Source: an optimization exercise on an open RTL-to-GDS flow (aim: small area). Production flows keep margins and buffers that such runs may drop.
The series may have gaps, and a smaller design here may also do less where the tests do not look.
No functional check of the RTL was part of any run shown here.

==> run_1/port_trees.png <==
The bar under the picture is 50 µm long.
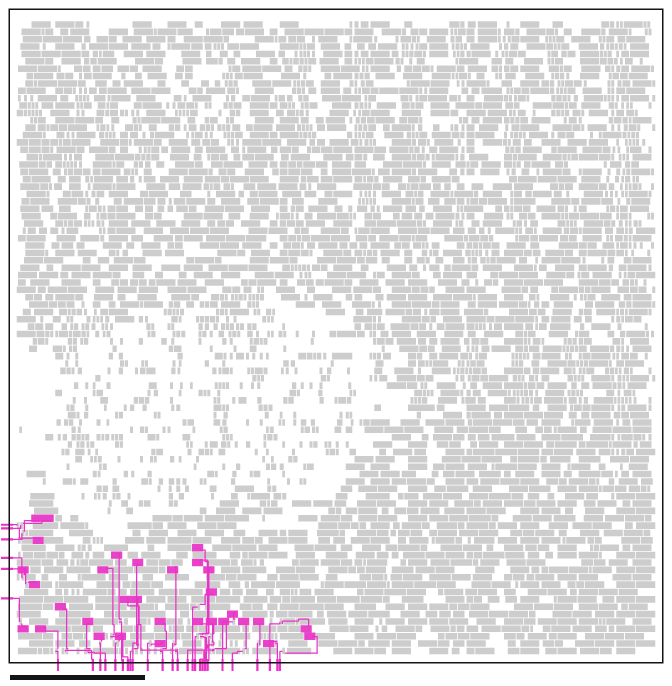
==> run_1/pinout.png <==
Pins as bars across the die edge, other pins in grey.
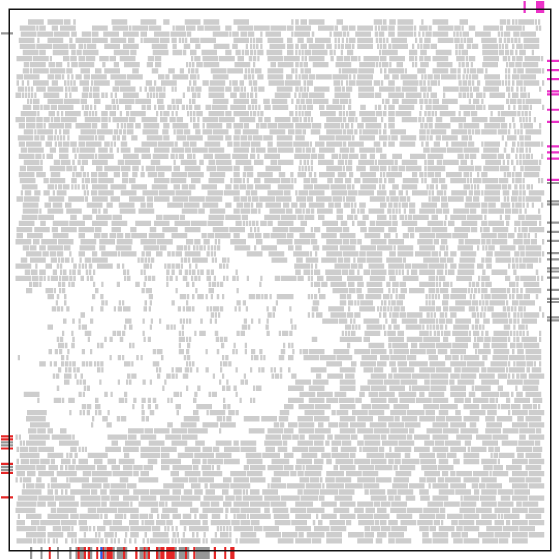
==> run_1/clock_nets.png <==
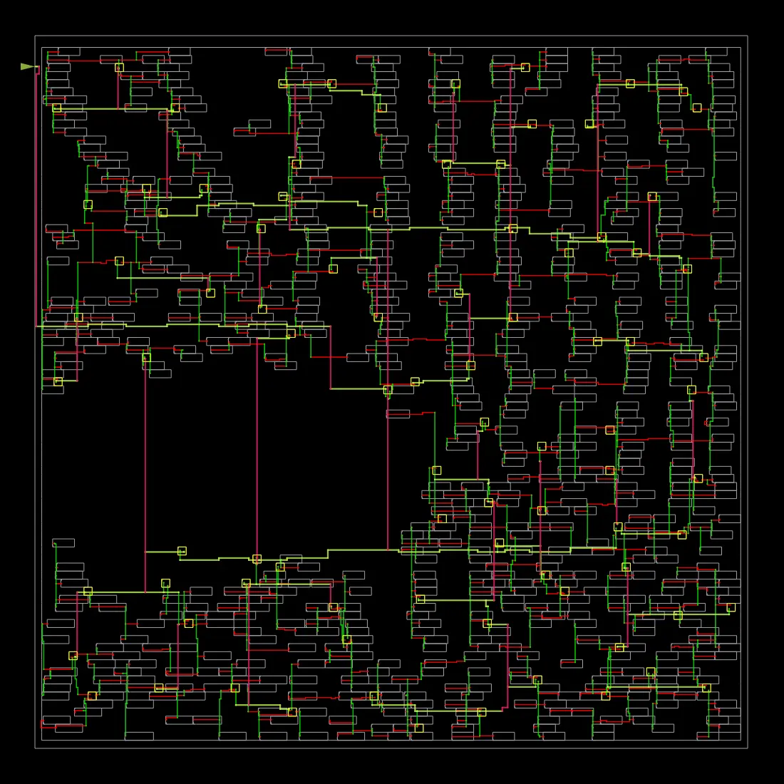
## flow/design.v in outline (module list and top-level ports)
// module cordic_sin_cos: 2232 lines
// module cordic_dds: 173 lines
module cordic_dds (
  input             clk,
  input             rst_n,
  input             cfg_vld,
  input      [31:0] cfg_freq_word,
  input      [31:0] cfg_phase_word,
  output reg        sig_vld_o,
  output     [15:0] sin_o,
  output     [15:0] cos_o
);
  // ...
==> flow/flow/run.sh <==
#!/bin/bash
# Layout flow: the standard ORFS flow (standard.sh), with these changes:
#  - clock tree synthesis uses clkbuf_4 buffers in clusters of at most 10 sinks within
#    50 um, and inserts no dummy loads;
#  - the port buffers are buf_1 cells.
# Everything else (floorplan, power grid, tap cells, placement, routing, repair) is the
# standard flow. The full output of the ORFS run goes to standard.log in this work
# folder, and each ORFS step keeps its own log under orfs/logs/.
set -o pipefail
bash standard.sh \
  SYNTH_ARGS=-noabc \
  "CTS_ARGS=-sink_clustering_enable -repair_clock_nets -dont_use_dummy_load -buf_list sky130_fd_sc_hd__clkbuf_4 -sink_clustering_size 10 -sink_clustering_max_diameter 50" \
  "BUFFER_PORTS_ARGS=-buffer_cell sky130_fd_sc_hd__buf_1" \
  finish > standard.log 2>&1
==> flow/standard.sh <==
#!/bin/bash
# synth_recipe.tcl (not shown) runs the flow's synth.tcl, then flattens the netlist and writes it again
# the make line also repeats each setting of config.mk as NAME=value (left out here)
make -C /OpenROAD-flow-scripts/flow DESIGN_CONFIG=/design/flow/config.mk WORK_HOME=/design/flow/orfs CLKGATE_MAP_FILE= SYNTH_SCRIPT=/design/flow/synth_recipe.tcl "${@:-finish}"
==> flow/config.mk <==
export PLATFORM = sky130hd
export DESIGN_NAME = cordic_dds
export DESIGN_NICKNAME = cordic_dds
export VERILOG_FILES = /design/flow/design.v
export SDC_FILE = /design/flow/constraint.sdc
export NUM_CORES = 4
export LEC_CHECK = 0
export ABC_AREA = 1
export CAP_MARGIN = 20
export CORE_MARGIN = 2
export CORE_UTILIZATION = 65
export SLEW_MARGIN = 20
==> flow/constraint.sdc <==
create_clock -name core_clock -period 5.0 [get_ports {clk}]
set_input_delay 1.0000 -clock core_clock [delete_from_list [all_inputs] [get_ports {clk}]]
set_output_delay 1.0000 -clock core_clock [all_outputs]
set_load 0.01 [all_outputs]
==> flow_summary_export.csv, run 1 <==
group,metric,value,unit
job,cap_violations,0,
global_route,gr-usage-met1,0.318,
floorplanning,num_rows,86,
timing,fin_setup_tns,0,ns
final_layout,fin_cells,4300,
global_route,grt_max_degree,71,
final_layout,n_clock_buffer,88,
synth,synth_common_cells,"dfxtp_1, nand2_1, xor2_1",
place,placed_cell_area,37700,µm²
final_layout,multiInputGateArea,19700,µm²
final_layout,final_common_cell,"dfxtp_1",
clock_network,cts_buffer_depth,3,
detailed_routing,post-route-drc-count,0,
global_route,top_usage_layer,"met2",
synth,synth.mux.area_fraction,0.0219,
synth,synthArstFlopShare,0.0938,
min_path,hold_class,"flip-flop to flip-flop",
clock_network,cts_resized,13,
final_layout,seq_area,15300,µm²
place,dp_cells,4210,
synth,ys_seq_area_frac,0.420,
global_route,overflow,0,
clock_network,clkTransAtPathRegs,0.10,ns
critical_path,max_stage_delay,0.42,ns
clock_network,numCtsBuffers,88,
synth,yosys-top-cells-area,"dfxtp_1, fa_1, xor2_1",
critical_path,cp-start-kind,"flip-flop",
timing,setup_viol,0,
detailed_routing,wl_met3,3930,µm
synth,yosysTopAreaCell,"dfxtp_1",
final_layout,nFillCells,3990,
place,dp_slack,-0.241,ns
synth,synth_xor_area_frac,0.134,
run_status,run_status,"timing/DRC/antenna clean",
synth,yosys_most_used_dff,"dfxtp_1",
final_layout,nets,4102,
detailed_routing,final_antenna_net_count,0,
final_layout,multi_input_area_share,0.512,
critical_path,reg2regPathDepth,18,
final_layout,fin_util,0.698,
final_layout,final_cell_area,38500,µm²
detailed_routing,firstDrtPassIters,6,
timing,slew_viol_final,0,
detailed_routing,top_layer_used,"met4",
critical_path,path_class,"flip-flop to flip-flop",
global_route,track_usage,0.269,
global_route,met2_usage,0.480,
final_layout,area_delta_synth_final,5.85,%
detailed_routing,vias_per_cell,5.27,
timing,fin_skew,0.151,ns
synth,yosysUniqueCellTypes,69,
global_route,first_global_vias,24200,
floorplanning,die-area,57900,µm²
clock_network,clock_sinks,746,
critical_path,critical_path_buf_inv_count,2,
synth,synth_cells,3395,
critical_path,slowest_stage,"fa_2",
synth,synth_nets,3945,
synth,post-synth-top-count-cell,"dfxtp_1",
critical_path,worstSetupPathDepth,18,
final_layout,sh_seq_area,0.398,
clock_network,cts_tree,"yes",
clock_network,cts_setup_buffers,0,
synth,synth-edff-count,0,
critical_path,cpLargestDelayFamily,"adder cells",
final_layout,buf_share,0.0187,
critical_path,r2r_slack,0.1,ns
synth,syn_avg_cell_area,10.7,µm²
global_route,use_met3,0.0491,
critical_path,worst_ep_arrival_time,5.69,ns
synth,syn_area,36400,µm²
critical_path,path_cells,"inv_1 > ha_1 > inv_1 > ha_1 > or2_2 > fa_2 > fa_2 > fa_2 > fa_2 > fa_2 > fa_2 > ha_4 > ha_1 > ha_2 > ha_2 > ha_2 > ha_1 > xor2_1",
detailed_routing,route.met2.wl,38000,µm
## Picture notes: port_trees.png
- magenta: cfg_freq_word (bits 32; direction input; end cells 32; buffers 32; wire 776 µm)
IO Count: 100
I/O Buffers: 99

## Picture notes: pinout.png
- red: cfg_freq_word (pins 32; direction input; edge 26 bottom, 6 left)
- blue: cfg_vld (pins 1; direction input; edge bottom)
- magenta: sin_o (pins 16; direction output; edge 11 right, 5 top)
- all pins by edge: 57 bottom, 27 right, 11 left, 5 top
die height: 241 µm
Die Wd: 241 µm

## Picture notes: clock_nets.png
clock latency on the worst-skew pair: 0.89 ns
FFs & Latches: 746

==> run 2, diff against run 1 <==
--- a/flow/design.v
+++ b/flow/design.v
@@ -549,102 +549,36 @@
   always @(posedge clk) zp_11 <= ~zn_11[8];
   reg d_11_r12;
   always @(posedge clk) begin z_11 <= zn_11[8:0]; d_11_r12 <= z_10[9]; end
-  wire [7:0] zn_12;
-  wire [7:0] zn_12_k0;
-  wire [6:0] zn_12_s0;
-  assign zn_12_k0[0] = zp_11;
-  assign zn_12_s0[0] = z_11[0] ^ z_11[8] ^ zn_12_k0[0];
-  assign zn_12_k0[1] = (z_11[0] & z_11[8]) | (zn_12_k0[0] & (z_11[0] ^ z_11[8]));
-  assign zn_12_s0[1] = z_11[1] ^ zp_11 ^ zn_12_k0[1];
-  assign zn_12_k0[2] = (z_11[1] & zp_11) | (zn_12_k0[1] & (z_11[1] ^ zp_11));
-  assign zn_12_s0[2] = z_11[2] ^ zp_11 ^ zn_12_k0[2];
-  assign zn_12_k0[3] = (z_11[2] & zp_11) | (zn_12_k0[2] & (z_11[2] ^ zp_11));
-  assign zn_12_s0[3] = z_11[3] ^ zp_11 ^ zn_12_k0[3];
-  assign zn_12_k0[4] = (z_11[3] & zp_11) | (zn_12_k0[3] & (z_11[3] ^ zp_11));
-  assign zn_12_s0[4] = z_11[4] ^ z_11[8] ^ zn_12_k0[4];
-  assign zn_12_k0[5] = (z_11[4] & z_11[8]) | (zn_12_k0[4] & (z_11[4] ^ z_11[8]));
-  assign zn_12_s0[5] = z_11[5] ^ zp_11 ^ zn_12_k0[5];
-  assign zn_12_k0[6] = (z_11[5] & zp_11) | (zn_12_k0[5] & (z_11[5] ^ zp_11));
-  assign zn_12_s0[6] = z_11[6] ^ z_11[8] ^ zn_12_k0[6];
-  assign zn_12_k0[7] = (z_11[6] & z_11[8]) | (zn_12_k0[6] & (z_11[6] ^ z_11[8]));
-  assign zn_12[6:0] = zn_12_s0;
-  wire zn_12_c0 = zn_12_k0[7];
-  wire [1:0] zn_12_k1;
-  wire [0:0] zn_12_s1;
-  assign zn_12_k1[0] = 1'b0;
-  assign zn_12_s1[0] = z_11[7] ^ zp_11 ^ zn_12_k1[0];
-  assign zn_12_k1[1] = (z_11[7] & zp_11) | (zn_12_k1[0] & (z_11[7] ^ zp_11));
-  wire [1:0] zn_12_p1;
-  assign zn_12_p1[0] = zn_12_c0;
-  assign zn_12_p1[1] = zn_12_p1[0] & zn_12_s1[0];
-  assign zn_12[7:7] = zn_12_s1 ^ zn_12_p1[0:0];
-  reg [7:0] z_12;
-  reg zp_12;
-  always @(posedge clk) zp_12 <= ~zn_12[7];
   reg d_12_r13;
-  always @(posedge clk) begin z_12 <= zn_12[7:0]; d_12_r13 <= z_11[8]; end
-  wire [6:0] zn_13;
-  wire [7:0] zn_13_k0;
-  wire [6:0] zn_13_s0;
-  assign zn_13_k0[0] = zp_12;
-  assign zn_13_s0[0] = z_12[0] ^ z_12[7] ^ zn_13_k0[0];
-  assign zn_13_k0[1] = (z_12[0] & z_12[7]) | (zn_13_k0[0] & (z_12[0] ^ z_12[7]));
-  assign zn_13_s0[1] = z_12[1] ^ zp_12 ^ zn_13_k0[1];
-  assign zn_13_k0[2] = (z_12[1] & zp_12) | (zn_13_k0[1] & (z_12[1] ^ zp_12));
-  assign zn_13_s0[2] = z_12[2] ^ zp_12 ^ zn_13_k0[2];
-  assign zn_13_k0[3] = (z_12[2] & zp_12) | (zn_13_k0[2] & (z_12[2] ^ zp_12));
-  assign zn_13_s0[3] = z_12[3] ^ z_12[7] ^ zn_13_k0[3];
-  assign zn_13_k0[4] = (z_12[3] & z_12[7]) | (zn_13_k0[3] & (z_12[3] ^ z_12[7]));
-  assign zn_13_s0[4] = z_12[4] ^ zp_12 ^ zn_13_k0[4];
-  assign zn_13_k0[5] = (z_12[4] & zp_12) | (zn_13_k0[4] & (z_12[4] ^ zp_12));
-  assign zn_13_s0[5] = z_12[5] ^ z_12[7] ^ zn_13_k0[5];
-  assign zn_13_k0[6] = (z_12[5] & z_12[7]) | (zn_13_k0[5] & (z_12[5] ^ z_12[7]));
-  assign zn_13_s0[6] = z_12[6] ^ zp_12 ^ zn_13_k0[6];
-  assign zn_13_k0[7] = (z_12[6] & zp_12) | (zn_13_k0[6] & (z_12[6] ^ zp_12));
-  assign zn_13[6:0] = zn_13_s0;
-  reg [6:1] z_13;
-  reg zp_13;
-  always @(posedge clk) zp_13 <= ~zn_13[6];
+  always @(posedge clk) d_12_r13 <= z_11[8];
+  reg d_13_r13;
+  always @(posedge clk) d_13_r13 <= (z_11[8] ? (z_11[7] ? (z_11[6] ? 1'b0 : (z_11[5] ? (z_11[4] ? 1'b0 : (z_11[3] ? (z_11[2] ? (z_11[1] ? (z_11[0] ? 1'b0 : 1'b1) : 1'b1) : 1'b1) : 1'b1)) : 1'b1)) : 1'b1) : (z_11[7] ? 1'b0 : (z_11[6] ? (z_11[5] ? 1'b0 : (z_11[4] ? (z_11[3] ? 1'b0 : (z_11[2] ? 1'b0 : (z_11[1] ? 1'b0 : (z_11[0] ? 1'b0 : 1'b1)))) : 1'b1)) : 1'b1)));
   reg d_13_r14;
-  always @(posedge clk) begin z_13 <= zn_13[6:1]; d_13_r14 <= z_12[7]; end
-  wire [4:0] zn_14;
-  wire [5:0] zn_14_k0;
-  wire [4:0] zn_14_s0;
-  assign zn_14_k0[0] = zp_13;
-  assign zn_14_s0[0] = z_13[1] ^ zp_13 ^ zn_14_k0[0];
-  assign zn_14_k0[1] = (z_13[1] & zp_13) | (zn_14_k0[0] & (z_13[1] ^ zp_13));
-  assign zn_14_s0[1] = z_13[2] ^ z_13[6] ^ zn_14_k0[1];
-  assign zn_14_k0[2] = (z_13[2] & z_13[6]) | (zn_14_k0[1] & (z_13[2] ^ z_13[6]));
-  assign zn_14_s0[2] = z_13[3] ^ zp_13 ^ zn_14_k0[2];
-  assign zn_14_k0[3] = (z_13[3] & zp_13) | (zn_14_k0[2] & (z_13[3] ^ zp_13));
-  assign zn_14_s0[3] = z_13[4] ^ z_13[6] ^ zn_14_k0[3];
-  assign zn_14_k0[4] = (z_13[4] & z_13[6]) | (zn_14_k0[3] & (z_13[4] ^ z_13[6]));
-  assign zn_14_s0[4] = z_13[5] ^ zp_13 ^ zn_14_k0[4];
-  assign zn_14_k0[5] = (z_13[5] & zp_13) | (zn_14_k0[4] & (z_13[5] ^ zp_13));
-  assign zn_14[4:0] = zn_14_s0;
-  reg [5:1] z_14;
-  reg zp_14;
-  always @(posedge clk) zp_14 <= ~zn_14[4];
+  always @(posedge clk) d_13_r14 <= d_13_r13;
+  reg d_14_r13;
+  always @(posedge clk) d_14_r13 <= (z_11[8] ? (z_11[7] ? (z_11[6] ? (z_11[5] ? 1'b0 : (z_11[4] ? (z_11[3] ? 1'b0 : 1'b1) : 1'b1)) : (z_11[5] ? (z_11[4] ? 1'b1 : (z_11[3] ? (z_11[2] ? (z_11[1] ? (z_11[0] ? 1'b1 : 1'b0) : 1'b0) : 1'b0) : 1'b0)) : (z_11[4] ? 1'b0 : (z_11[3] ? 1'b0 : (z_11[2] ? (z_11[1] ? 1'b0 : 1'b1) : 1'b1))))) : 1'b1) : (z_11[7] ? 1'b0 : (z_11[6] ? (z_11[5] ? (z_11[4] ? (z_11[3] ? (z_11[2] ? 1'b0 : (z_11[1] ? 1'b0 : 1'b1)) : 1'b1) : 1'b1) : (z_11[4] ? (z_11[3] ? 1'b1 : (z_11[2] ? 1'b1 : (z_11[1] ? 1'b1 : (z_11[0] ? 1'b1 : 1'b0)))) : 1'b0)) : (z_11[5] ? (z_11[4] ? 1'b0 : (z_11[3] ? 1'b0 : 1'b1)) : 1'b1))));
+  reg d_14_r14;
+  always @(posedge clk) d_14_r14 <= d_14_r13;
   reg d_14_r15;
-  always @(posedge clk) begin z_14 <= zn_14[4:0]; d_14_r15 <= z_13[6]; end
-  wire [3:0] zn_15;
-  wire [4:0] zn_15_k0;
-  wire [3:0] zn_15_s0;
-  assign zn_15_k0[0] = zp_14;
-  assign zn_15_s0[0] = z_14[1] ^ z_14[5] ^ zn_15_k0[0];
-  assign zn_15_k0[1] = (z_14[1] & z_14[5]) | (zn_15_k0[0] & (z_14[1] ^ z_14[5]));
-  assign zn_15_s0[1] = z_14[2] ^ zp_14 ^ zn_15_k0[1];
-  assign zn_15_k0[2] = (z_14[2] & zp_14) | (zn_15_k0[1] & (z_14[2] ^ zp_14));
-  assign zn_15_s0[2] = z_14[3] ^ z_14[5] ^ zn_15_k0[2];
-  assign zn_15_k0[3] = (z_14[3] & z_14[5]) | (zn_15_k0[2] & (z_14[3] ^ z_14[5]));
-  assign zn_15_s0[3] = z_14[4] ^ zp_14 ^ zn_15_k0[3];
-  assign zn_15_k0[4] = (z_14[4] & zp_14) | (zn_15_k0[3] & (z_14[4] ^ zp_14));
-  assign zn_15[3:0] = zn_15_s0;
-  reg [4:4] z_15;
+  always @(posedge clk) d_14_r15 <= d_14_r14;
+  reg d_15_r13;
+  always @(posedge clk) d_15_r13 <= (z_11[8] ? (z_11[7] ? (z_11[6] ? (z_11[5] ? (z_11[4] ? 1'b0 : (z_11[3] ? (z_11[2] ? 1'b0 : 1'b1) : 1'b1)) : (z_11[4] ? (z_11[3] ? 1'b1 : 1'b0) : (z_11[3] ? 1'b0 : (z_11[2] ? 1'b0 : 1'b1)))) : (z_11[5] ? (z_11[4] ? 1'b1 : (z_11[3] ? (z_11[2] ? (z_11[1] ? (z_11[0] ? 1'b1 : 1'b0) : 1'b0) : 1'b0) : 1'b0)) : (z_11[4] ? (z_11[3] ? (z_11[2] ? 1'b0 : (z_11[1] ? 1'b0 : 1'b1)) : 1'b1) : (z_11[3] ? 1'b1 : (z_11[2] ? (z_11[1] ? 1'b1 : 1'b0) : 1'b0))))) : (z_11[6] ? (z_11[5] ? (z_11[4] ? (z_11[3] ? 1'b0 : (z_11[2] ? 1'b0 : (z_11[1] ? 1'b0 : 1'b1))) : 1'b1) : 1'b1) : 1'b1)) : (z_11[7] ? (z_11[6] ? 1'b0 : (z_11[5] ? 1'b0 : (z_11[4] ? 1'b0 : (z_11[3] ? (z_11[2] ? (z_11[1] ? 1'b0 : 1'b1) : 1'b1) : 1'b1)))) : (z_11[6] ? (z_11[5] ? (z_11[4] ? (z_11[3] ? (z_11[2] ? 1'b1 : (z_11[1] ? 1'b1 : 1'b0)) : 1'b0) : (z_11[3] ? 1'b0 : (z_11[2] ? (z_11[1] ? 1'b0 : 1'b1) : 1'b1))) : (z_11[4] ? (z_11[3] ? 1'b1 : (z_11[2] ? 1'b1 : (z_11[1] ? 1'b1 : (z_11[0] ? 1'b1 : 1'b0)))) : 1'b0)) : (z_11[5] ? (z_11[4] ? (z_11[3] ? (z_11[2] ? 1'b0 : 1'b1) : 1'b1) : (z_11[3] ? 1'b1 : 1'b0)) : (z_11[4] ? (z_11[3] ? 1'b0 : (z_11[2] ? 1'b0 : 1'b1)) : 1'b1)))));
+  reg d_15_r14;
+  always @(posedge clk) d_15_r14 <= d_15_r13;
+  reg d_15_r15;
+  always @(posedge clk) d_15_r15 <= d_15_r14;
   reg d_15_r16;
-  always @(posedge clk) begin z_15 <= zn_15[3:3]; d_15_r16 <= z_14[5]; end
+  always @(posedge clk) d_15_r16 <= d_15_r15;
+  reg d_16_r13;
+  always @(posedge clk) d_16_r13 <= (z_11[8] ? (z_11[7] ? (z_11[6] ? (z_11[5] ? (z_11[4] ? (z_11[3] ? 1'b0 : (z_11[2] ? (z_11[1] ? 1'b0 : 1'b1) : 1'b1)) : (z_11[3] ? (z_11[2] ? 1'b1 : 1'b0) : (z_11[2] ? 1'b0 : (z_11[1] ? 1'b0 : 1'b1)))) : (z_11[4] ? (z_11[3] ? 1'b1 : 1'b0) : (z_11[3] ? (z_11[2] ? (z_11[1] ? 1'b0 : 1'b1) : 1'b1) : (z_11[2] ? 1'b1 : 1'b0)))) : (z_11[5] ? (z_11[4] ? (z_11[3] ? (z_11[2] ? 1'b0 : (z_11[1] ? 1'b0 : 1'b1)) : 1'b1) : (z_11[3] ? (z_11[2] ? (z_11[1] ? (z_11[0] ? 1'b1 : 1'b0) : 1'b0) : 1'b0) : (z_11[2] ? 1'b0 : 1'b1))) : (z_11[4] ? (z_11[3] ? (z_11[2] ? 1'b1 : (z_11[1] ? 1'b1 : 1'b0)) : 1'b0) : (z_11[3] ? 1'b1 : (z_11[2] ? (z_11[1] ? 1'b1 : 1'b0) : 1'b0))))) : (z_11[6] ? (z_11[5] ? (z_11[4] ? (z_11[3] ? (z_11[2] ? 1'b0 : 1'b1) : (z_11[2] ? 1'b1 : (z_11[1] ? 1'b1 : 1'b0))) : (z_11[3] ? 1'b0 : 1'b1)) : 1'b1) : 1'b1)) : (z_11[7] ? (z_11[6] ? 1'b0 : (z_11[5] ? 1'b0 : (z_11[4] ? (z_11[3] ? 1'b0 : 1'b1) : (z_11[3] ? (z_11[2] ? (z_11[1] ? 1'b1 : 1'b0) : 1'b0) : (z_11[2] ? 1'b0 : 1'b1))))) : (z_11[6] ? (z_11[5] ? (z_11[4] ? (z_11[3] ? (z_11[2] ? 1'b1 : (z_11[1] ? 1'b1 : 1'b0)) : 1'b0) : (z_11[3] ? 1'b1 : (z_11[2] ? (z_11[1] ? 1'b1 : 1'b0) : 1'b0))) : (z_11[4] ? (z_11[3] ? (z_11[2] ? 1'b0 : 1'b1) : (z_11[2] ? 1'b1 : (z_11[1] ? 1'b1 : (z_11[0] ? 1'b1 : 1'b0)))) : (z_11[3] ? 1'b0 : (z_11[2] ? (z_11[1] ? 1'b0 : 1'b1) : 1'b1)))) : (z_11[5] ? (z_11[4] ? (z_11[3] ? (z_11[2] ? 1'b1 : 1'b0) : (z_11[2] ? 1'b0 : (z_11[1] ? 1'b0 : 1'b1))) : (z_11[3] ? 1'b1 : 1'b0)) : (z_11[4] ? (z_11[3] ? (z_11[2] ? (z_11[1] ? 1'b0 : 1'b1) : 1'b1) : (z_11[2] ? 1'b1 : 1'b0)) : (z_11[3] ? (z_11[2] ? 1'b0 : (z_11[1] ? 1'b0 : 1'b1)) : 1'b1))))));
+  reg d_16_r14;
+  always @(posedge clk) d_16_r14 <= d_16_r13;
+  reg d_16_r15;
+  always @(posedge clk) d_16_r15 <= d_16_r14;
+  reg d_16_r16;
+  always @(posedge clk) d_16_r16 <= d_16_r15;
   reg d_16_r17;
-  always @(posedge clk) d_16_r17 <= z_15[4];
+  always @(posedge clk) d_16_r17 <= d_16_r16;
   reg s_r2;
   always @(posedge clk) s_r2 <= s_r1;
   reg s_r3;
--- a/flow/config.mk
+++ b/flow/config.mk
@@ -8,5 +8,5 @@
 export ABC_AREA = 1
 export CAP_MARGIN = 20
 export CORE_MARGIN = 2
-export CORE_UTILIZATION = 65
+export CORE_UTILIZATION = 60
 export SLEW_MARGIN = 20
==> flow_summary_export.csv, run 2 <==
group,metric,value,unit
detailed_routing,post-route-drc-count,0,
critical_path,crit_fanout,2,
detailed_routing,vias,22600,
floorplanning,coreArea,59000,µm²
place,place_hpwl,59300,µm
synth,syn_area,35900,µm²
critical_path,critical_path_buf_inv_count,0,
detailed_routing,vias_per_cell,5.23,
synth,synthAdderAreaFrac,0.219,
timing,whs,0.240,ns
synth,synth_xor_area_frac,0.136,
synth,syn_avg_cell_area,10.6,µm²
clock_network,cts_tree,"yes",
final_layout,antenna_cells,2,
clock_network,cts_buffer_depth,3,
timing,layout_setup_ws,0.153,ns
global_route,overflow,0,
min_path,worst_hold_path.num_cells,0,
min_path,hold_class,"flip-flop to flip-flop",
global_route,grt_max_degree,67,
critical_path,worst_ep_arrival_time,5.58,ns
synth,yosysUniqueCellTypes,67,
critical_path,reg2regPathDepth,14,
synth,post-synth-top-count-cell,"dfxtp_1",
synth,yosys_most_used_dff,"dfxtp_1",
final_layout,multiInputGateArea,19400,µm²
global_route,antenna_found_initial,2,
timing,slew_viol_final,0,
detailed_routing,top_layer_used,"met4",
detailed_routing,drt-met1-wl,30500,µm
final_layout,final_common_cell,"dfxtp_1",
final_layout,nFillCells,4745,
synth,synth_top_family_by_area,"adder cells",
timing,fin_skew,0.106,ns
final_layout,signal_buffers,148,
final_layout,sh_seq_area,0.395,
detailed_routing,wire_per_inst,17.2,µm
detailed_routing,wl_met3,3240,µm
synth,yosys.area.top_type_share,0.369,
timing,worst_slew_margin_rel,0.330,
floorplanning,nWellTaps,773,
place,placed_cell_area,37300,µm²
place,dp_slack,-0.136,ns
critical_path,max_stage_delay,0.47,ns
critical_path,slowest_stage,"fa_1",
clock_network,root_buffer,"clkbuf_4",
run_status,run_status,"timing/DRC/antenna clean",
critical_path,path_cells,"fa_1 > fa_1 > fa_2 > fa_2 > fa_2 > fa_1 > fa_2 > ha_1 > ha_1 > ha_1 > ha_1 > ha_1 > ha_1 > xor2_1",
timing,clock.fmax,206,MHz
final_layout,drive_gt1_frac,0.111,
place,place_congestion,0.954,
critical_path,path_class,"flip-flop to flip-flop",
final_layout,nets,4074,
global_route,first_global_vias,24100,
final_layout,clock_cell_area_share,0.0180,
timing,rsz0062_at_grt,"no",
detailed_routing,first_iter_violations,1076,
synth,synth_compound_area_frac,0.0572,
detailed_routing,route.met2.wl,38300,µm
detailed_routing,final_antenna_net_count,0,
floorplanning,die-area,61800,µm²
timing,layout_min_cycle_time,4.85,ns
global_route,grt_first_pass_wirelength,121000,µm
clock_network,cts_htree_levels,3,
synth,ys_seq_area_frac,0.419,
synth,ys_ff_latch,732,
synth,synth-warning-count,2,
final_layout,area_delta_synth_final,6.03,%
critical_path,worstSetupPathDepth,14,
critical_path,end_kind,"flip-flop",
detailed_routing,firstDrtPassIters,6,
critical_path,cp-start-kind,"flip-flop",
clock_network,cts_setup_buffers,0,
final_layout,multi_input_area_share,0.510,
final_layout,dominant_cells,"multi-input gates",
critical_path,r2r_slack,0.15,ns
final_layout,seq_area,15000,µm²
global_route,met2_usage,0.447,
synth,synth_nets,3912,
detailed_routing,drt_wl_total,74200,µm
synth,synth_common_cells,"dfxtp_1, nand2_1, xor2_1",
global_route,top_usage_layer,"met2",
critical_path,cpLargestDelayFamily,"adder cells",
synth,synth.mux.area_fraction,0.0234,
timing,fin_crit_sh,0.969,
global_route,use_met3,0.0395,
critical_path,crit_top_cell,"ha_1",
clock_network,cts_resized,11,
synth,synth_cells,3384,
synth,yosys-top-cells-area,"dfxtp_1, fa_1, xor2_1",
synth,synth-simple-area-share,0.103,
timing,setup_viol,0,
final_layout,fin_cells,4319,
timing,finalHoldViolCount,0,
global_route,track_usage,0.245,
final_layout,final_cell_mix,"dfxtp_1, nand2_1, xor2_1, inv_1, fa_1",
timing,fin_setup_tns,0,ns
synth,synthArstFlopShare,0.0956,
clock_network,clkTransAtPathRegs,0.10,ns
floorplanning,ioPinCount,100,
clock_network,cts_hold_buf,0,
synth,synth-edff-count,0,
place,dp_cells,4225,
timing,tightestPinTransition,1.01,ns
floorplanning,die_h,249,µm
final_layout,nMultiInputCombCells,2265,
floorplanning,initial_utilization,0.608,
job,cap_violations,0,
critical_path,required,5.73,ns
final_layout,buf_share,0.0202,
floorplanning,die_x,249,µm
place,io_buffer_count,99,
synth,yosysTopAreaCell,"dfxtp_1",
final_layout,non_clock_inverter_count,308,
global_route,gr-usage-met1,0.289,
==> run_2/clock_nets.png <==
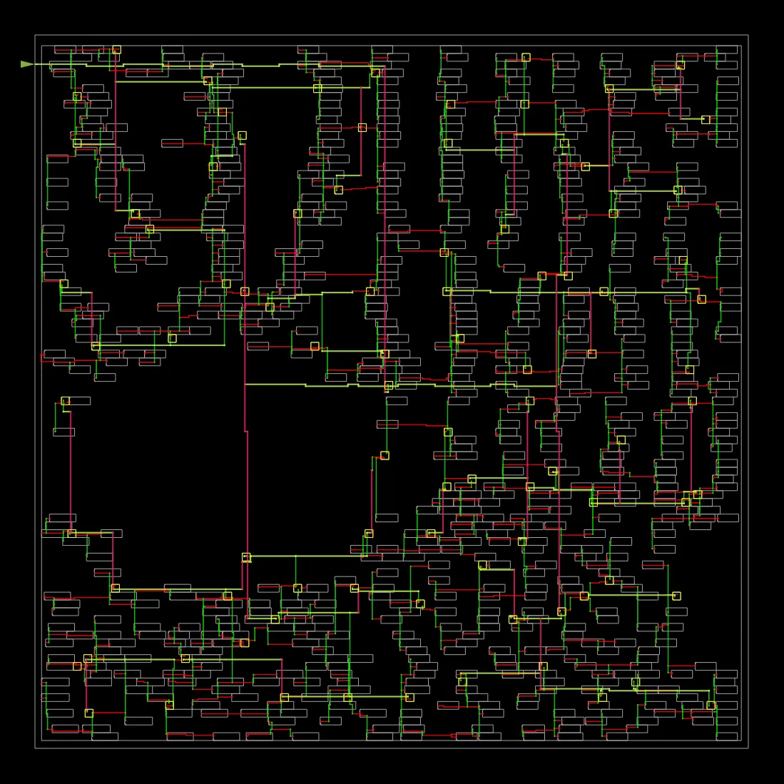
FFs & Latches: 732
TritonCTS buffer count: 91
clock buffers: 91
clock latency on the worst-skew pair: 0.88 ns
Clock Sinks: 732

==> run_2/class_map.png <==
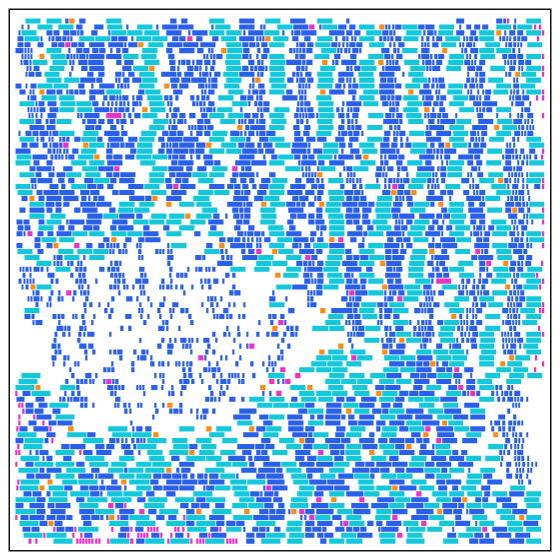
- orange: clock-net drivers (cells 91; share of their area 1.8%)
- blue: remaining logic cells (cells 2573; share of their area 56%)
- cyan: registers (cells 732; share of their area 41%)
- magenta: remaining buffers and delay cells (cells 148; share of their area 2.1%)
Finished Cell Area: 38000 µm²
fin util: 0.645
Rows: 89

## Run 3: large edit since run 2, in outline
flow/design.v: 2339 -> 2314 lines; modules unchanged: 0
  cordic_sin_cos: edited, 2166 -> 2141 lines
  cordic_dds: edited, 173 -> 173 lines
==> module cordic_dds as of run 3 <==
module cordic_dds (
  input             clk,
  input             rst_n,
  input             cfg_vld,
  input      [31:0] cfg_freq_word,
  input      [31:0] cfg_phase_word,
  output reg        sig_vld_o,
  output     [15:0] sin_o,
  output     [15:0] cos_o
);
  reg [31:0] phase_accum;
  reg [31:0] add_freq_wd;
  reg [4:0]  pro_cnt;
  wire [31:0] acc_sum;
  wire [5:0] acc_sum_k0;
  wire [4:0] acc_sum_s0;
  assign acc_sum_k0[0] = 1'b0;
  assign acc_sum_s0[0] = phase_accum[0] ^ add_freq_wd[0] ^ acc_sum_k0[0];
  assign acc_sum_k0[1] = (phase_accum[0] & add_freq_wd[0]) | (acc_sum_k0[0] & (phase_accum[0] ^ add_freq_wd[0]));
  assign acc_sum_s0[1] = phase_accum[1] ^ add_freq_wd[1] ^ acc_sum_k0[1];
  assign acc_sum_k0[2] = (phase_accum[1] & add_freq_wd[1]) | (acc_sum_k0[1] & (phase_accum[1] ^ add_freq_wd[1]));
  assign acc_sum_s0[2] = phase_accum[2] ^ add_freq_wd[2] ^ acc_sum_k0[2];
  assign acc_sum_k0[3] = (phase_accum[2] & add_freq_wd[2]) | (acc_sum_k0[2] & (phase_accum[2] ^ add_freq_wd[2]));
  assign acc_sum_s0[3] = phase_accum[3] ^ add_freq_wd[3] ^ acc_sum_k0[3];
  assign acc_sum_k0[4] = (phase_accum[3] & add_freq_wd[3]) | (acc_sum_k0[3] & (phase_accum[3] ^ add_freq_wd[3]));
  assign acc_sum_s0[4] = phase_accum[4] ^ add_freq_wd[4] ^ acc_sum_k0[4];
  assign acc_sum_k0[5] = (phase_accum[4] & add_freq_wd[4]) | (acc_sum_k0[4] & (phase_accum[4] ^ add_freq_wd[4]));
  assign acc_sum[4:0] = acc_sum_s0;
  wire acc_sum_c0 = acc_sum_k0[5];
  wire [5:0] acc_sum_k1;
  wire [4:0] acc_sum_s1;
  assign acc_sum_k1[0] = 1'b0;
  assign acc_sum_s1[0] = phase_accum[5] ^ add_freq_wd[5] ^ acc_sum_k1[0];
  assign acc_sum_k1[1] = (phase_accum[5] & add_freq_wd[5]) | (acc_sum_k1[0] & (phase_accum[5] ^ add_freq_wd[5]));
  assign acc_sum_s1[1] = phase_accum[6] ^ add_freq_wd[6] ^ acc_sum_k1[1];
  assign acc_sum_k1[2] = (phase_accum[6] & add_freq_wd[6]) | (acc_sum_k1[1] & (phase_accum[6] ^ add_freq_wd[6]));
  assign acc_sum_s1[2] = phase_accum[7] ^ add_freq_wd[7] ^ acc_sum_k1[2];
  assign acc_sum_k1[3] = (phase_accum[7] & add_freq_wd[7]) | (acc_sum_k1[2] & (phase_accum[7] ^ add_freq_wd[7]));
  assign acc_sum_s1[3] = phase_accum[8] ^ add_freq_wd[8] ^ acc_sum_k1[3];
  assign acc_sum_k1[4] = (phase_accum[8] & add_freq_wd[8]) | (acc_sum_k1[3] & (phase_accum[8] ^ add_freq_wd[8]));
  assign acc_sum_s1[4] = phase_accum[9] ^ add_freq_wd[9] ^ acc_sum_k1[4];
  assign acc_sum_k1[5] = (phase_accum[9] & add_freq_wd[9]) | (acc_sum_k1[4] & (phase_accum[9] ^ add_freq_wd[9]));
  wire [5:0] acc_sum_p1;
  assign acc_sum_p1[0] = 1'b1;
  assign acc_sum_p1[1] = acc_sum_p1[0] & acc_sum_s1[0];
  assign acc_sum_p1[2] = acc_sum_p1[1] & acc_sum_s1[1];
  assign acc_sum_p1[3] = acc_sum_p1[2] & acc_sum_s1[2];
  assign acc_sum_p1[4] = acc_sum_p1[3] & acc_sum_s1[3];
  assign acc_sum_p1[5] = acc_sum_p1[4] & acc_sum_s1[4];
  assign acc_sum[9:5] = acc_sum_s1 ^ (acc_sum_p1[4:0] & {5{acc_sum_c0}});
  wire acc_sum_c1 = acc_sum_k1[5] | (acc_sum_c0 & acc_sum_p1[5]);
  wire [5:0] acc_sum_k2;
  wire [4:0] acc_sum_s2;
  assign acc_sum_k2[0] = 1'b0;
  assign acc_sum_s2[0] = phase_accum[10] ^ add_freq_wd[10] ^ acc_sum_k2[0];
  assign acc_sum_k2[1] = (phase_accum[10] & add_freq_wd[10]) | (acc_sum_k2[0] & (phase_accum[10] ^ add_freq_wd[10]));
  assign acc_sum_s2[1] = phase_accum[11] ^ add_freq_wd[11] ^ acc_sum_k2[1];
  assign acc_sum_k2[2] = (phase_accum[11] & add_freq_wd[11]) | (acc_sum_k2[1] & (phase_accum[11] ^ add_freq_wd[11]));
  assign acc_sum_s2[2] = phase_accum[12] ^ add_freq_wd[12] ^ acc_sum_k2[2];
  assign acc_sum_k2[3] = (phase_accum[12] & add_freq_wd[12]) | (acc_sum_k2[2] & (phase_accum[12] ^ add_freq_wd[12]));
  assign acc_sum_s2[3] = phase_accum[13] ^ add_freq_wd[13] ^ acc_sum_k2[3];
  assign acc_sum_k2[4] = (phase_accum[13] & add_freq_wd[13]) | (acc_sum_k2[3] & (phase_accum[13] ^ add_freq_wd[13]));
  assign acc_sum_s2[4] = phase_accum[14] ^ add_freq_wd[14] ^ acc_sum_k2[4];
  assign acc_sum_k2[5] = (phase_accum[14] & add_freq_wd[14]) | (acc_sum_k2[4] & (phase_accum[14] ^ add_freq_wd[14]));
  wire [5:0] acc_sum_p2;
  assign acc_sum_p2[0] = 1'b1;
  assign acc_sum_p2[1] = acc_sum_p2[0] & acc_sum_s2[0];
  assign acc_sum_p2[2] = acc_sum_p2[1] & acc_sum_s2[1];
  assign acc_sum_p2[3] = acc_sum_p2[2] & acc_sum_s2[2];
  assign acc_sum_p2[4] = acc_sum_p2[3] & acc_sum_s2[3];
  assign acc_sum_p2[5] = acc_sum_p2[4] & acc_sum_s2[4];
  assign acc_sum[14:10] = acc_sum_s2 ^ (acc_sum_p2[4:0] & {5{acc_sum_c1}});
  wire acc_sum_c2 = acc_sum_k2[5] | (acc_sum_c1 & acc_sum_p2[5]);
  wire [5:0] acc_sum_k3;
  wire [4:0] acc_sum_s3;
  assign acc_sum_k3[0] = 1'b0;
  assign acc_sum_s3[0] = phase_accum[15] ^ add_freq_wd[15] ^ acc_sum_k3[0];
  assign acc_sum_k3[1] = (phase_accum[15] & add_freq_wd[15]) | (acc_sum_k3[0] & (phase_accum[15] ^ add_freq_wd[15]));
  assign acc_sum_s3[1] = phase_accum[16] ^ add_freq_wd[16] ^ acc_sum_k3[1];
  assign acc_sum_k3[2] = (phase_accum[16] & add_freq_wd[16]) | (acc_sum_k3[1] & (phase_accum[16] ^ add_freq_wd[16]));
  assign acc_sum_s3[2] = phase_accum[17] ^ add_freq_wd[17] ^ acc_sum_k3[2];
  assign acc_sum_k3[3] = (phase_accum[17] & add_freq_wd[17]) | (acc_sum_k3[2] & (phase_accum[17] ^ add_freq_wd[17]));
  assign acc_sum_s3[3] = phase_accum[18] ^ add_freq_wd[18] ^ acc_sum_k3[3];
  assign acc_sum_k3[4] = (phase_accum[18] & add_freq_wd[18]) | (acc_sum_k3[3] & (phase_accum[18] ^ add_freq_wd[18]));
  assign acc_sum_s3[4] = phase_accum[19] ^ add_freq_wd[19] ^ acc_sum_k3[4];
  assign acc_sum_k3[5] = (phase_accum[19] & add_freq_wd[19]) | (acc_sum_k3[4] & (phase_accum[19] ^ add_freq_wd[19]));
  wire [5:0] acc_sum_p3;
  assign acc_sum_p3[0] = 1'b1;
  assign acc_sum_p3[1] = acc_sum_p3[0] & acc_sum_s3[0];
  assign acc_sum_p3[2] = acc_sum_p3[1] & acc_sum_s3[1];
  assign acc_sum_p3[3] = acc_sum_p3[2] & acc_sum_s3[2];
  assign acc_sum_p3[4] = acc_sum_p3[3] & acc_sum_s3[3];
  assign acc_sum_p3[5] = acc_sum_p3[4] & acc_sum_s3[4];
  assign acc_sum[19:15] = acc_sum_s3 ^ (acc_sum_p3[4:0] & {5{acc_sum_c2}});
  wire acc_sum_c3 = acc_sum_k3[5] | (acc_sum_c2 & acc_sum_p3[5]);
  wire [6:0] acc_sum_k4;
  wire [5:0] acc_sum_s4;
  assign acc_sum_k4[0] = 1'b0;
  assign acc_sum_s4[0] = phase_accum[20] ^ add_freq_wd[20] ^ acc_sum_k4[0];
  assign acc_sum_k4[1] = (phase_accum[20] & add_freq_wd[20]) | (acc_sum_k4[0] & (phase_accum[20] ^ add_freq_wd[20]));
  assign acc_sum_s4[1] = phase_accum[21] ^ add_freq_wd[21] ^ acc_sum_k4[1];
  assign acc_sum_k4[2] = (phase_accum[21] & add_freq_wd[21]) | (acc_sum_k4[1] & (phase_accum[21] ^ add_freq_wd[21]));
  assign acc_sum_s4[2] = phase_accum[22] ^ add_freq_wd[22] ^ acc_sum_k4[2];
  assign acc_sum_k4[3] = (phase_accum[22] & add_freq_wd[22]) | (acc_sum_k4[2] & (phase_accum[22] ^ add_freq_wd[22]));
  assign acc_sum_s4[3] = phase_accum[23] ^ add_freq_wd[23] ^ acc_sum_k4[3];
  assign acc_sum_k4[4] = (phase_accum[23] & add_freq_wd[23]) | (acc_sum_k4[3] & (phase_accum[23] ^ add_freq_wd[23]));
  assign acc_sum_s4[4] = phase_accum[24] ^ add_freq_wd[24] ^ acc_sum_k4[4];
  assign acc_sum_k4[5] = (phase_accum[24] & add_freq_wd[24]) | (acc_sum_k4[4] & (phase_accum[24] ^ add_freq_wd[24]));
  assign acc_sum_s4[5] = phase_accum[25] ^ add_freq_wd[25] ^ acc_sum_k4[5];
  assign acc_sum_k4[6] = (phase_accum[25] & add_freq_wd[25]) | (acc_sum_k4[5] & (phase_accum[25] ^ add_freq_wd[25]));
  wire [6:0] acc_sum_p4;
  assign acc_sum_p4[0] = 1'b1;
  assign acc_sum_p4[1] = acc_sum_p4[0] & acc_sum_s4[0];
  assign acc_sum_p4[2] = acc_sum_p4[1] & acc_sum_s4[1];
  assign acc_sum_p4[3] = acc_sum_p4[2] & acc_sum_s4[2];
  assign acc_sum_p4[4] = acc_sum_p4[3] & acc_sum_s4[3];
  assign acc_sum_p4[5] = acc_sum_p4[4] & acc_sum_s4[4];
  assign acc_sum_p4[6] = acc_sum_p4[5] & acc_sum_s4[5];
  assign acc_sum[25:20] = acc_sum_s4 ^ (acc_sum_p4[5:0] & {6{acc_sum_c3}});
  wire acc_sum_c4 = acc_sum_k4[6] | (acc_sum_c3 & acc_sum_p4[6]);
  wire [6:0] acc_sum_k5;
  wire [5:0] acc_sum_s5;
  assign acc_sum_k5[0] = 1'b0;
  assign acc_sum_s5[0] = phase_accum[26] ^ add_freq_wd[26] ^ acc_sum_k5[0];
  assign acc_sum_k5[1] = (phase_accum[26] & add_freq_wd[26]) | (acc_sum_k5[0] & (phase_accum[26] ^ add_freq_wd[26]));
  assign acc_sum_s5[1] = phase_accum[27] ^ add_freq_wd[27] ^ acc_sum_k5[1];
  assign acc_sum_k5[2] = (phase_accum[27] & add_freq_wd[27]) | (acc_sum_k5[1] & (phase_accum[27] ^ add_freq_wd[27]));
  assign acc_sum_s5[2] = phase_accum[28] ^ add_freq_wd[28] ^ acc_sum_k5[2];
  assign acc_sum_k5[3] = (phase_accum[28] & add_freq_wd[28]) | (acc_sum_k5[2] & (phase_accum[28] ^ add_freq_wd[28]));
  assign acc_sum_s5[3] = phase_accum[29] ^ add_freq_wd[29] ^ acc_sum_k5[3];
  assign acc_sum_k5[4] = (phase_accum[29] & add_freq_wd[29]) | (acc_sum_k5[3] & (phase_accum[29] ^ add_freq_wd[29]));
  assign acc_sum_s5[4] = phase_accum[30] ^ add_freq_wd[30] ^ acc_sum_k5[4];
  assign acc_sum_k5[5] = (phase_accum[30] & add_freq_wd[30]) | (acc_sum_k5[4] & (phase_accum[30] ^ add_freq_wd[30]));
  assign acc_sum_s5[5] = phase_accum[31] ^ add_freq_wd[31] ^ acc_sum_k5[5];
  assign acc_sum_k5[6] = (phase_accum[31] & add_freq_wd[31]) | (acc_sum_k5[5] & (phase_accum[31] ^ add_freq_wd[31]));
  wire [6:0] acc_sum_p5;
  assign acc_sum_p5[0] = 1'b1;
  assign acc_sum_p5[1] = acc_sum_p5[0] & acc_sum_s5[0];
  assign acc_sum_p5[2] = acc_sum_p5[1] & acc_sum_s5[1];
  assign acc_sum_p5[3] = acc_sum_p5[2] & acc_sum_s5[2];
  assign acc_sum_p5[4] = acc_sum_p5[3] & acc_sum_s5[3];
  assign acc_sum_p5[5] = acc_sum_p5[4] & acc_sum_s5[4];
  assign acc_sum_p5[6] = acc_sum_p5[5] & acc_sum_s5[5];
  assign acc_sum[31:26] = acc_sum_s5 ^ (acc_sum_p5[5:0] & {6{acc_sum_c4}});
  always @(posedge clk or negedge rst_n) begin
    if (!rst_n) begin
      phase_accum <= 32'd0;
      add_freq_wd <= 32'h006D3A06;
    end else if (cfg_vld) begin
      phase_accum <= cfg_phase_word;
      add_freq_wd <= cfg_freq_word;
    end else begin
      phase_accum <= acc_sum;
    end
  end
  always @(posedge clk or negedge rst_n) begin
    if (!rst_n) begin
      pro_cnt   <= 5'd0;
      sig_vld_o <= 1'b0;
    end else if (pro_cnt == 5'd17) begin
      sig_vld_o <= 1'b1;
    end else begin
      pro_cnt   <= pro_cnt + 5'd1;
      sig_vld_o <= 1'b0;
    end
  end
  cordic_sin_cos u_cordic (
    .clk   (clk),
    .angle (phase_accum[31:12]),
    .cos_o (cos_o),
    .sin_o (sin_o)
  );
endmodule
==> flow_summary_export.csv, run 3 <==
group,metric,value,unit
run_status,run_status,"timing/DRC/antenna clean",
critical_path,worstSetupPathDepth,19,
final_layout,signal_buffers,149,
clock_network,cts_tree,"yes",
final_layout,final_cell_area,38200,µm²
synth,synthArstFlopShare,0.0963,
timing,fin_skew,0.132,ns
synth,synthAdderAreaFrac,0.183,
clock_network,cts_hold_buf,0,
final_layout,sh_seq_area,0.391,
critical_path,path_cells,"xor2_1 > fa_2 > fa_1 > fa_1 > fa_1 > fa_1 > nand3_1 > nor2_1 > nand2_1 > o21bai_1 > fa_2 > nor2_2 > or2_1 > nand3_2 > a21oi_2 > nand2_1 > a21oi_2 > nand2_1 > xnor2_2",
final_layout,n_clock_buffer,90,
critical_path,path_class,"flip-flop to flip-flop",
synth,syn_avg_cell_area,9.70,µm²
clock_network,root_buffer,"clkbuf_4",
critical_path,crit_fanout,4,
final_layout,area_delta_synth_final,5.95,%
timing,slew_viol_final,0,
synth,synth_nets,4152,
timing,whs,0.190,ns
final_layout,nMultiInputCombCells,2534,
global_route,first_global_vias,25500,
synth,post-synth-top-count-cell,"dfxtp_1",
synth,synth.mux.area_fraction,0.00430,
final_layout,multi_input_area_share,0.509,
synth,synth-warning-count,2,
global_route,overflow,0,
synth,yosys_most_used_dff,"dfxtp_1",
critical_path,critical_path_buf_inv_count,0,
final_layout,nets,4306,
final_layout,fin_cells,4648,
floorplanning,ioPinCount,100,
clock_network,numCtsBuffers,90,
place,place_hpwl,60300,µm
synth,synth_compound_area_frac,0.0625,
timing,layout_setup_ws,0.255,ns
synth,synth-edff-count,0,
floorplanning,die-area,62100,µm²
detailed_routing,firstDrtPassIters,6,
critical_path,r2r_slack,0.26,ns
floorplanning,nWellTaps,773,
critical_path,worst_ep_arrival_time,5.46,ns
critical_path,required,5.71,ns
detailed_routing,final_antenna_net_count,0,
timing,rsz0062_at_grt,"yes",
detailed_routing,wl_met3,2950,µm
place,placed_cell_area,37400,µm²
clock_network,clk_latency,0.85,ns
critical_path,slowest_stage,"fa_1",
min_path,hold_class,"flip-flop to flip-flop",
final_layout,buf_share,0.0204,
synth,synth_common_cells,"dfxtp_1, nand2_1, xor2_1",
synth,syn_area,36100,µm²
critical_path,crit_top_cell,"fa_1",
global_route,grt_first_pass_wirelength,127000,µm
global_route,antenna_found_initial,3,
final_layout,drive_gt1_frac,0.0847,
global_route,top_usage_layer,"met2",
place,dp_cells,4554,
global_route,track_usage,0.253,
global_route,use_met3,0.0379,
timing,tightestPinTransition,0.989,ns
final_layout,nFillCells,4855,
critical_path,reg2regPathDepth,19,
timing,fin_crit_sh,0.949,
synth,ys_ff_latch,727,
detailed_routing,vias_per_cell,5.23,
final_layout,antenna_cells,3,
synth,ys_seq_area_frac,0.414,
final_layout,dominant_cells,"multi-input gates",
detailed_routing,first_iter_violations,1287,
timing,clock.fmax,211,MHz
global_route,grt_max_degree,76,
timing,finalHoldViolCount,0,
synth,yosys.area.top_type_share,0.365,
final_layout,seq_cell_count,727,
timing,fin_setup_tns,0,ns
global_route,gr-usage-met1,0.302,
critical_path,max_stage_delay,0.42,ns
timing,setup_viol,0,
clock_network,cts_buffer_depth,3,
critical_path,cp-start-kind,"flip-flop",
place,place_congestion,0.947,
detailed_routing,top_layer_used,"met4",
clock_network,cts_htree_levels,3,
synth,synth_cells,3720,
synth,synth_top_family_by_area,"adder cells",
place,io_buffer_count,99,
detailed_routing,wire_per_inst,16.5,µm
critical_path,cpLargestDelayFamily,"adder cells",
floorplanning,num_rows,89,
synth,yosysTopAreaCell,"dfxtp_1",
critical_path,end_kind,"flip-flop",
final_layout,clock_cell_area_share,0.0177,
final_layout,non_clock_inverter_count,372,
detailed_routing,drt-met1-wl,32000,µm
synth,yosysUniqueCellTypes,66,
job,cap_violations,0,
detailed_routing,post-route-drc-count,0,
clock_network,cts_resized,1,
final_layout,seq_area,14900,µm²
final_layout,fin_util,0.645,
timing,layout_min_cycle_time,4.74,ns
clock_network,clock_sinks,727,
clock_network,cts_setup_buffers,0,
final_layout,multiInputGateArea,19400,µm²
synth,yosys-top-cells-area,"dfxtp_1, fa_1, xor2_1",
floorplanning,initial_utilization,0.609,
floorplanning,coreArea,59200,µm²
min_path,worst_hold_path.num_cells,0,
place,dp_slack,-0.0279,ns
==> run_3/pinout.png <==
Pins as bars across the die edge, other pins in grey.
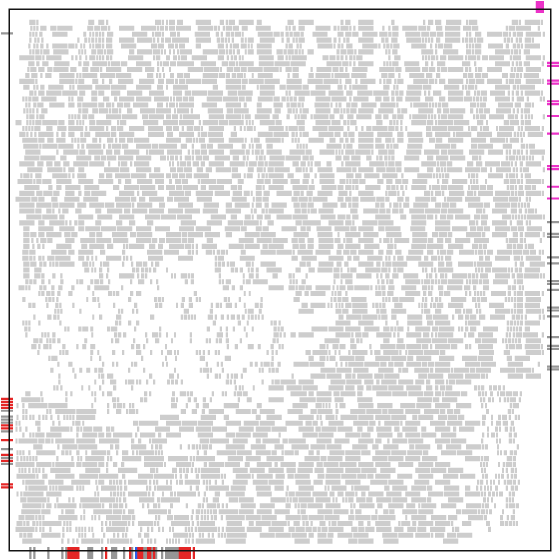
- blue: cfg_vld (pins 1; direction input; edge bottom)
- magenta: sin_o (pins 16; direction output; edge 12 right, 4 top)
- red: cfg_freq_word (pins 32; direction input; edge 21 bottom, 11 left)
Die Wd: 249 µm
die height: 249 µm

==> run_3/m2.png <==
The bar under the picture is 50 µm long.
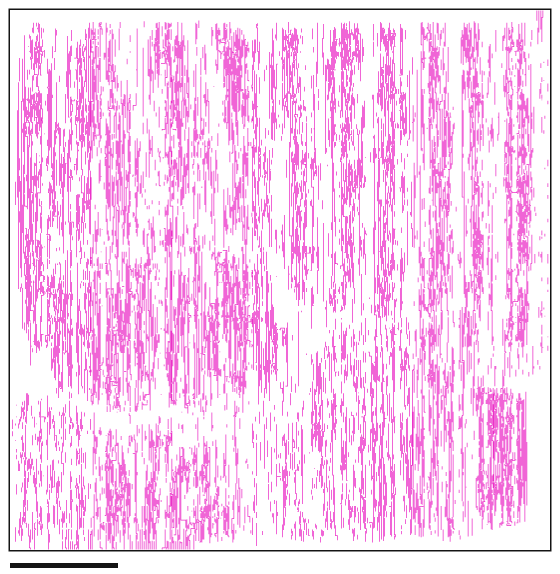
- longest straight run: 95.2 µm
- nets with wire on the layer: 3618
- wire length on this layer: 39.2 mm
GR Util met2: 0.464
Routed WL: 76800 µm
total number of vias: 24300

==> run 4, diff against run 3 <==
--- a/flow/flow/run.sh
+++ b/flow/flow/run.sh
@@ -9,6 +9,6 @@
 set -o pipefail
 bash standard.sh \
   SYNTH_ARGS=-noabc \
-  "CTS_ARGS=-sink_clustering_enable -repair_clock_nets -dont_use_dummy_load -buf_list sky130_fd_sc_hd__clkbuf_4 -sink_clustering_size 10 -sink_clustering_max_diameter 50" \
+  "CTS_ARGS=-sink_clustering_enable -repair_clock_nets -dont_use_dummy_load -buf_list sky130_fd_sc_hd__clkbuf_4 -sink_clustering_size 9 -sink_clustering_max_diameter 45" \
   "BUFFER_PORTS_ARGS=-buffer_cell sky130_fd_sc_hd__buf_1" \
   finish > standard.log 2>&1
==> flow_summary_export.csv, run 4 <==
group,metric,value,unit
run_status,run_status,"timing/DRC/antenna clean",
place,place_hpwl,60300,µm
synth,synth-warning-count,2,
floorplanning,ioPinCount,100,
clock_network,cts_buffer_depth,3,
critical_path,max_stage_delay,0.42,ns
floorplanning,nWellTaps,773,
floorplanning,num_rows,89,
floorplanning,initial_utilization,0.609,
clock_network,clk_latency,0.85,ns
synth,synth_compound_area_frac,0.0625,
synth,yosysUniqueCellTypes,66,
critical_path,worst_ep_arrival_time,5.46,ns
timing,slew_viol_final,0,
clock_network,cts_setup_buffers,0,
critical_path,critical_path_buf_inv_count,0,
critical_path,reg2regPathDepth,19,
final_layout,multiInputGateArea,19400,µm²
synth,synth_nets,4152,
synth,synth_top_family_by_area,"adder cells",
global_route,top_usage_layer,"met2",
critical_path,slowest_stage,"fa_1",
timing,fin_skew,0.136,ns
global_route,first_global_vias,25500,
final_layout,area_delta_synth_final,6.08,%
final_layout,nFillCells,4854,
clock_network,cts_tree,"yes",
global_route,antenna_found_initial,2,
timing,tightestPinTransition,0.957,ns
place,dp_cells,4554,
final_layout,clock_cell_area_share,0.0192,
synth,syn_avg_cell_area,9.70,µm²
critical_path,worstSetupPathDepth,19,
global_route,grt_first_pass_wirelength,126000,µm
global_route,use_met3,0.0398,
synth,synth_cells,3720,
synth,synthAdderAreaFrac,0.183,
global_route,met2_usage,0.462,
place,place_congestion,0.947,
timing,clock.fmax,211,MHz
timing,rsz0062_at_grt,"yes",
final_layout,seq_cell_count,727,
timing,layout_setup_ws,0.255,ns
timing,fin_setup_tns,0,ns
detailed_routing,top_layer_used,"met4",
floorplanning,die-area,62100,µm²
final_layout,dominant_cells,"multi-input gates",
clock_network,root_buffer,"clkbuf_4",
global_route,overflow,0,
global_route,grt_max_degree,76,
critical_path,end_kind,"flip-flop",
synth,post-synth-top-count-cell,"dfxtp_1",
synth,yosys-top-cells-area,"dfxtp_1, fa_1, xor2_1",
clock_network,cts_hold_buf,0,
final_layout,multi_input_area_share,0.508,
final_layout,drive_gt1_frac,0.0861,
critical_path,crit_fanout,4,
final_layout,antenna_cells,3,
synth,ys_seq_area_frac,0.414,
job,cap_violations,0,
critical_path,cpLargestDelayFamily,"adder cells",
critical_path,r2r_slack,0.26,ns
synth,synth-edff-count,0,
place,placed_cell_area,37400,µm²
timing,whs,0.192,ns
timing,setup_viol,0,
detailed_routing,firstDrtPassIters,5,
global_route,gr-usage-met1,0.299,
timing,finalHoldViolCount,0,
detailed_routing,wl_met3,3380,µm
detailed_routing,drt-met1-wl,31300,µm
final_layout,fin_cells,4656,
detailed_routing,vias_per_cell,5.23,
critical_path,crit_top_cell,"fa_1",
final_layout,nets,4314,
critical_path,path_class,"flip-flop to flip-flop",
final_layout,n_clock_buffer,98,
global_route,track_usage,0.252,
final_layout,buf_share,0.0203,
synth,ys_ff_latch,727,
floorplanning,die_x,249,µm
final_layout,signal_buffers,149,
min_path,hold_class,"flip-flop to flip-flop",
critical_path,path_cells,"xor2_1 > fa_2 > fa_1 > fa_1 > fa_1 > fa_1 > nand3_1 > nor2_1 > nand2_1 > o21bai_1 > fa_2 > nor2_2 > or2_1 > nand3_2 > a21oi_2 > nand2_1 > a21oi_2 > nand2_1 > xnor2_2",
synth,synth.mux.area_fraction,0.00430,
detailed_routing,final_antenna_net_count,0,
clock_network,cts_resized,1,
min_path,worst_hold_path.num_cells,0,
detailed_routing,first_iter_violations,1233,
synth,yosys_most_used_dff,"dfxtp_1",
detailed_routing,vias,24400,
synth,syn_area,36100,µm²
detailed_routing,drt_wl_total,76400,µm
critical_path,cp-start-kind,"flip-flop",
final_layout,seq_area,14900,µm²
detailed_routing,post-route-drc-count,0,
floorplanning,die_h,249,µm
synth,synthArstFlopShare,0.0963,
clock_network,numCtsBuffers,98,
timing,fin_crit_sh,0.949,
synth,synth_common_cells,"dfxtp_1, nand2_1, xor2_1",
timing,layout_min_cycle_time,4.74,ns
synth,yosysTopAreaCell,"dfxtp_1",
place,dp_slack,-0.0279,ns
final_layout,nMultiInputCombCells,2534,
critical_path,required,5.72,ns
final_layout,sh_seq_area,0.390,
place,io_buffer_count,99,
detailed_routing,wire_per_inst,16.4,µm
synth,yosys.area.top_type_share,0.365,
clock_network,cts_htree_levels,3,
final_layout,final_cell_area,38300,µm²
final_layout,non_clock_inverter_count,372,
==> run_4/port_trees.png <==
The bar under the picture is 50 µm long.
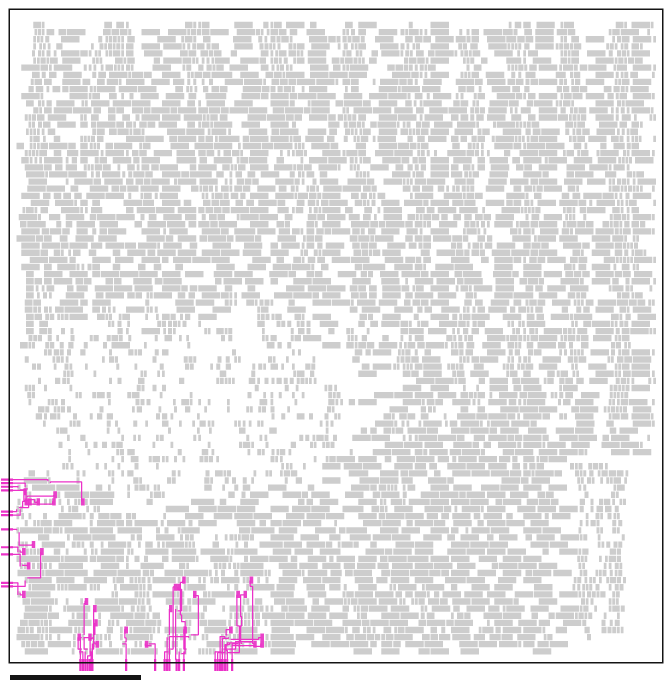
- magenta: cfg_freq_word (bits 32; direction input; end cells 32; buffers 32; wire 636 µm)

==> run_4/class_map.png <==
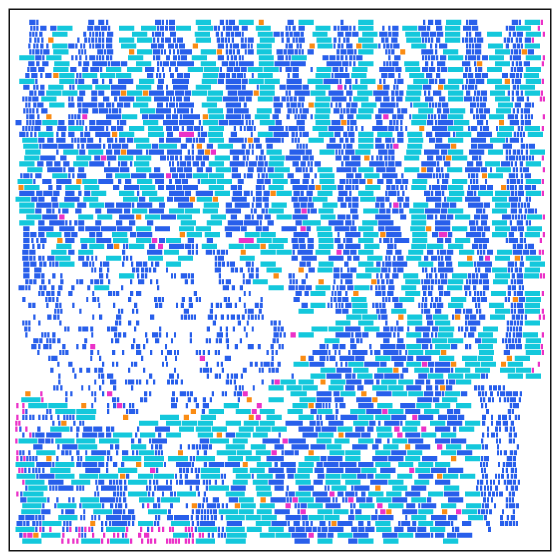
- blue: remaining logic cells (cells 2906; share of their area 56%)
- orange: clock-net drivers (cells 98; share of their area 2.0%)
- magenta: remaining buffers and delay cells (cells 149; share of their area 2.1%)
- cyan: registers (cells 727; share of their area 40%)
fin util: 0.646
core area: 59200 µm²

--- run 5: outline of the changes from run 4 ---
flow/design.v: 2314 -> 2388 lines; modules unchanged: 0
  cordic_sin_cos: edited, 2141 -> 2232 lines
  cordic_dds: edited, 173 -> 156 lines
==> module cordic_dds as of run 5 <==
module cordic_dds (
  input             clk,
  input             rst_n,
  input             cfg_vld,
  input      [31:0] cfg_freq_word,
  input      [31:0] cfg_phase_word,
  output reg        sig_vld_o,
  output     [15:0] sin_o,
  output     [15:0] cos_o
);
  reg [31:0] phase_accum;
  reg [31:0] add_freq_wd;
  reg [4:0]  pro_cnt;
  wire [31:0] acc_sum;
  wire [8:0] acc_sum_k0;
  wire [7:0] acc_sum_s0;
  assign acc_sum_k0[0] = 1'b0;
  assign acc_sum_s0[0] = phase_accum[0] ^ add_freq_wd[0] ^ acc_sum_k0[0];
  assign acc_sum_k0[1] = (phase_accum[0] & add_freq_wd[0]) | (acc_sum_k0[0] & (phase_accum[0] ^ add_freq_wd[0]));
  assign acc_sum_s0[1] = phase_accum[1] ^ add_freq_wd[1] ^ acc_sum_k0[1];
  assign acc_sum_k0[2] = (phase_accum[1] & add_freq_wd[1]) | (acc_sum_k0[1] & (phase_accum[1] ^ add_freq_wd[1]));
  assign acc_sum_s0[2] = phase_accum[2] ^ add_freq_wd[2] ^ acc_sum_k0[2];
  assign acc_sum_k0[3] = (phase_accum[2] & add_freq_wd[2]) | (acc_sum_k0[2] & (phase_accum[2] ^ add_freq_wd[2]));
  assign acc_sum_s0[3] = phase_accum[3] ^ add_freq_wd[3] ^ acc_sum_k0[3];
  assign acc_sum_k0[4] = (phase_accum[3] & add_freq_wd[3]) | (acc_sum_k0[3] & (phase_accum[3] ^ add_freq_wd[3]));
  assign acc_sum_s0[4] = phase_accum[4] ^ add_freq_wd[4] ^ acc_sum_k0[4];
  assign acc_sum_k0[5] = (phase_accum[4] & add_freq_wd[4]) | (acc_sum_k0[4] & (phase_accum[4] ^ add_freq_wd[4]));
  assign acc_sum_s0[5] = phase_accum[5] ^ add_freq_wd[5] ^ acc_sum_k0[5];
  assign acc_sum_k0[6] = (phase_accum[5] & add_freq_wd[5]) | (acc_sum_k0[5] & (phase_accum[5] ^ add_freq_wd[5]));
  assign acc_sum_s0[6] = phase_accum[6] ^ add_freq_wd[6] ^ acc_sum_k0[6];
  assign acc_sum_k0[7] = (phase_accum[6] & add_freq_wd[6]) | (acc_sum_k0[6] & (phase_accum[6] ^ add_freq_wd[6]));
  assign acc_sum_s0[7] = phase_accum[7] ^ add_freq_wd[7] ^ acc_sum_k0[7];
  assign acc_sum_k0[8] = (phase_accum[7] & add_freq_wd[7]) | (acc_sum_k0[7] & (phase_accum[7] ^ add_freq_wd[7]));
  assign acc_sum[7:0] = acc_sum_s0;
  wire acc_sum_c0 = acc_sum_k0[8];
  wire [8:0] acc_sum_k1;
  wire [7:0] acc_sum_s1;
  assign acc_sum_k1[0] = 1'b0;
  assign acc_sum_s1[0] = phase_accum[8] ^ add_freq_wd[8] ^ acc_sum_k1[0];
  assign acc_sum_k1[1] = (phase_accum[8] & add_freq_wd[8]) | (acc_sum_k1[0] & (phase_accum[8] ^ add_freq_wd[8]));
  assign acc_sum_s1[1] = phase_accum[9] ^ add_freq_wd[9] ^ acc_sum_k1[1];
  assign acc_sum_k1[2] = (phase_accum[9] & add_freq_wd[9]) | (acc_sum_k1[1] & (phase_accum[9] ^ add_freq_wd[9]));
  assign acc_sum_s1[2] = phase_accum[10] ^ add_freq_wd[10] ^ acc_sum_k1[2];
  assign acc_sum_k1[3] = (phase_accum[10] & add_freq_wd[10]) | (acc_sum_k1[2] & (phase_accum[10] ^ add_freq_wd[10]));
  assign acc_sum_s1[3] = phase_accum[11] ^ add_freq_wd[11] ^ acc_sum_k1[3];
  assign acc_sum_k1[4] = (phase_accum[11] & add_freq_wd[11]) | (acc_sum_k1[3] & (phase_accum[11] ^ add_freq_wd[11]));
  assign acc_sum_s1[4] = phase_accum[12] ^ add_freq_wd[12] ^ acc_sum_k1[4];
  assign acc_sum_k1[5] = (phase_accum[12] & add_freq_wd[12]) | (acc_sum_k1[4] & (phase_accum[12] ^ add_freq_wd[12]));
  assign acc_sum_s1[5] = phase_accum[13] ^ add_freq_wd[13] ^ acc_sum_k1[5];
  assign acc_sum_k1[6] = (phase_accum[13] & add_freq_wd[13]) | (acc_sum_k1[5] & (phase_accum[13] ^ add_freq_wd[13]));
  assign acc_sum_s1[6] = phase_accum[14] ^ add_freq_wd[14] ^ acc_sum_k1[6];
  assign acc_sum_k1[7] = (phase_accum[14] & add_freq_wd[14]) | (acc_sum_k1[6] & (phase_accum[14] ^ add_freq_wd[14]));
  assign acc_sum_s1[7] = phase_accum[15] ^ add_freq_wd[15] ^ acc_sum_k1[7];
  assign acc_sum_k1[8] = (phase_accum[15] & add_freq_wd[15]) | (acc_sum_k1[7] & (phase_accum[15] ^ add_freq_wd[15]));
  wire [8:0] acc_sum_p1;
  assign acc_sum_p1[0] = 1'b1;
  assign acc_sum_p1[1] = acc_sum_p1[0] & acc_sum_s1[0];
  assign acc_sum_p1[2] = acc_sum_p1[1] & acc_sum_s1[1];
  assign acc_sum_p1[3] = acc_sum_p1[2] & acc_sum_s1[2];
  assign acc_sum_p1[4] = acc_sum_p1[3] & acc_sum_s1[3];
  assign acc_sum_p1[5] = acc_sum_p1[4] & acc_sum_s1[4];
  assign acc_sum_p1[6] = acc_sum_p1[5] & acc_sum_s1[5];
  assign acc_sum_p1[7] = acc_sum_p1[6] & acc_sum_s1[6];
  assign acc_sum_p1[8] = acc_sum_p1[7] & acc_sum_s1[7];
  assign acc_sum[15:8] = acc_sum_s1 ^ (acc_sum_p1[7:0] & {8{acc_sum_c0}});
  wire acc_sum_c1 = acc_sum_k1[8] | (acc_sum_c0 & acc_sum_p1[8]);
  wire [8:0] acc_sum_k2;
  wire [7:0] acc_sum_s2;
  assign acc_sum_k2[0] = 1'b0;
  assign acc_sum_s2[0] = phase_accum[16] ^ add_freq_wd[16] ^ acc_sum_k2[0];
  assign acc_sum_k2[1] = (phase_accum[16] & add_freq_wd[16]) | (acc_sum_k2[0] & (phase_accum[16] ^ add_freq_wd[16]));
  assign acc_sum_s2[1] = phase_accum[17] ^ add_freq_wd[17] ^ acc_sum_k2[1];
  assign acc_sum_k2[2] = (phase_accum[17] & add_freq_wd[17]) | (acc_sum_k2[1] & (phase_accum[17] ^ add_freq_wd[17]));
  assign acc_sum_s2[2] = phase_accum[18] ^ add_freq_wd[18] ^ acc_sum_k2[2];
  assign acc_sum_k2[3] = (phase_accum[18] & add_freq_wd[18]) | (acc_sum_k2[2] & (phase_accum[18] ^ add_freq_wd[18]));
  assign acc_sum_s2[3] = phase_accum[19] ^ add_freq_wd[19] ^ acc_sum_k2[3];
  assign acc_sum_k2[4] = (phase_accum[19] & add_freq_wd[19]) | (acc_sum_k2[3] & (phase_accum[19] ^ add_freq_wd[19]));
  assign acc_sum_s2[4] = phase_accum[20] ^ add_freq_wd[20] ^ acc_sum_k2[4];
  assign acc_sum_k2[5] = (phase_accum[20] & add_freq_wd[20]) | (acc_sum_k2[4] & (phase_accum[20] ^ add_freq_wd[20]));
  assign acc_sum_s2[5] = phase_accum[21] ^ add_freq_wd[21] ^ acc_sum_k2[5];
  assign acc_sum_k2[6] = (phase_accum[21] & add_freq_wd[21]) | (acc_sum_k2[5] & (phase_accum[21] ^ add_freq_wd[21]));
  assign acc_sum_s2[6] = phase_accum[22] ^ add_freq_wd[22] ^ acc_sum_k2[6];
  assign acc_sum_k2[7] = (phase_accum[22] & add_freq_wd[22]) | (acc_sum_k2[6] & (phase_accum[22] ^ add_freq_wd[22]));
  assign acc_sum_s2[7] = phase_accum[23] ^ add_freq_wd[23] ^ acc_sum_k2[7];
  assign acc_sum_k2[8] = (phase_accum[23] & add_freq_wd[23]) | (acc_sum_k2[7] & (phase_accum[23] ^ add_freq_wd[23]));
  wire [8:0] acc_sum_p2;
  assign acc_sum_p2[0] = 1'b1;
  assign acc_sum_p2[1] = acc_sum_p2[0] & acc_sum_s2[0];
  assign acc_sum_p2[2] = acc_sum_p2[1] & acc_sum_s2[1];
  assign acc_sum_p2[3] = acc_sum_p2[2] & acc_sum_s2[2];
  assign acc_sum_p2[4] = acc_sum_p2[3] & acc_sum_s2[3];
  assign acc_sum_p2[5] = acc_sum_p2[4] & acc_sum_s2[4];
  assign acc_sum_p2[6] = acc_sum_p2[5] & acc_sum_s2[5];
  assign acc_sum_p2[7] = acc_sum_p2[6] & acc_sum_s2[6];
  assign acc_sum_p2[8] = acc_sum_p2[7] & acc_sum_s2[7];
  assign acc_sum[23:16] = acc_sum_s2 ^ (acc_sum_p2[7:0] & {8{acc_sum_c1}});
  wire acc_sum_c2 = acc_sum_k2[8] | (acc_sum_c1 & acc_sum_p2[8]);
  wire [8:0] acc_sum_k3;
  wire [7:0] acc_sum_s3;
  assign acc_sum_k3[0] = 1'b0;
  assign acc_sum_s3[0] = phase_accum[24] ^ add_freq_wd[24] ^ acc_sum_k3[0];
  assign acc_sum_k3[1] = (phase_accum[24] & add_freq_wd[24]) | (acc_sum_k3[0] & (phase_accum[24] ^ add_freq_wd[24]));
  assign acc_sum_s3[1] = phase_accum[25] ^ add_freq_wd[25] ^ acc_sum_k3[1];
  assign acc_sum_k3[2] = (phase_accum[25] & add_freq_wd[25]) | (acc_sum_k3[1] & (phase_accum[25] ^ add_freq_wd[25]));
  assign acc_sum_s3[2] = phase_accum[26] ^ add_freq_wd[26] ^ acc_sum_k3[2];
  assign acc_sum_k3[3] = (phase_accum[26] & add_freq_wd[26]) | (acc_sum_k3[2] & (phase_accum[26] ^ add_freq_wd[26]));
  assign acc_sum_s3[3] = phase_accum[27] ^ add_freq_wd[27] ^ acc_sum_k3[3];
  assign acc_sum_k3[4] = (phase_accum[27] & add_freq_wd[27]) | (acc_sum_k3[3] & (phase_accum[27] ^ add_freq_wd[27]));
  assign acc_sum_s3[4] = phase_accum[28] ^ add_freq_wd[28] ^ acc_sum_k3[4];
  assign acc_sum_k3[5] = (phase_accum[28] & add_freq_wd[28]) | (acc_sum_k3[4] & (phase_accum[28] ^ add_freq_wd[28]));
  assign acc_sum_s3[5] = phase_accum[29] ^ add_freq_wd[29] ^ acc_sum_k3[5];
  assign acc_sum_k3[6] = (phase_accum[29] & add_freq_wd[29]) | (acc_sum_k3[5] & (phase_accum[29] ^ add_freq_wd[29]));
  assign acc_sum_s3[6] = phase_accum[30] ^ add_freq_wd[30] ^ acc_sum_k3[6];
  assign acc_sum_k3[7] = (phase_accum[30] & add_freq_wd[30]) | (acc_sum_k3[6] & (phase_accum[30] ^ add_freq_wd[30]));
  assign acc_sum_s3[7] = phase_accum[31] ^ add_freq_wd[31] ^ acc_sum_k3[7];
  assign acc_sum_k3[8] = (phase_accum[31] & add_freq_wd[31]) | (acc_sum_k3[7] & (phase_accum[31] ^ add_freq_wd[31]));
  wire [8:0] acc_sum_p3;
  assign acc_sum_p3[0] = 1'b1;
  assign acc_sum_p3[1] = acc_sum_p3[0] & acc_sum_s3[0];
  assign acc_sum_p3[2] = acc_sum_p3[1] & acc_sum_s3[1];
  assign acc_sum_p3[3] = acc_sum_p3[2] & acc_sum_s3[2];
  assign acc_sum_p3[4] = acc_sum_p3[3] & acc_sum_s3[3];
  assign acc_sum_p3[5] = acc_sum_p3[4] & acc_sum_s3[4];
  assign acc_sum_p3[6] = acc_sum_p3[5] & acc_sum_s3[5];
  assign acc_sum_p3[7] = acc_sum_p3[6] & acc_sum_s3[6];
  assign acc_sum_p3[8] = acc_sum_p3[7] & acc_sum_s3[7];
  assign acc_sum[31:24] = acc_sum_s3 ^ (acc_sum_p3[7:0] & {8{acc_sum_c2}});
  always @(posedge clk or negedge rst_n) begin
    if (!rst_n) begin
      phase_accum <= 32'd0;
      add_freq_wd <= 32'h006D3A06;
    end else if (cfg_vld) begin
      phase_accum <= cfg_phase_word;
      add_freq_wd <= cfg_freq_word;
    end else begin
      phase_accum <= acc_sum;
    end
  end
  always @(posedge clk or negedge rst_n) begin
    if (!rst_n) begin
      pro_cnt   <= 5'd0;
      sig_vld_o <= 1'b0;
    end else if (pro_cnt == 5'd17) begin
      sig_vld_o <= 1'b1;
    end else begin
      pro_cnt   <= pro_cnt + 5'd1;
      sig_vld_o <= 1'b0;
    end
  end
  cordic_sin_cos u_cordic (
    .clk   (clk),
    .angle (phase_accum[31:12]),
    .cos_o (cos_o),
    .sin_o (sin_o)
  );
endmodule
--- a/flow/flow/run.sh
+++ b/flow/flow/run.sh
@@ -10,5 +10,5 @@
 bash standard.sh \
   SYNTH_ARGS=-noabc \
-  "CTS_ARGS=-sink_clustering_enable -repair_clock_nets -dont_use_dummy_load -buf_list sky130_fd_sc_hd__clkbuf_4 -sink_clustering_size 9 -sink_clustering_max_diameter 45" \
+  "CTS_ARGS=-sink_clustering_enable -repair_clock_nets -dont_use_dummy_load -buf_list sky130_fd_sc_hd__clkbuf_4 -sink_clustering_size 10 -sink_clustering_max_diameter 50" \
   "BUFFER_PORTS_ARGS=-buffer_cell sky130_fd_sc_hd__buf_1" \
   finish > standard.log 2>&1
--- a/flow/config.mk
+++ b/flow/config.mk
@@ -9,4 +9,4 @@
 export CAP_MARGIN = 20
 export CORE_MARGIN = 2
-export CORE_UTILIZATION = 60
+export CORE_UTILIZATION = 65
 export SLEW_MARGIN = 20
==> flow_summary_export.csv, run 5 <==
group,metric,value,unit
synth,synth-edff-count,0,
critical_path,reg2regPathDepth,19,
final_layout,seq_area,15300,µm²
timing,tightestPinTransition,0.983,ns
final_layout,nFillCells,4175,
timing,setup_viol,0,
synth,ys_seq_area_frac,0.421,
detailed_routing,vias,23800,
critical_path,r2r_slack,0.14,ns
synth,syn_area,36400,µm²
final_layout,antenna_cells,4,
synth,syn_avg_cell_area,10.1,µm²
final_layout,clock_cell_area_share,0.0177,
floorplanning,die_h,241,µm
global_route,gr-usage-met1,0.315,
clock_network,cts_buffer_depth,3,
detailed_routing,top_layer_used,"met4",
synth,yosysUniqueCellTypes,69,
final_layout,sh_seq_area,0.397,
clock_network,cts_hold_buf,0,
synth,synth_cells,3612,
global_route,antenna_found_initial,2,
final_layout,buf_share,0.0203,
detailed_routing,vias_per_cell,5.26,
synth,synth_common_cells,"dfxtp_1, nand2_1, xor2_1",
detailed_routing,drt_wl_total,75100,µm
floorplanning,initial_utilization,0.659,
clock_network,cts_htree_levels,3,
synth,synth_compound_area_frac,0.0570,
global_route,grt_first_pass_wirelength,122000,µm
critical_path,worst_ep_arrival_time,5.61,ns
critical_path,cp-start-kind,"flip-flop",
min_path,worst_hold_path.num_cells,0,
critical_path,path_class,"flip-flop to flip-flop",
run_status,run_status,"timing/DRC/antenna clean",
clock_network,numCtsBuffers,91,
final_layout,non_clock_inverter_count,352,
synth,synthAdderAreaFrac,0.196,
place,dp_slack,-0.0445,ns
synth,synth_top_family_by_area,"adder cells",
clock_network,cts_tree,"yes",
detailed_routing,wl_met3,3560,µm
synth,post-synth-top-count-cell,"dfxtp_1",
timing,slew_viol_final,0,
final_layout,n_clock_buffer,91,
timing,whs,0.201,ns
synth,synth.mux.area_fraction,0.00485,
global_route,first_global_vias,25200,
floorplanning,ioPinCount,100,
final_layout,fin_util,0.698,
timing,layout_setup_ws,0.139,ns
global_route,top_usage_layer,"met2",
synth,yosysTopAreaCell,"dfxtp_1",
timing,fin_crit_sh,0.972,
critical_path,required,5.75,ns
job,cap_violations,0,
global_route,use_met3,0.0478,
critical_path,cpLargestDelayFamily,"adder cells",
place,dp_cells,4429,
==> run_5/port_trees.png <==
The bar under the picture is 50 µm long.
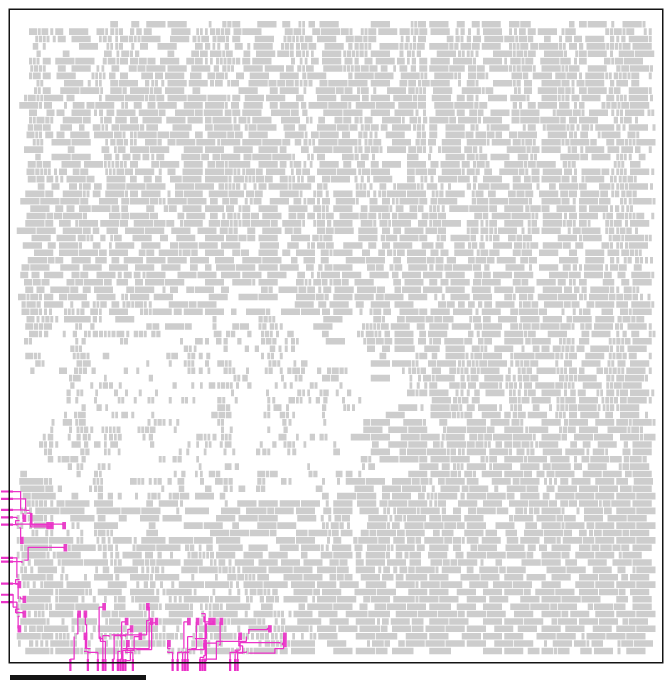
- magenta: cfg_freq_word (bits 32; direction input; end cells 32; buffers 32; wire 597 µm)

==> run_5/clock_nets.png <==
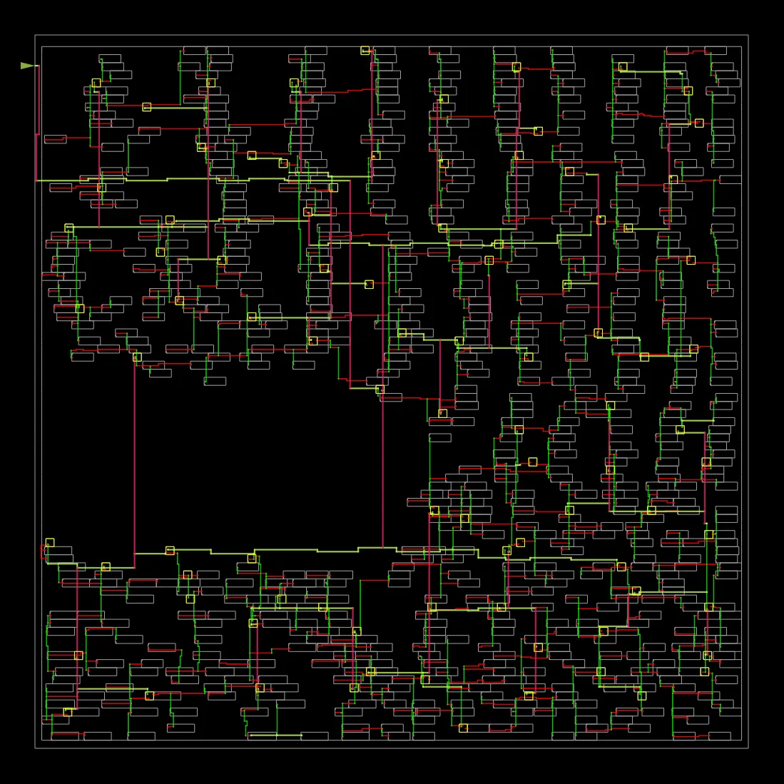
clock latency on the worst-skew pair: 0.86 ns
skew final: 0.127 ns
Clock Sinks: 746

==> run 6: too many edits to list; what changed since run 5 <==
flow/design.v: 2388 -> 2438 lines; modules unchanged: 0
  cordic_sin_cos: edited, 2232 -> 2265 lines
  cordic_dds: edited, 156 -> 173 lines
==> flow/flow/run.sh (replaced) <==
#!/bin/bash
# Layout flow: the standard ORFS flow (standard.sh), with these changes:
#  - Yosys's synth runs without its internal "abc -fast" (SYNTH_ARGS=-noabc), so the
#    full adders are extracted from the RTL's own ripple-carry structure, without the
#    inverters that the early ABC pass's polarity choices leave around them;
#  - clock tree synthesis uses clkbuf_4 buffers and inserts no dummy loads;
#  - the port buffers are buf_1 cells.
# Everything else (floorplan, power grid, tap cells, placement, routing, repair) is the
# standard flow. The full output of the ORFS run is in standard.log beside this script's
# work folder, and each ORFS step keeps its own log under orfs/logs/.
set -o pipefail
bash standard.sh \
  SYNTH_ARGS=-noabc \
  "CTS_ARGS=-sink_clustering_enable -repair_clock_nets -dont_use_dummy_load -buf_list sky130_fd_sc_hd__clkbuf_4 -sink_clustering_size 10 -sink_clustering_max_diameter 50" \
  "BUFFER_PORTS_ARGS=-buffer_cell sky130_fd_sc_hd__buf_1" \
  finish > standard.log 2>&1
==> flow_summary_export.csv, run 6 <==
group,metric,value,unit
final_layout,final_cell_area,38500,µm²
global_route,track_usage,0.268,
clock_network,cts_hold_buf,0,
final_layout,fin_cells,4546,
place,place_congestion,0.958,
clock_network,clock_sinks,746,
critical_path,required,5.72,ns
final_layout,nMultiInputCombCells,2457,
place,placed_cell_area,37800,µm²
final_layout,seq_cell_count,746,
detailed_routing,drt-met1-wl,30400,µm
critical_path,crit_top_cell,"fa_1",
timing,setup_viol,0,
detailed_routing,final_antenna_net_count,0,
final_layout,sh_seq_area,0.397,
synth,yosysUniqueCellTypes,67,
final_layout,dominant_cells,"multi-input gates",
final_layout,area_delta_synth_final,5.41,%
timing,layout_min_cycle_time,4.78,ns
global_route,grt_max_degree,76,
synth,synth_common_cells,"dfxtp_1, nand2_1, xor2_1",
global_route,grt_first_pass_wirelength,122000,µm
critical_path,critical_path_buf_inv_count,2,
timing,slew_viol_final,0,
synth,ys_seq_area_frac,0.418,
final_layout,final_common_cell,"dfxtp_1",
final_layout,fin_util,0.696,
final_layout,nFillCells,4164,
min_path,hold_class,"input port to async pin",
detailed_routing,vias_per_cell,5.24,
synth,synth_nets,4116,
synth,syn_area,36600,µm²
timing,fin_crit_sh,0.956,
final_layout,n_clock_buffer,90,
final_layout,clock_cell_area_share,0.0175,
global_route,first_global_vias,25200,
critical_path,reg2regPathDepth,17,
floorplanning,num_rows,86,
critical_path,path_class,"flip-flop to flip-flop",
timing,fin_skew,0.119,ns
final_layout,signal_buffers,137,
synth,yosysTopAreaCell,"dfxtp_1",
final_layout,non_clock_inverter_count,366,
global_route,use_met3,0.0413,
clock_network,clk_latency,0.87,ns
global_route,gr-usage-met1,0.321,
run_status,run_status,"timing/DRC/antenna clean",
timing,finalHoldViolCount,0,
final_layout,multi_input_area_share,0.508,
critical_path,slowest_stage,"fa_1",
final_layout,nets,4264,
final_layout,final_cell_mix,"dfxtp_1, nand2_1, xor2_1, inv_1, fa_1",
floorplanning,die-area,58200,µm²
clock_network,cts_setup_buffers,0,
detailed_routing,wire_per_inst,16.4,µm
clock_network,root_buffer,"clkbuf_4",
critical_path,r2r_slack,0.22,ns
synth,synth.mux.area_fraction,0.00455,
synth,yosys-top-cells-area,"dfxtp_1, fa_1, xor2_1",
timing,worst_slew_margin_rel,0.343,
final_layout,buf_share,0.0175,
place,dp_slack,0.0500,ns
synth,synth_xor_area_frac,0.150,
global_route,overflow,0,
job,cap_violations,0,
synth,post-synth-top-count-cell,"dfxtp_1",
timing,layout_setup_ws,0.221,ns
critical_path,crit_fanout,5,
synth,yosys_most_used_dff,"dfxtp_1",
critical_path,end_kind,"flip-flop",
timing,whs,0.179,ns
critical_path,worst_ep_arrival_time,5.50,ns
critical_path,path_cells,"xor2_1 > fa_1 > fa_1 > fa_1 > fa_1 > fa_1 > fa_1 > or2_1 > o21ai_2 > nand2_1 > inv_2 > nand2_2 > nor2_4 > nand3_1 > a21oi_2 > xnor2_1 > inv_1",
critical_path,worstSetupPathDepth,17,
final_layout,drive_gt1_frac,0.0798,
clock_network,cts_tree,"yes",
critical_path,cp-start-kind,"flip-flop",
synth,synth_compound_area_frac,0.0573,
floorplanning,ioPinCount,100,
detailed_routing,first_iter_violations,1209,
final_layout,multiInputGateArea,19600,µm²
synth,yosys.area.top_type_share,0.370,
clock_network,cts_htree_levels,3,
critical_path,max_stage_delay,0.48,ns
synth,synth-edff-count,0,
critical_path,cpLargestDelayFamily,"adder cells",
detailed_routing,firstDrtPassIters,6,
synth,syn_avg_cell_area,10.0,µm²
synth,synth_cells,3650,
floorplanning,initial_utilization,0.660,
timing,rsz0062_at_grt,"no",
synth,synth-simple-area-share,0.127,
place,dp_cells,4452,
final_layout,seq_area,15300,µm²
synth,synthArstFlopShare,0.0938,
timing,fin_setup_tns,0,ns
detailed_routing,wl_met3,3370,µm
place,place_hpwl,58900,µm
timing,tightestPinTransition,0.984,ns
clock_network,numCtsBuffers,90,
place,io_buffer_count,99,
final_layout,antenna_cells,2,
synth,synth-warning-count,2,
clock_network,clkTransAtPathRegs,0.12,ns
synth,ys_ff_latch,746,
clock_network,cts_resized,0,
synth,synthAdderAreaFrac,0.196,
floorplanning,coreArea,55400,µm²
global_route,top_usage_layer,"met2",
global_route,antenna_found_initial,2,
timing,clock.fmax,209,MHz
detailed_routing,drt_wl_total,74300,µm
synth,synth_top_family_by_area,"adder cells",
clock_network,cts_buffer_depth,3,
detailed_routing,route.met2.wl,37700,µm
floorplanning,nWellTaps,748,
detailed_routing,post-route-drc-count,0,
detailed_routing,top_layer_used,"met4",
==> run_6/m2.png <==
The bar under the picture is 50 µm long.
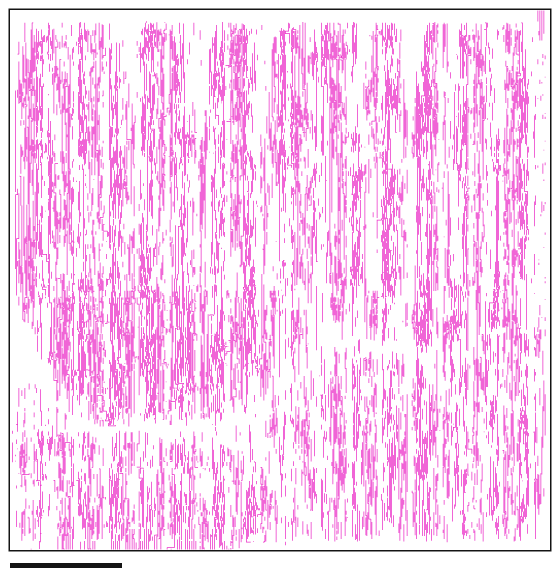
- main direction: vertical
- share of all routed wire: 51%
- nets with wire on the layer: 3586
- longest straight run: 73.4 µm
GR Util met2: 0.480
total number of vias: 23800

==> run_6/pinout.png <==
Pins as bars across the die edge, other pins in grey.
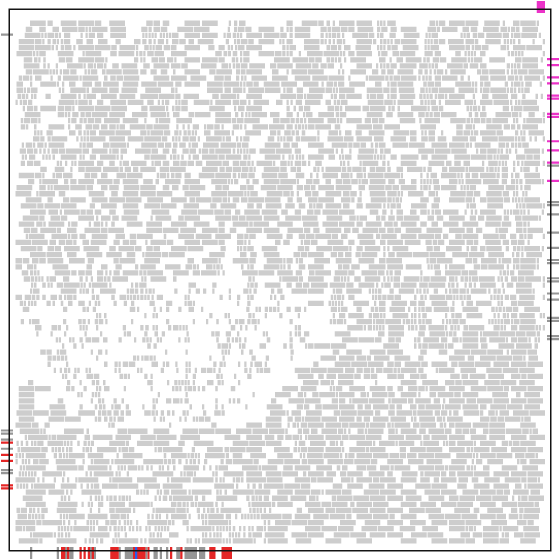
- red: cfg_freq_word (pins 32; direction input; edge 27 bottom, 5 left)
- blue: cfg_vld (pins 1; direction input; edge bottom)
- magenta: sin_o (pins 16; direction output; edge 12 right, 4 top)
- all pins by edge: 56 bottom, 28 right, 12 left, 4 top
Die Wd: 241 µm
die height: 241 µm

## Run 7: large edit since run 6, in outline
flow/design.v: 2438 -> 2385 lines; modules unchanged: 1
  cordic_sin_cos: edited, 2265 -> 2212 lines
==> flow_summary_export.csv, run 7 <==
group,metric,value,unit
synth,post-synth-top-count-cell,"dfxtp_1",
timing,tightestPinTransition,0.948,ns
clock_network,cts_resized,23,
synth,syn_avg_cell_area,10.1,µm²
critical_path,path_class,"flip-flop to flip-flop",
critical_path,critical_path_buf_inv_count,3,
floorplanning,die_h,240,µm
detailed_routing,vias_per_cell,5.21,
global_route,gr-usage-met1,0.332,
global_route,track_usage,0.272,
final_layout,clock_cell_area_share,0.0171,
min_path,hold_class,"flip-flop to flip-flop",
synth,synth_common_cells,"dfxtp_1, nand2_1, xor2_1",
clock_network,cts_htree_levels,3,
timing,layout_min_cycle_time,4.85,ns
detailed_routing,firstDrtPassIters,6,
clock_network,clkTransAtPathRegs,0.11,ns
final_layout,seq_area,15300,µm²
global_route,use_met3,0.0495,
synth,synthAdderAreaFrac,0.197,
detailed_routing,final_antenna_net_count,0,
place,place_congestion,0.954,
synth,synthArstFlopShare,0.0938,
final_layout,nets,4273,
synth,yosysTopAreaCell,"dfxtp_1",
timing,setup_viol,0,
synth,yosysUniqueCellTypes,62,
floorplanning,num_rows,86,
timing,clock.fmax,206,MHz
synth,synth_top_family_by_area,"adder cells",
synth,yosys-top-cells-area,"dfxtp_1, fa_1, xor2_1",
synth,synth-warning-count,2,
synth,synth_compound_area_frac,0.0549,
synth,synth-simple-area-share,0.124,
global_route,first_global_vias,24800,
clock_network,root_buffer,"clkbuf_4",
synth,yosys_most_used_dff,"dfxtp_1",
timing,whs,0.247,ns
critical_path,end_kind,"flip-flop",
floorplanning,die_x,240,µm
timing,finalHoldViolCount,0,
critical_path,crit_fanout,4,
timing,worst_slew_margin_rel,0.362,
final_layout,buf_share,0.0288,
floorplanning,coreArea,55100,µm²
synth,synth-edff-count,0,
final_layout,fin_util,0.711,
critical_path,reg2regPathDepth,18,
clock_network,cts_tree,"yes",
floorplanning,die-area,57700,µm²
global_route,antenna_found_initial,2,
critical_path,slowest_stage,"fa_2",
critical_path,worst_ep_arrival_time,5.60,ns
synth,syn_area,36300,µm²
final_layout,antenna_cells,5,
place,io_buffer_count,99,
critical_path,cp-start-kind,"flip-flop",
final_layout,final_common_cell,"dfxtp_1",
final_layout,final_cell_area,39100,µm²
final_layout,seq_cell_count,746,
timing,fin_setup_tns,0,ns
place,place_hpwl,58900,µm
critical_path,path_cells,"buf_4 > xor2_1 > fa_2 > fa_2 > fa_2 > fa_2 > fa_2 > fa_2 > fa_2 > fa_2 > or2_1 > o21ai_2 > nand3_2 > inv_2 > nand3_2 > a21oi_2 > xnor2_1 > inv_1",
final_layout,non_clock_inverter_count,365,
timing,fin_skew,0.113,ns
global_route,top_usage_layer,"met2",
critical_path,worstSetupPathDepth,18,
detailed_routing,wire_per_inst,16.5,µm
global_route,grt_first_pass_wirelength,123000,µm
synth,synth_cells,3602,
critical_path,r2r_slack,0.15,ns
detailed_routing,post-route-drc-count,0,
synth,yosys.area.top_type_share,0.373,
critical_path,crit_top_cell,"fa_2",
clock_network,clk_latency,0.86,ns
final_layout,drive_gt1_frac,0.128,
job,cap_violations,0,
final_layout,area_delta_synth_final,7.97,%
synth,ys_seq_area_frac,0.422,
run_status,run_status,"timing/DRC/antenna clean",
critical_path,max_stage_delay,0.40,ns
synth,synth_nets,4065,
clock_network,cts_hold_buf,0,
timing,layout_setup_ws,0.145,ns
final_layout,final_cell_mix,"dfxtp_1, nand2_1, xor2_1, inv_1, fa_1",
detailed_routing,top_layer_used,"met4",
floorplanning,nWellTaps,748,
detailed_routing,drt-met1-wl,30900,µm
detailed_routing,wl_met3,3750,µm
place,dp_cells,4435,
final_layout,signal_buffers,197,
timing,slew_viol_final,0,
global_route,overflow,0,
detailed_routing,first_iter_violations,1316,
final_layout,multiInputGateArea,19700,µm²
==> run_7/m2.png <==
The bar under the picture is 50 µm long.
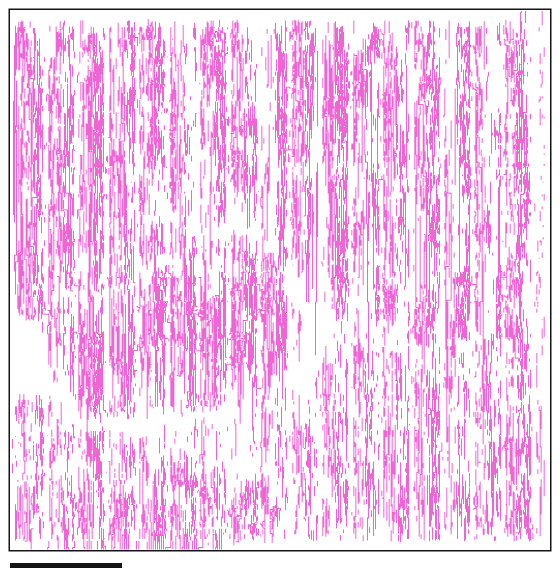
- nets with wire on the layer: 3616
- main direction: vertical
- longest straight run: 81.3 µm
- share of all routed wire: 52%
total number of vias: 23800
Routed WL: 75400 µm
GR Util met2: 0.489

==> run_7/port_trees.png <==
The bar under the picture is 50 µm long.
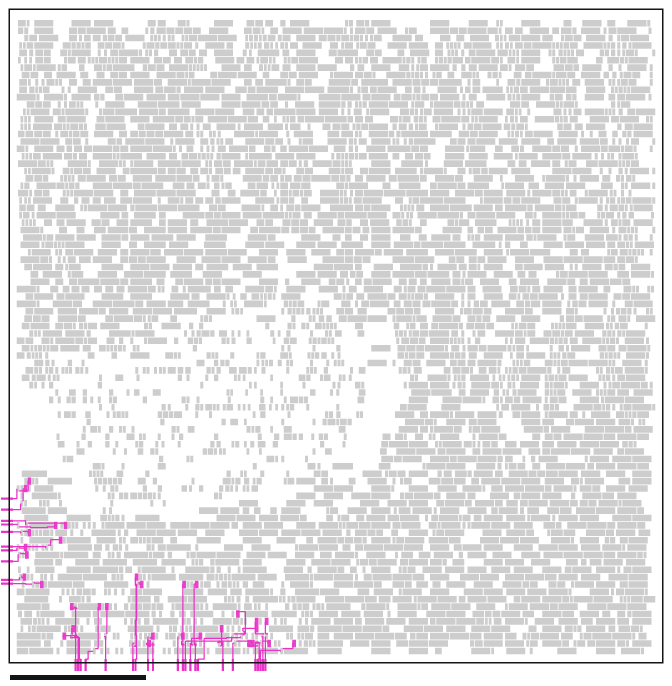
- magenta: cfg_freq_word (bits 32; direction input; end cells 32; buffers 32; wire 561 µm)

==> separate check: timing with driven ports <==
The results above use ideal ports. As a check the final layouts listed here were re-extracted and re-timed, cells and wires unchanged.
Step 1 (the two cells are an assumption about what drives the block):
set clk [get_ports {clk}]
set_driving_cell -lib_cell sky130_fd_sc_hd__clkbuf_16 $clk
set_driving_cell -lib_cell sky130_fd_sc_hd__buf_2 [delete_from_list [all_inputs] $clk]
Step 2 also shifts input and output timing later by t, the mid clock arrival at the registers, as if the neighbouring blocks saw the same clock.
Slacks: ideal / step 1 / step 2; pairs: ideal / step 1.
run	t, ns	setup slack, ns	hold slack, ns	worst setup path after step 2	pins driven straight from the clock port
run 1	0.865	0.100 / 0.100 / 0.100	0.256 / 0.256 / 0.256	register to register	1
run 2	0.885	0.153 / 0.153 / 0.153	0.240 / 0.240 / 0.240	register to register	1
run 3	0.847	0.255 / 0.255 / 0.255	0.190 / 0.190 / 0.190	register to register	1
run 4	0.849	0.255 / 0.255 / 0.255	0.192 / 0.192 / 0.192	register to register	1
run 5	0.865	0.139 / 0.139 / 0.139	0.201 / 0.201 / 0.201	register to register	1
run 6	0.875	0.221 / 0.221 / 0.221	0.179 / 0.140 / 0.235	register to register	1
run 7	0.851	0.145 / 0.145 / 0.145	0.247 / 0.247 / 0.247	register to register	1
After both steps setup and hold are still met in every run listed.
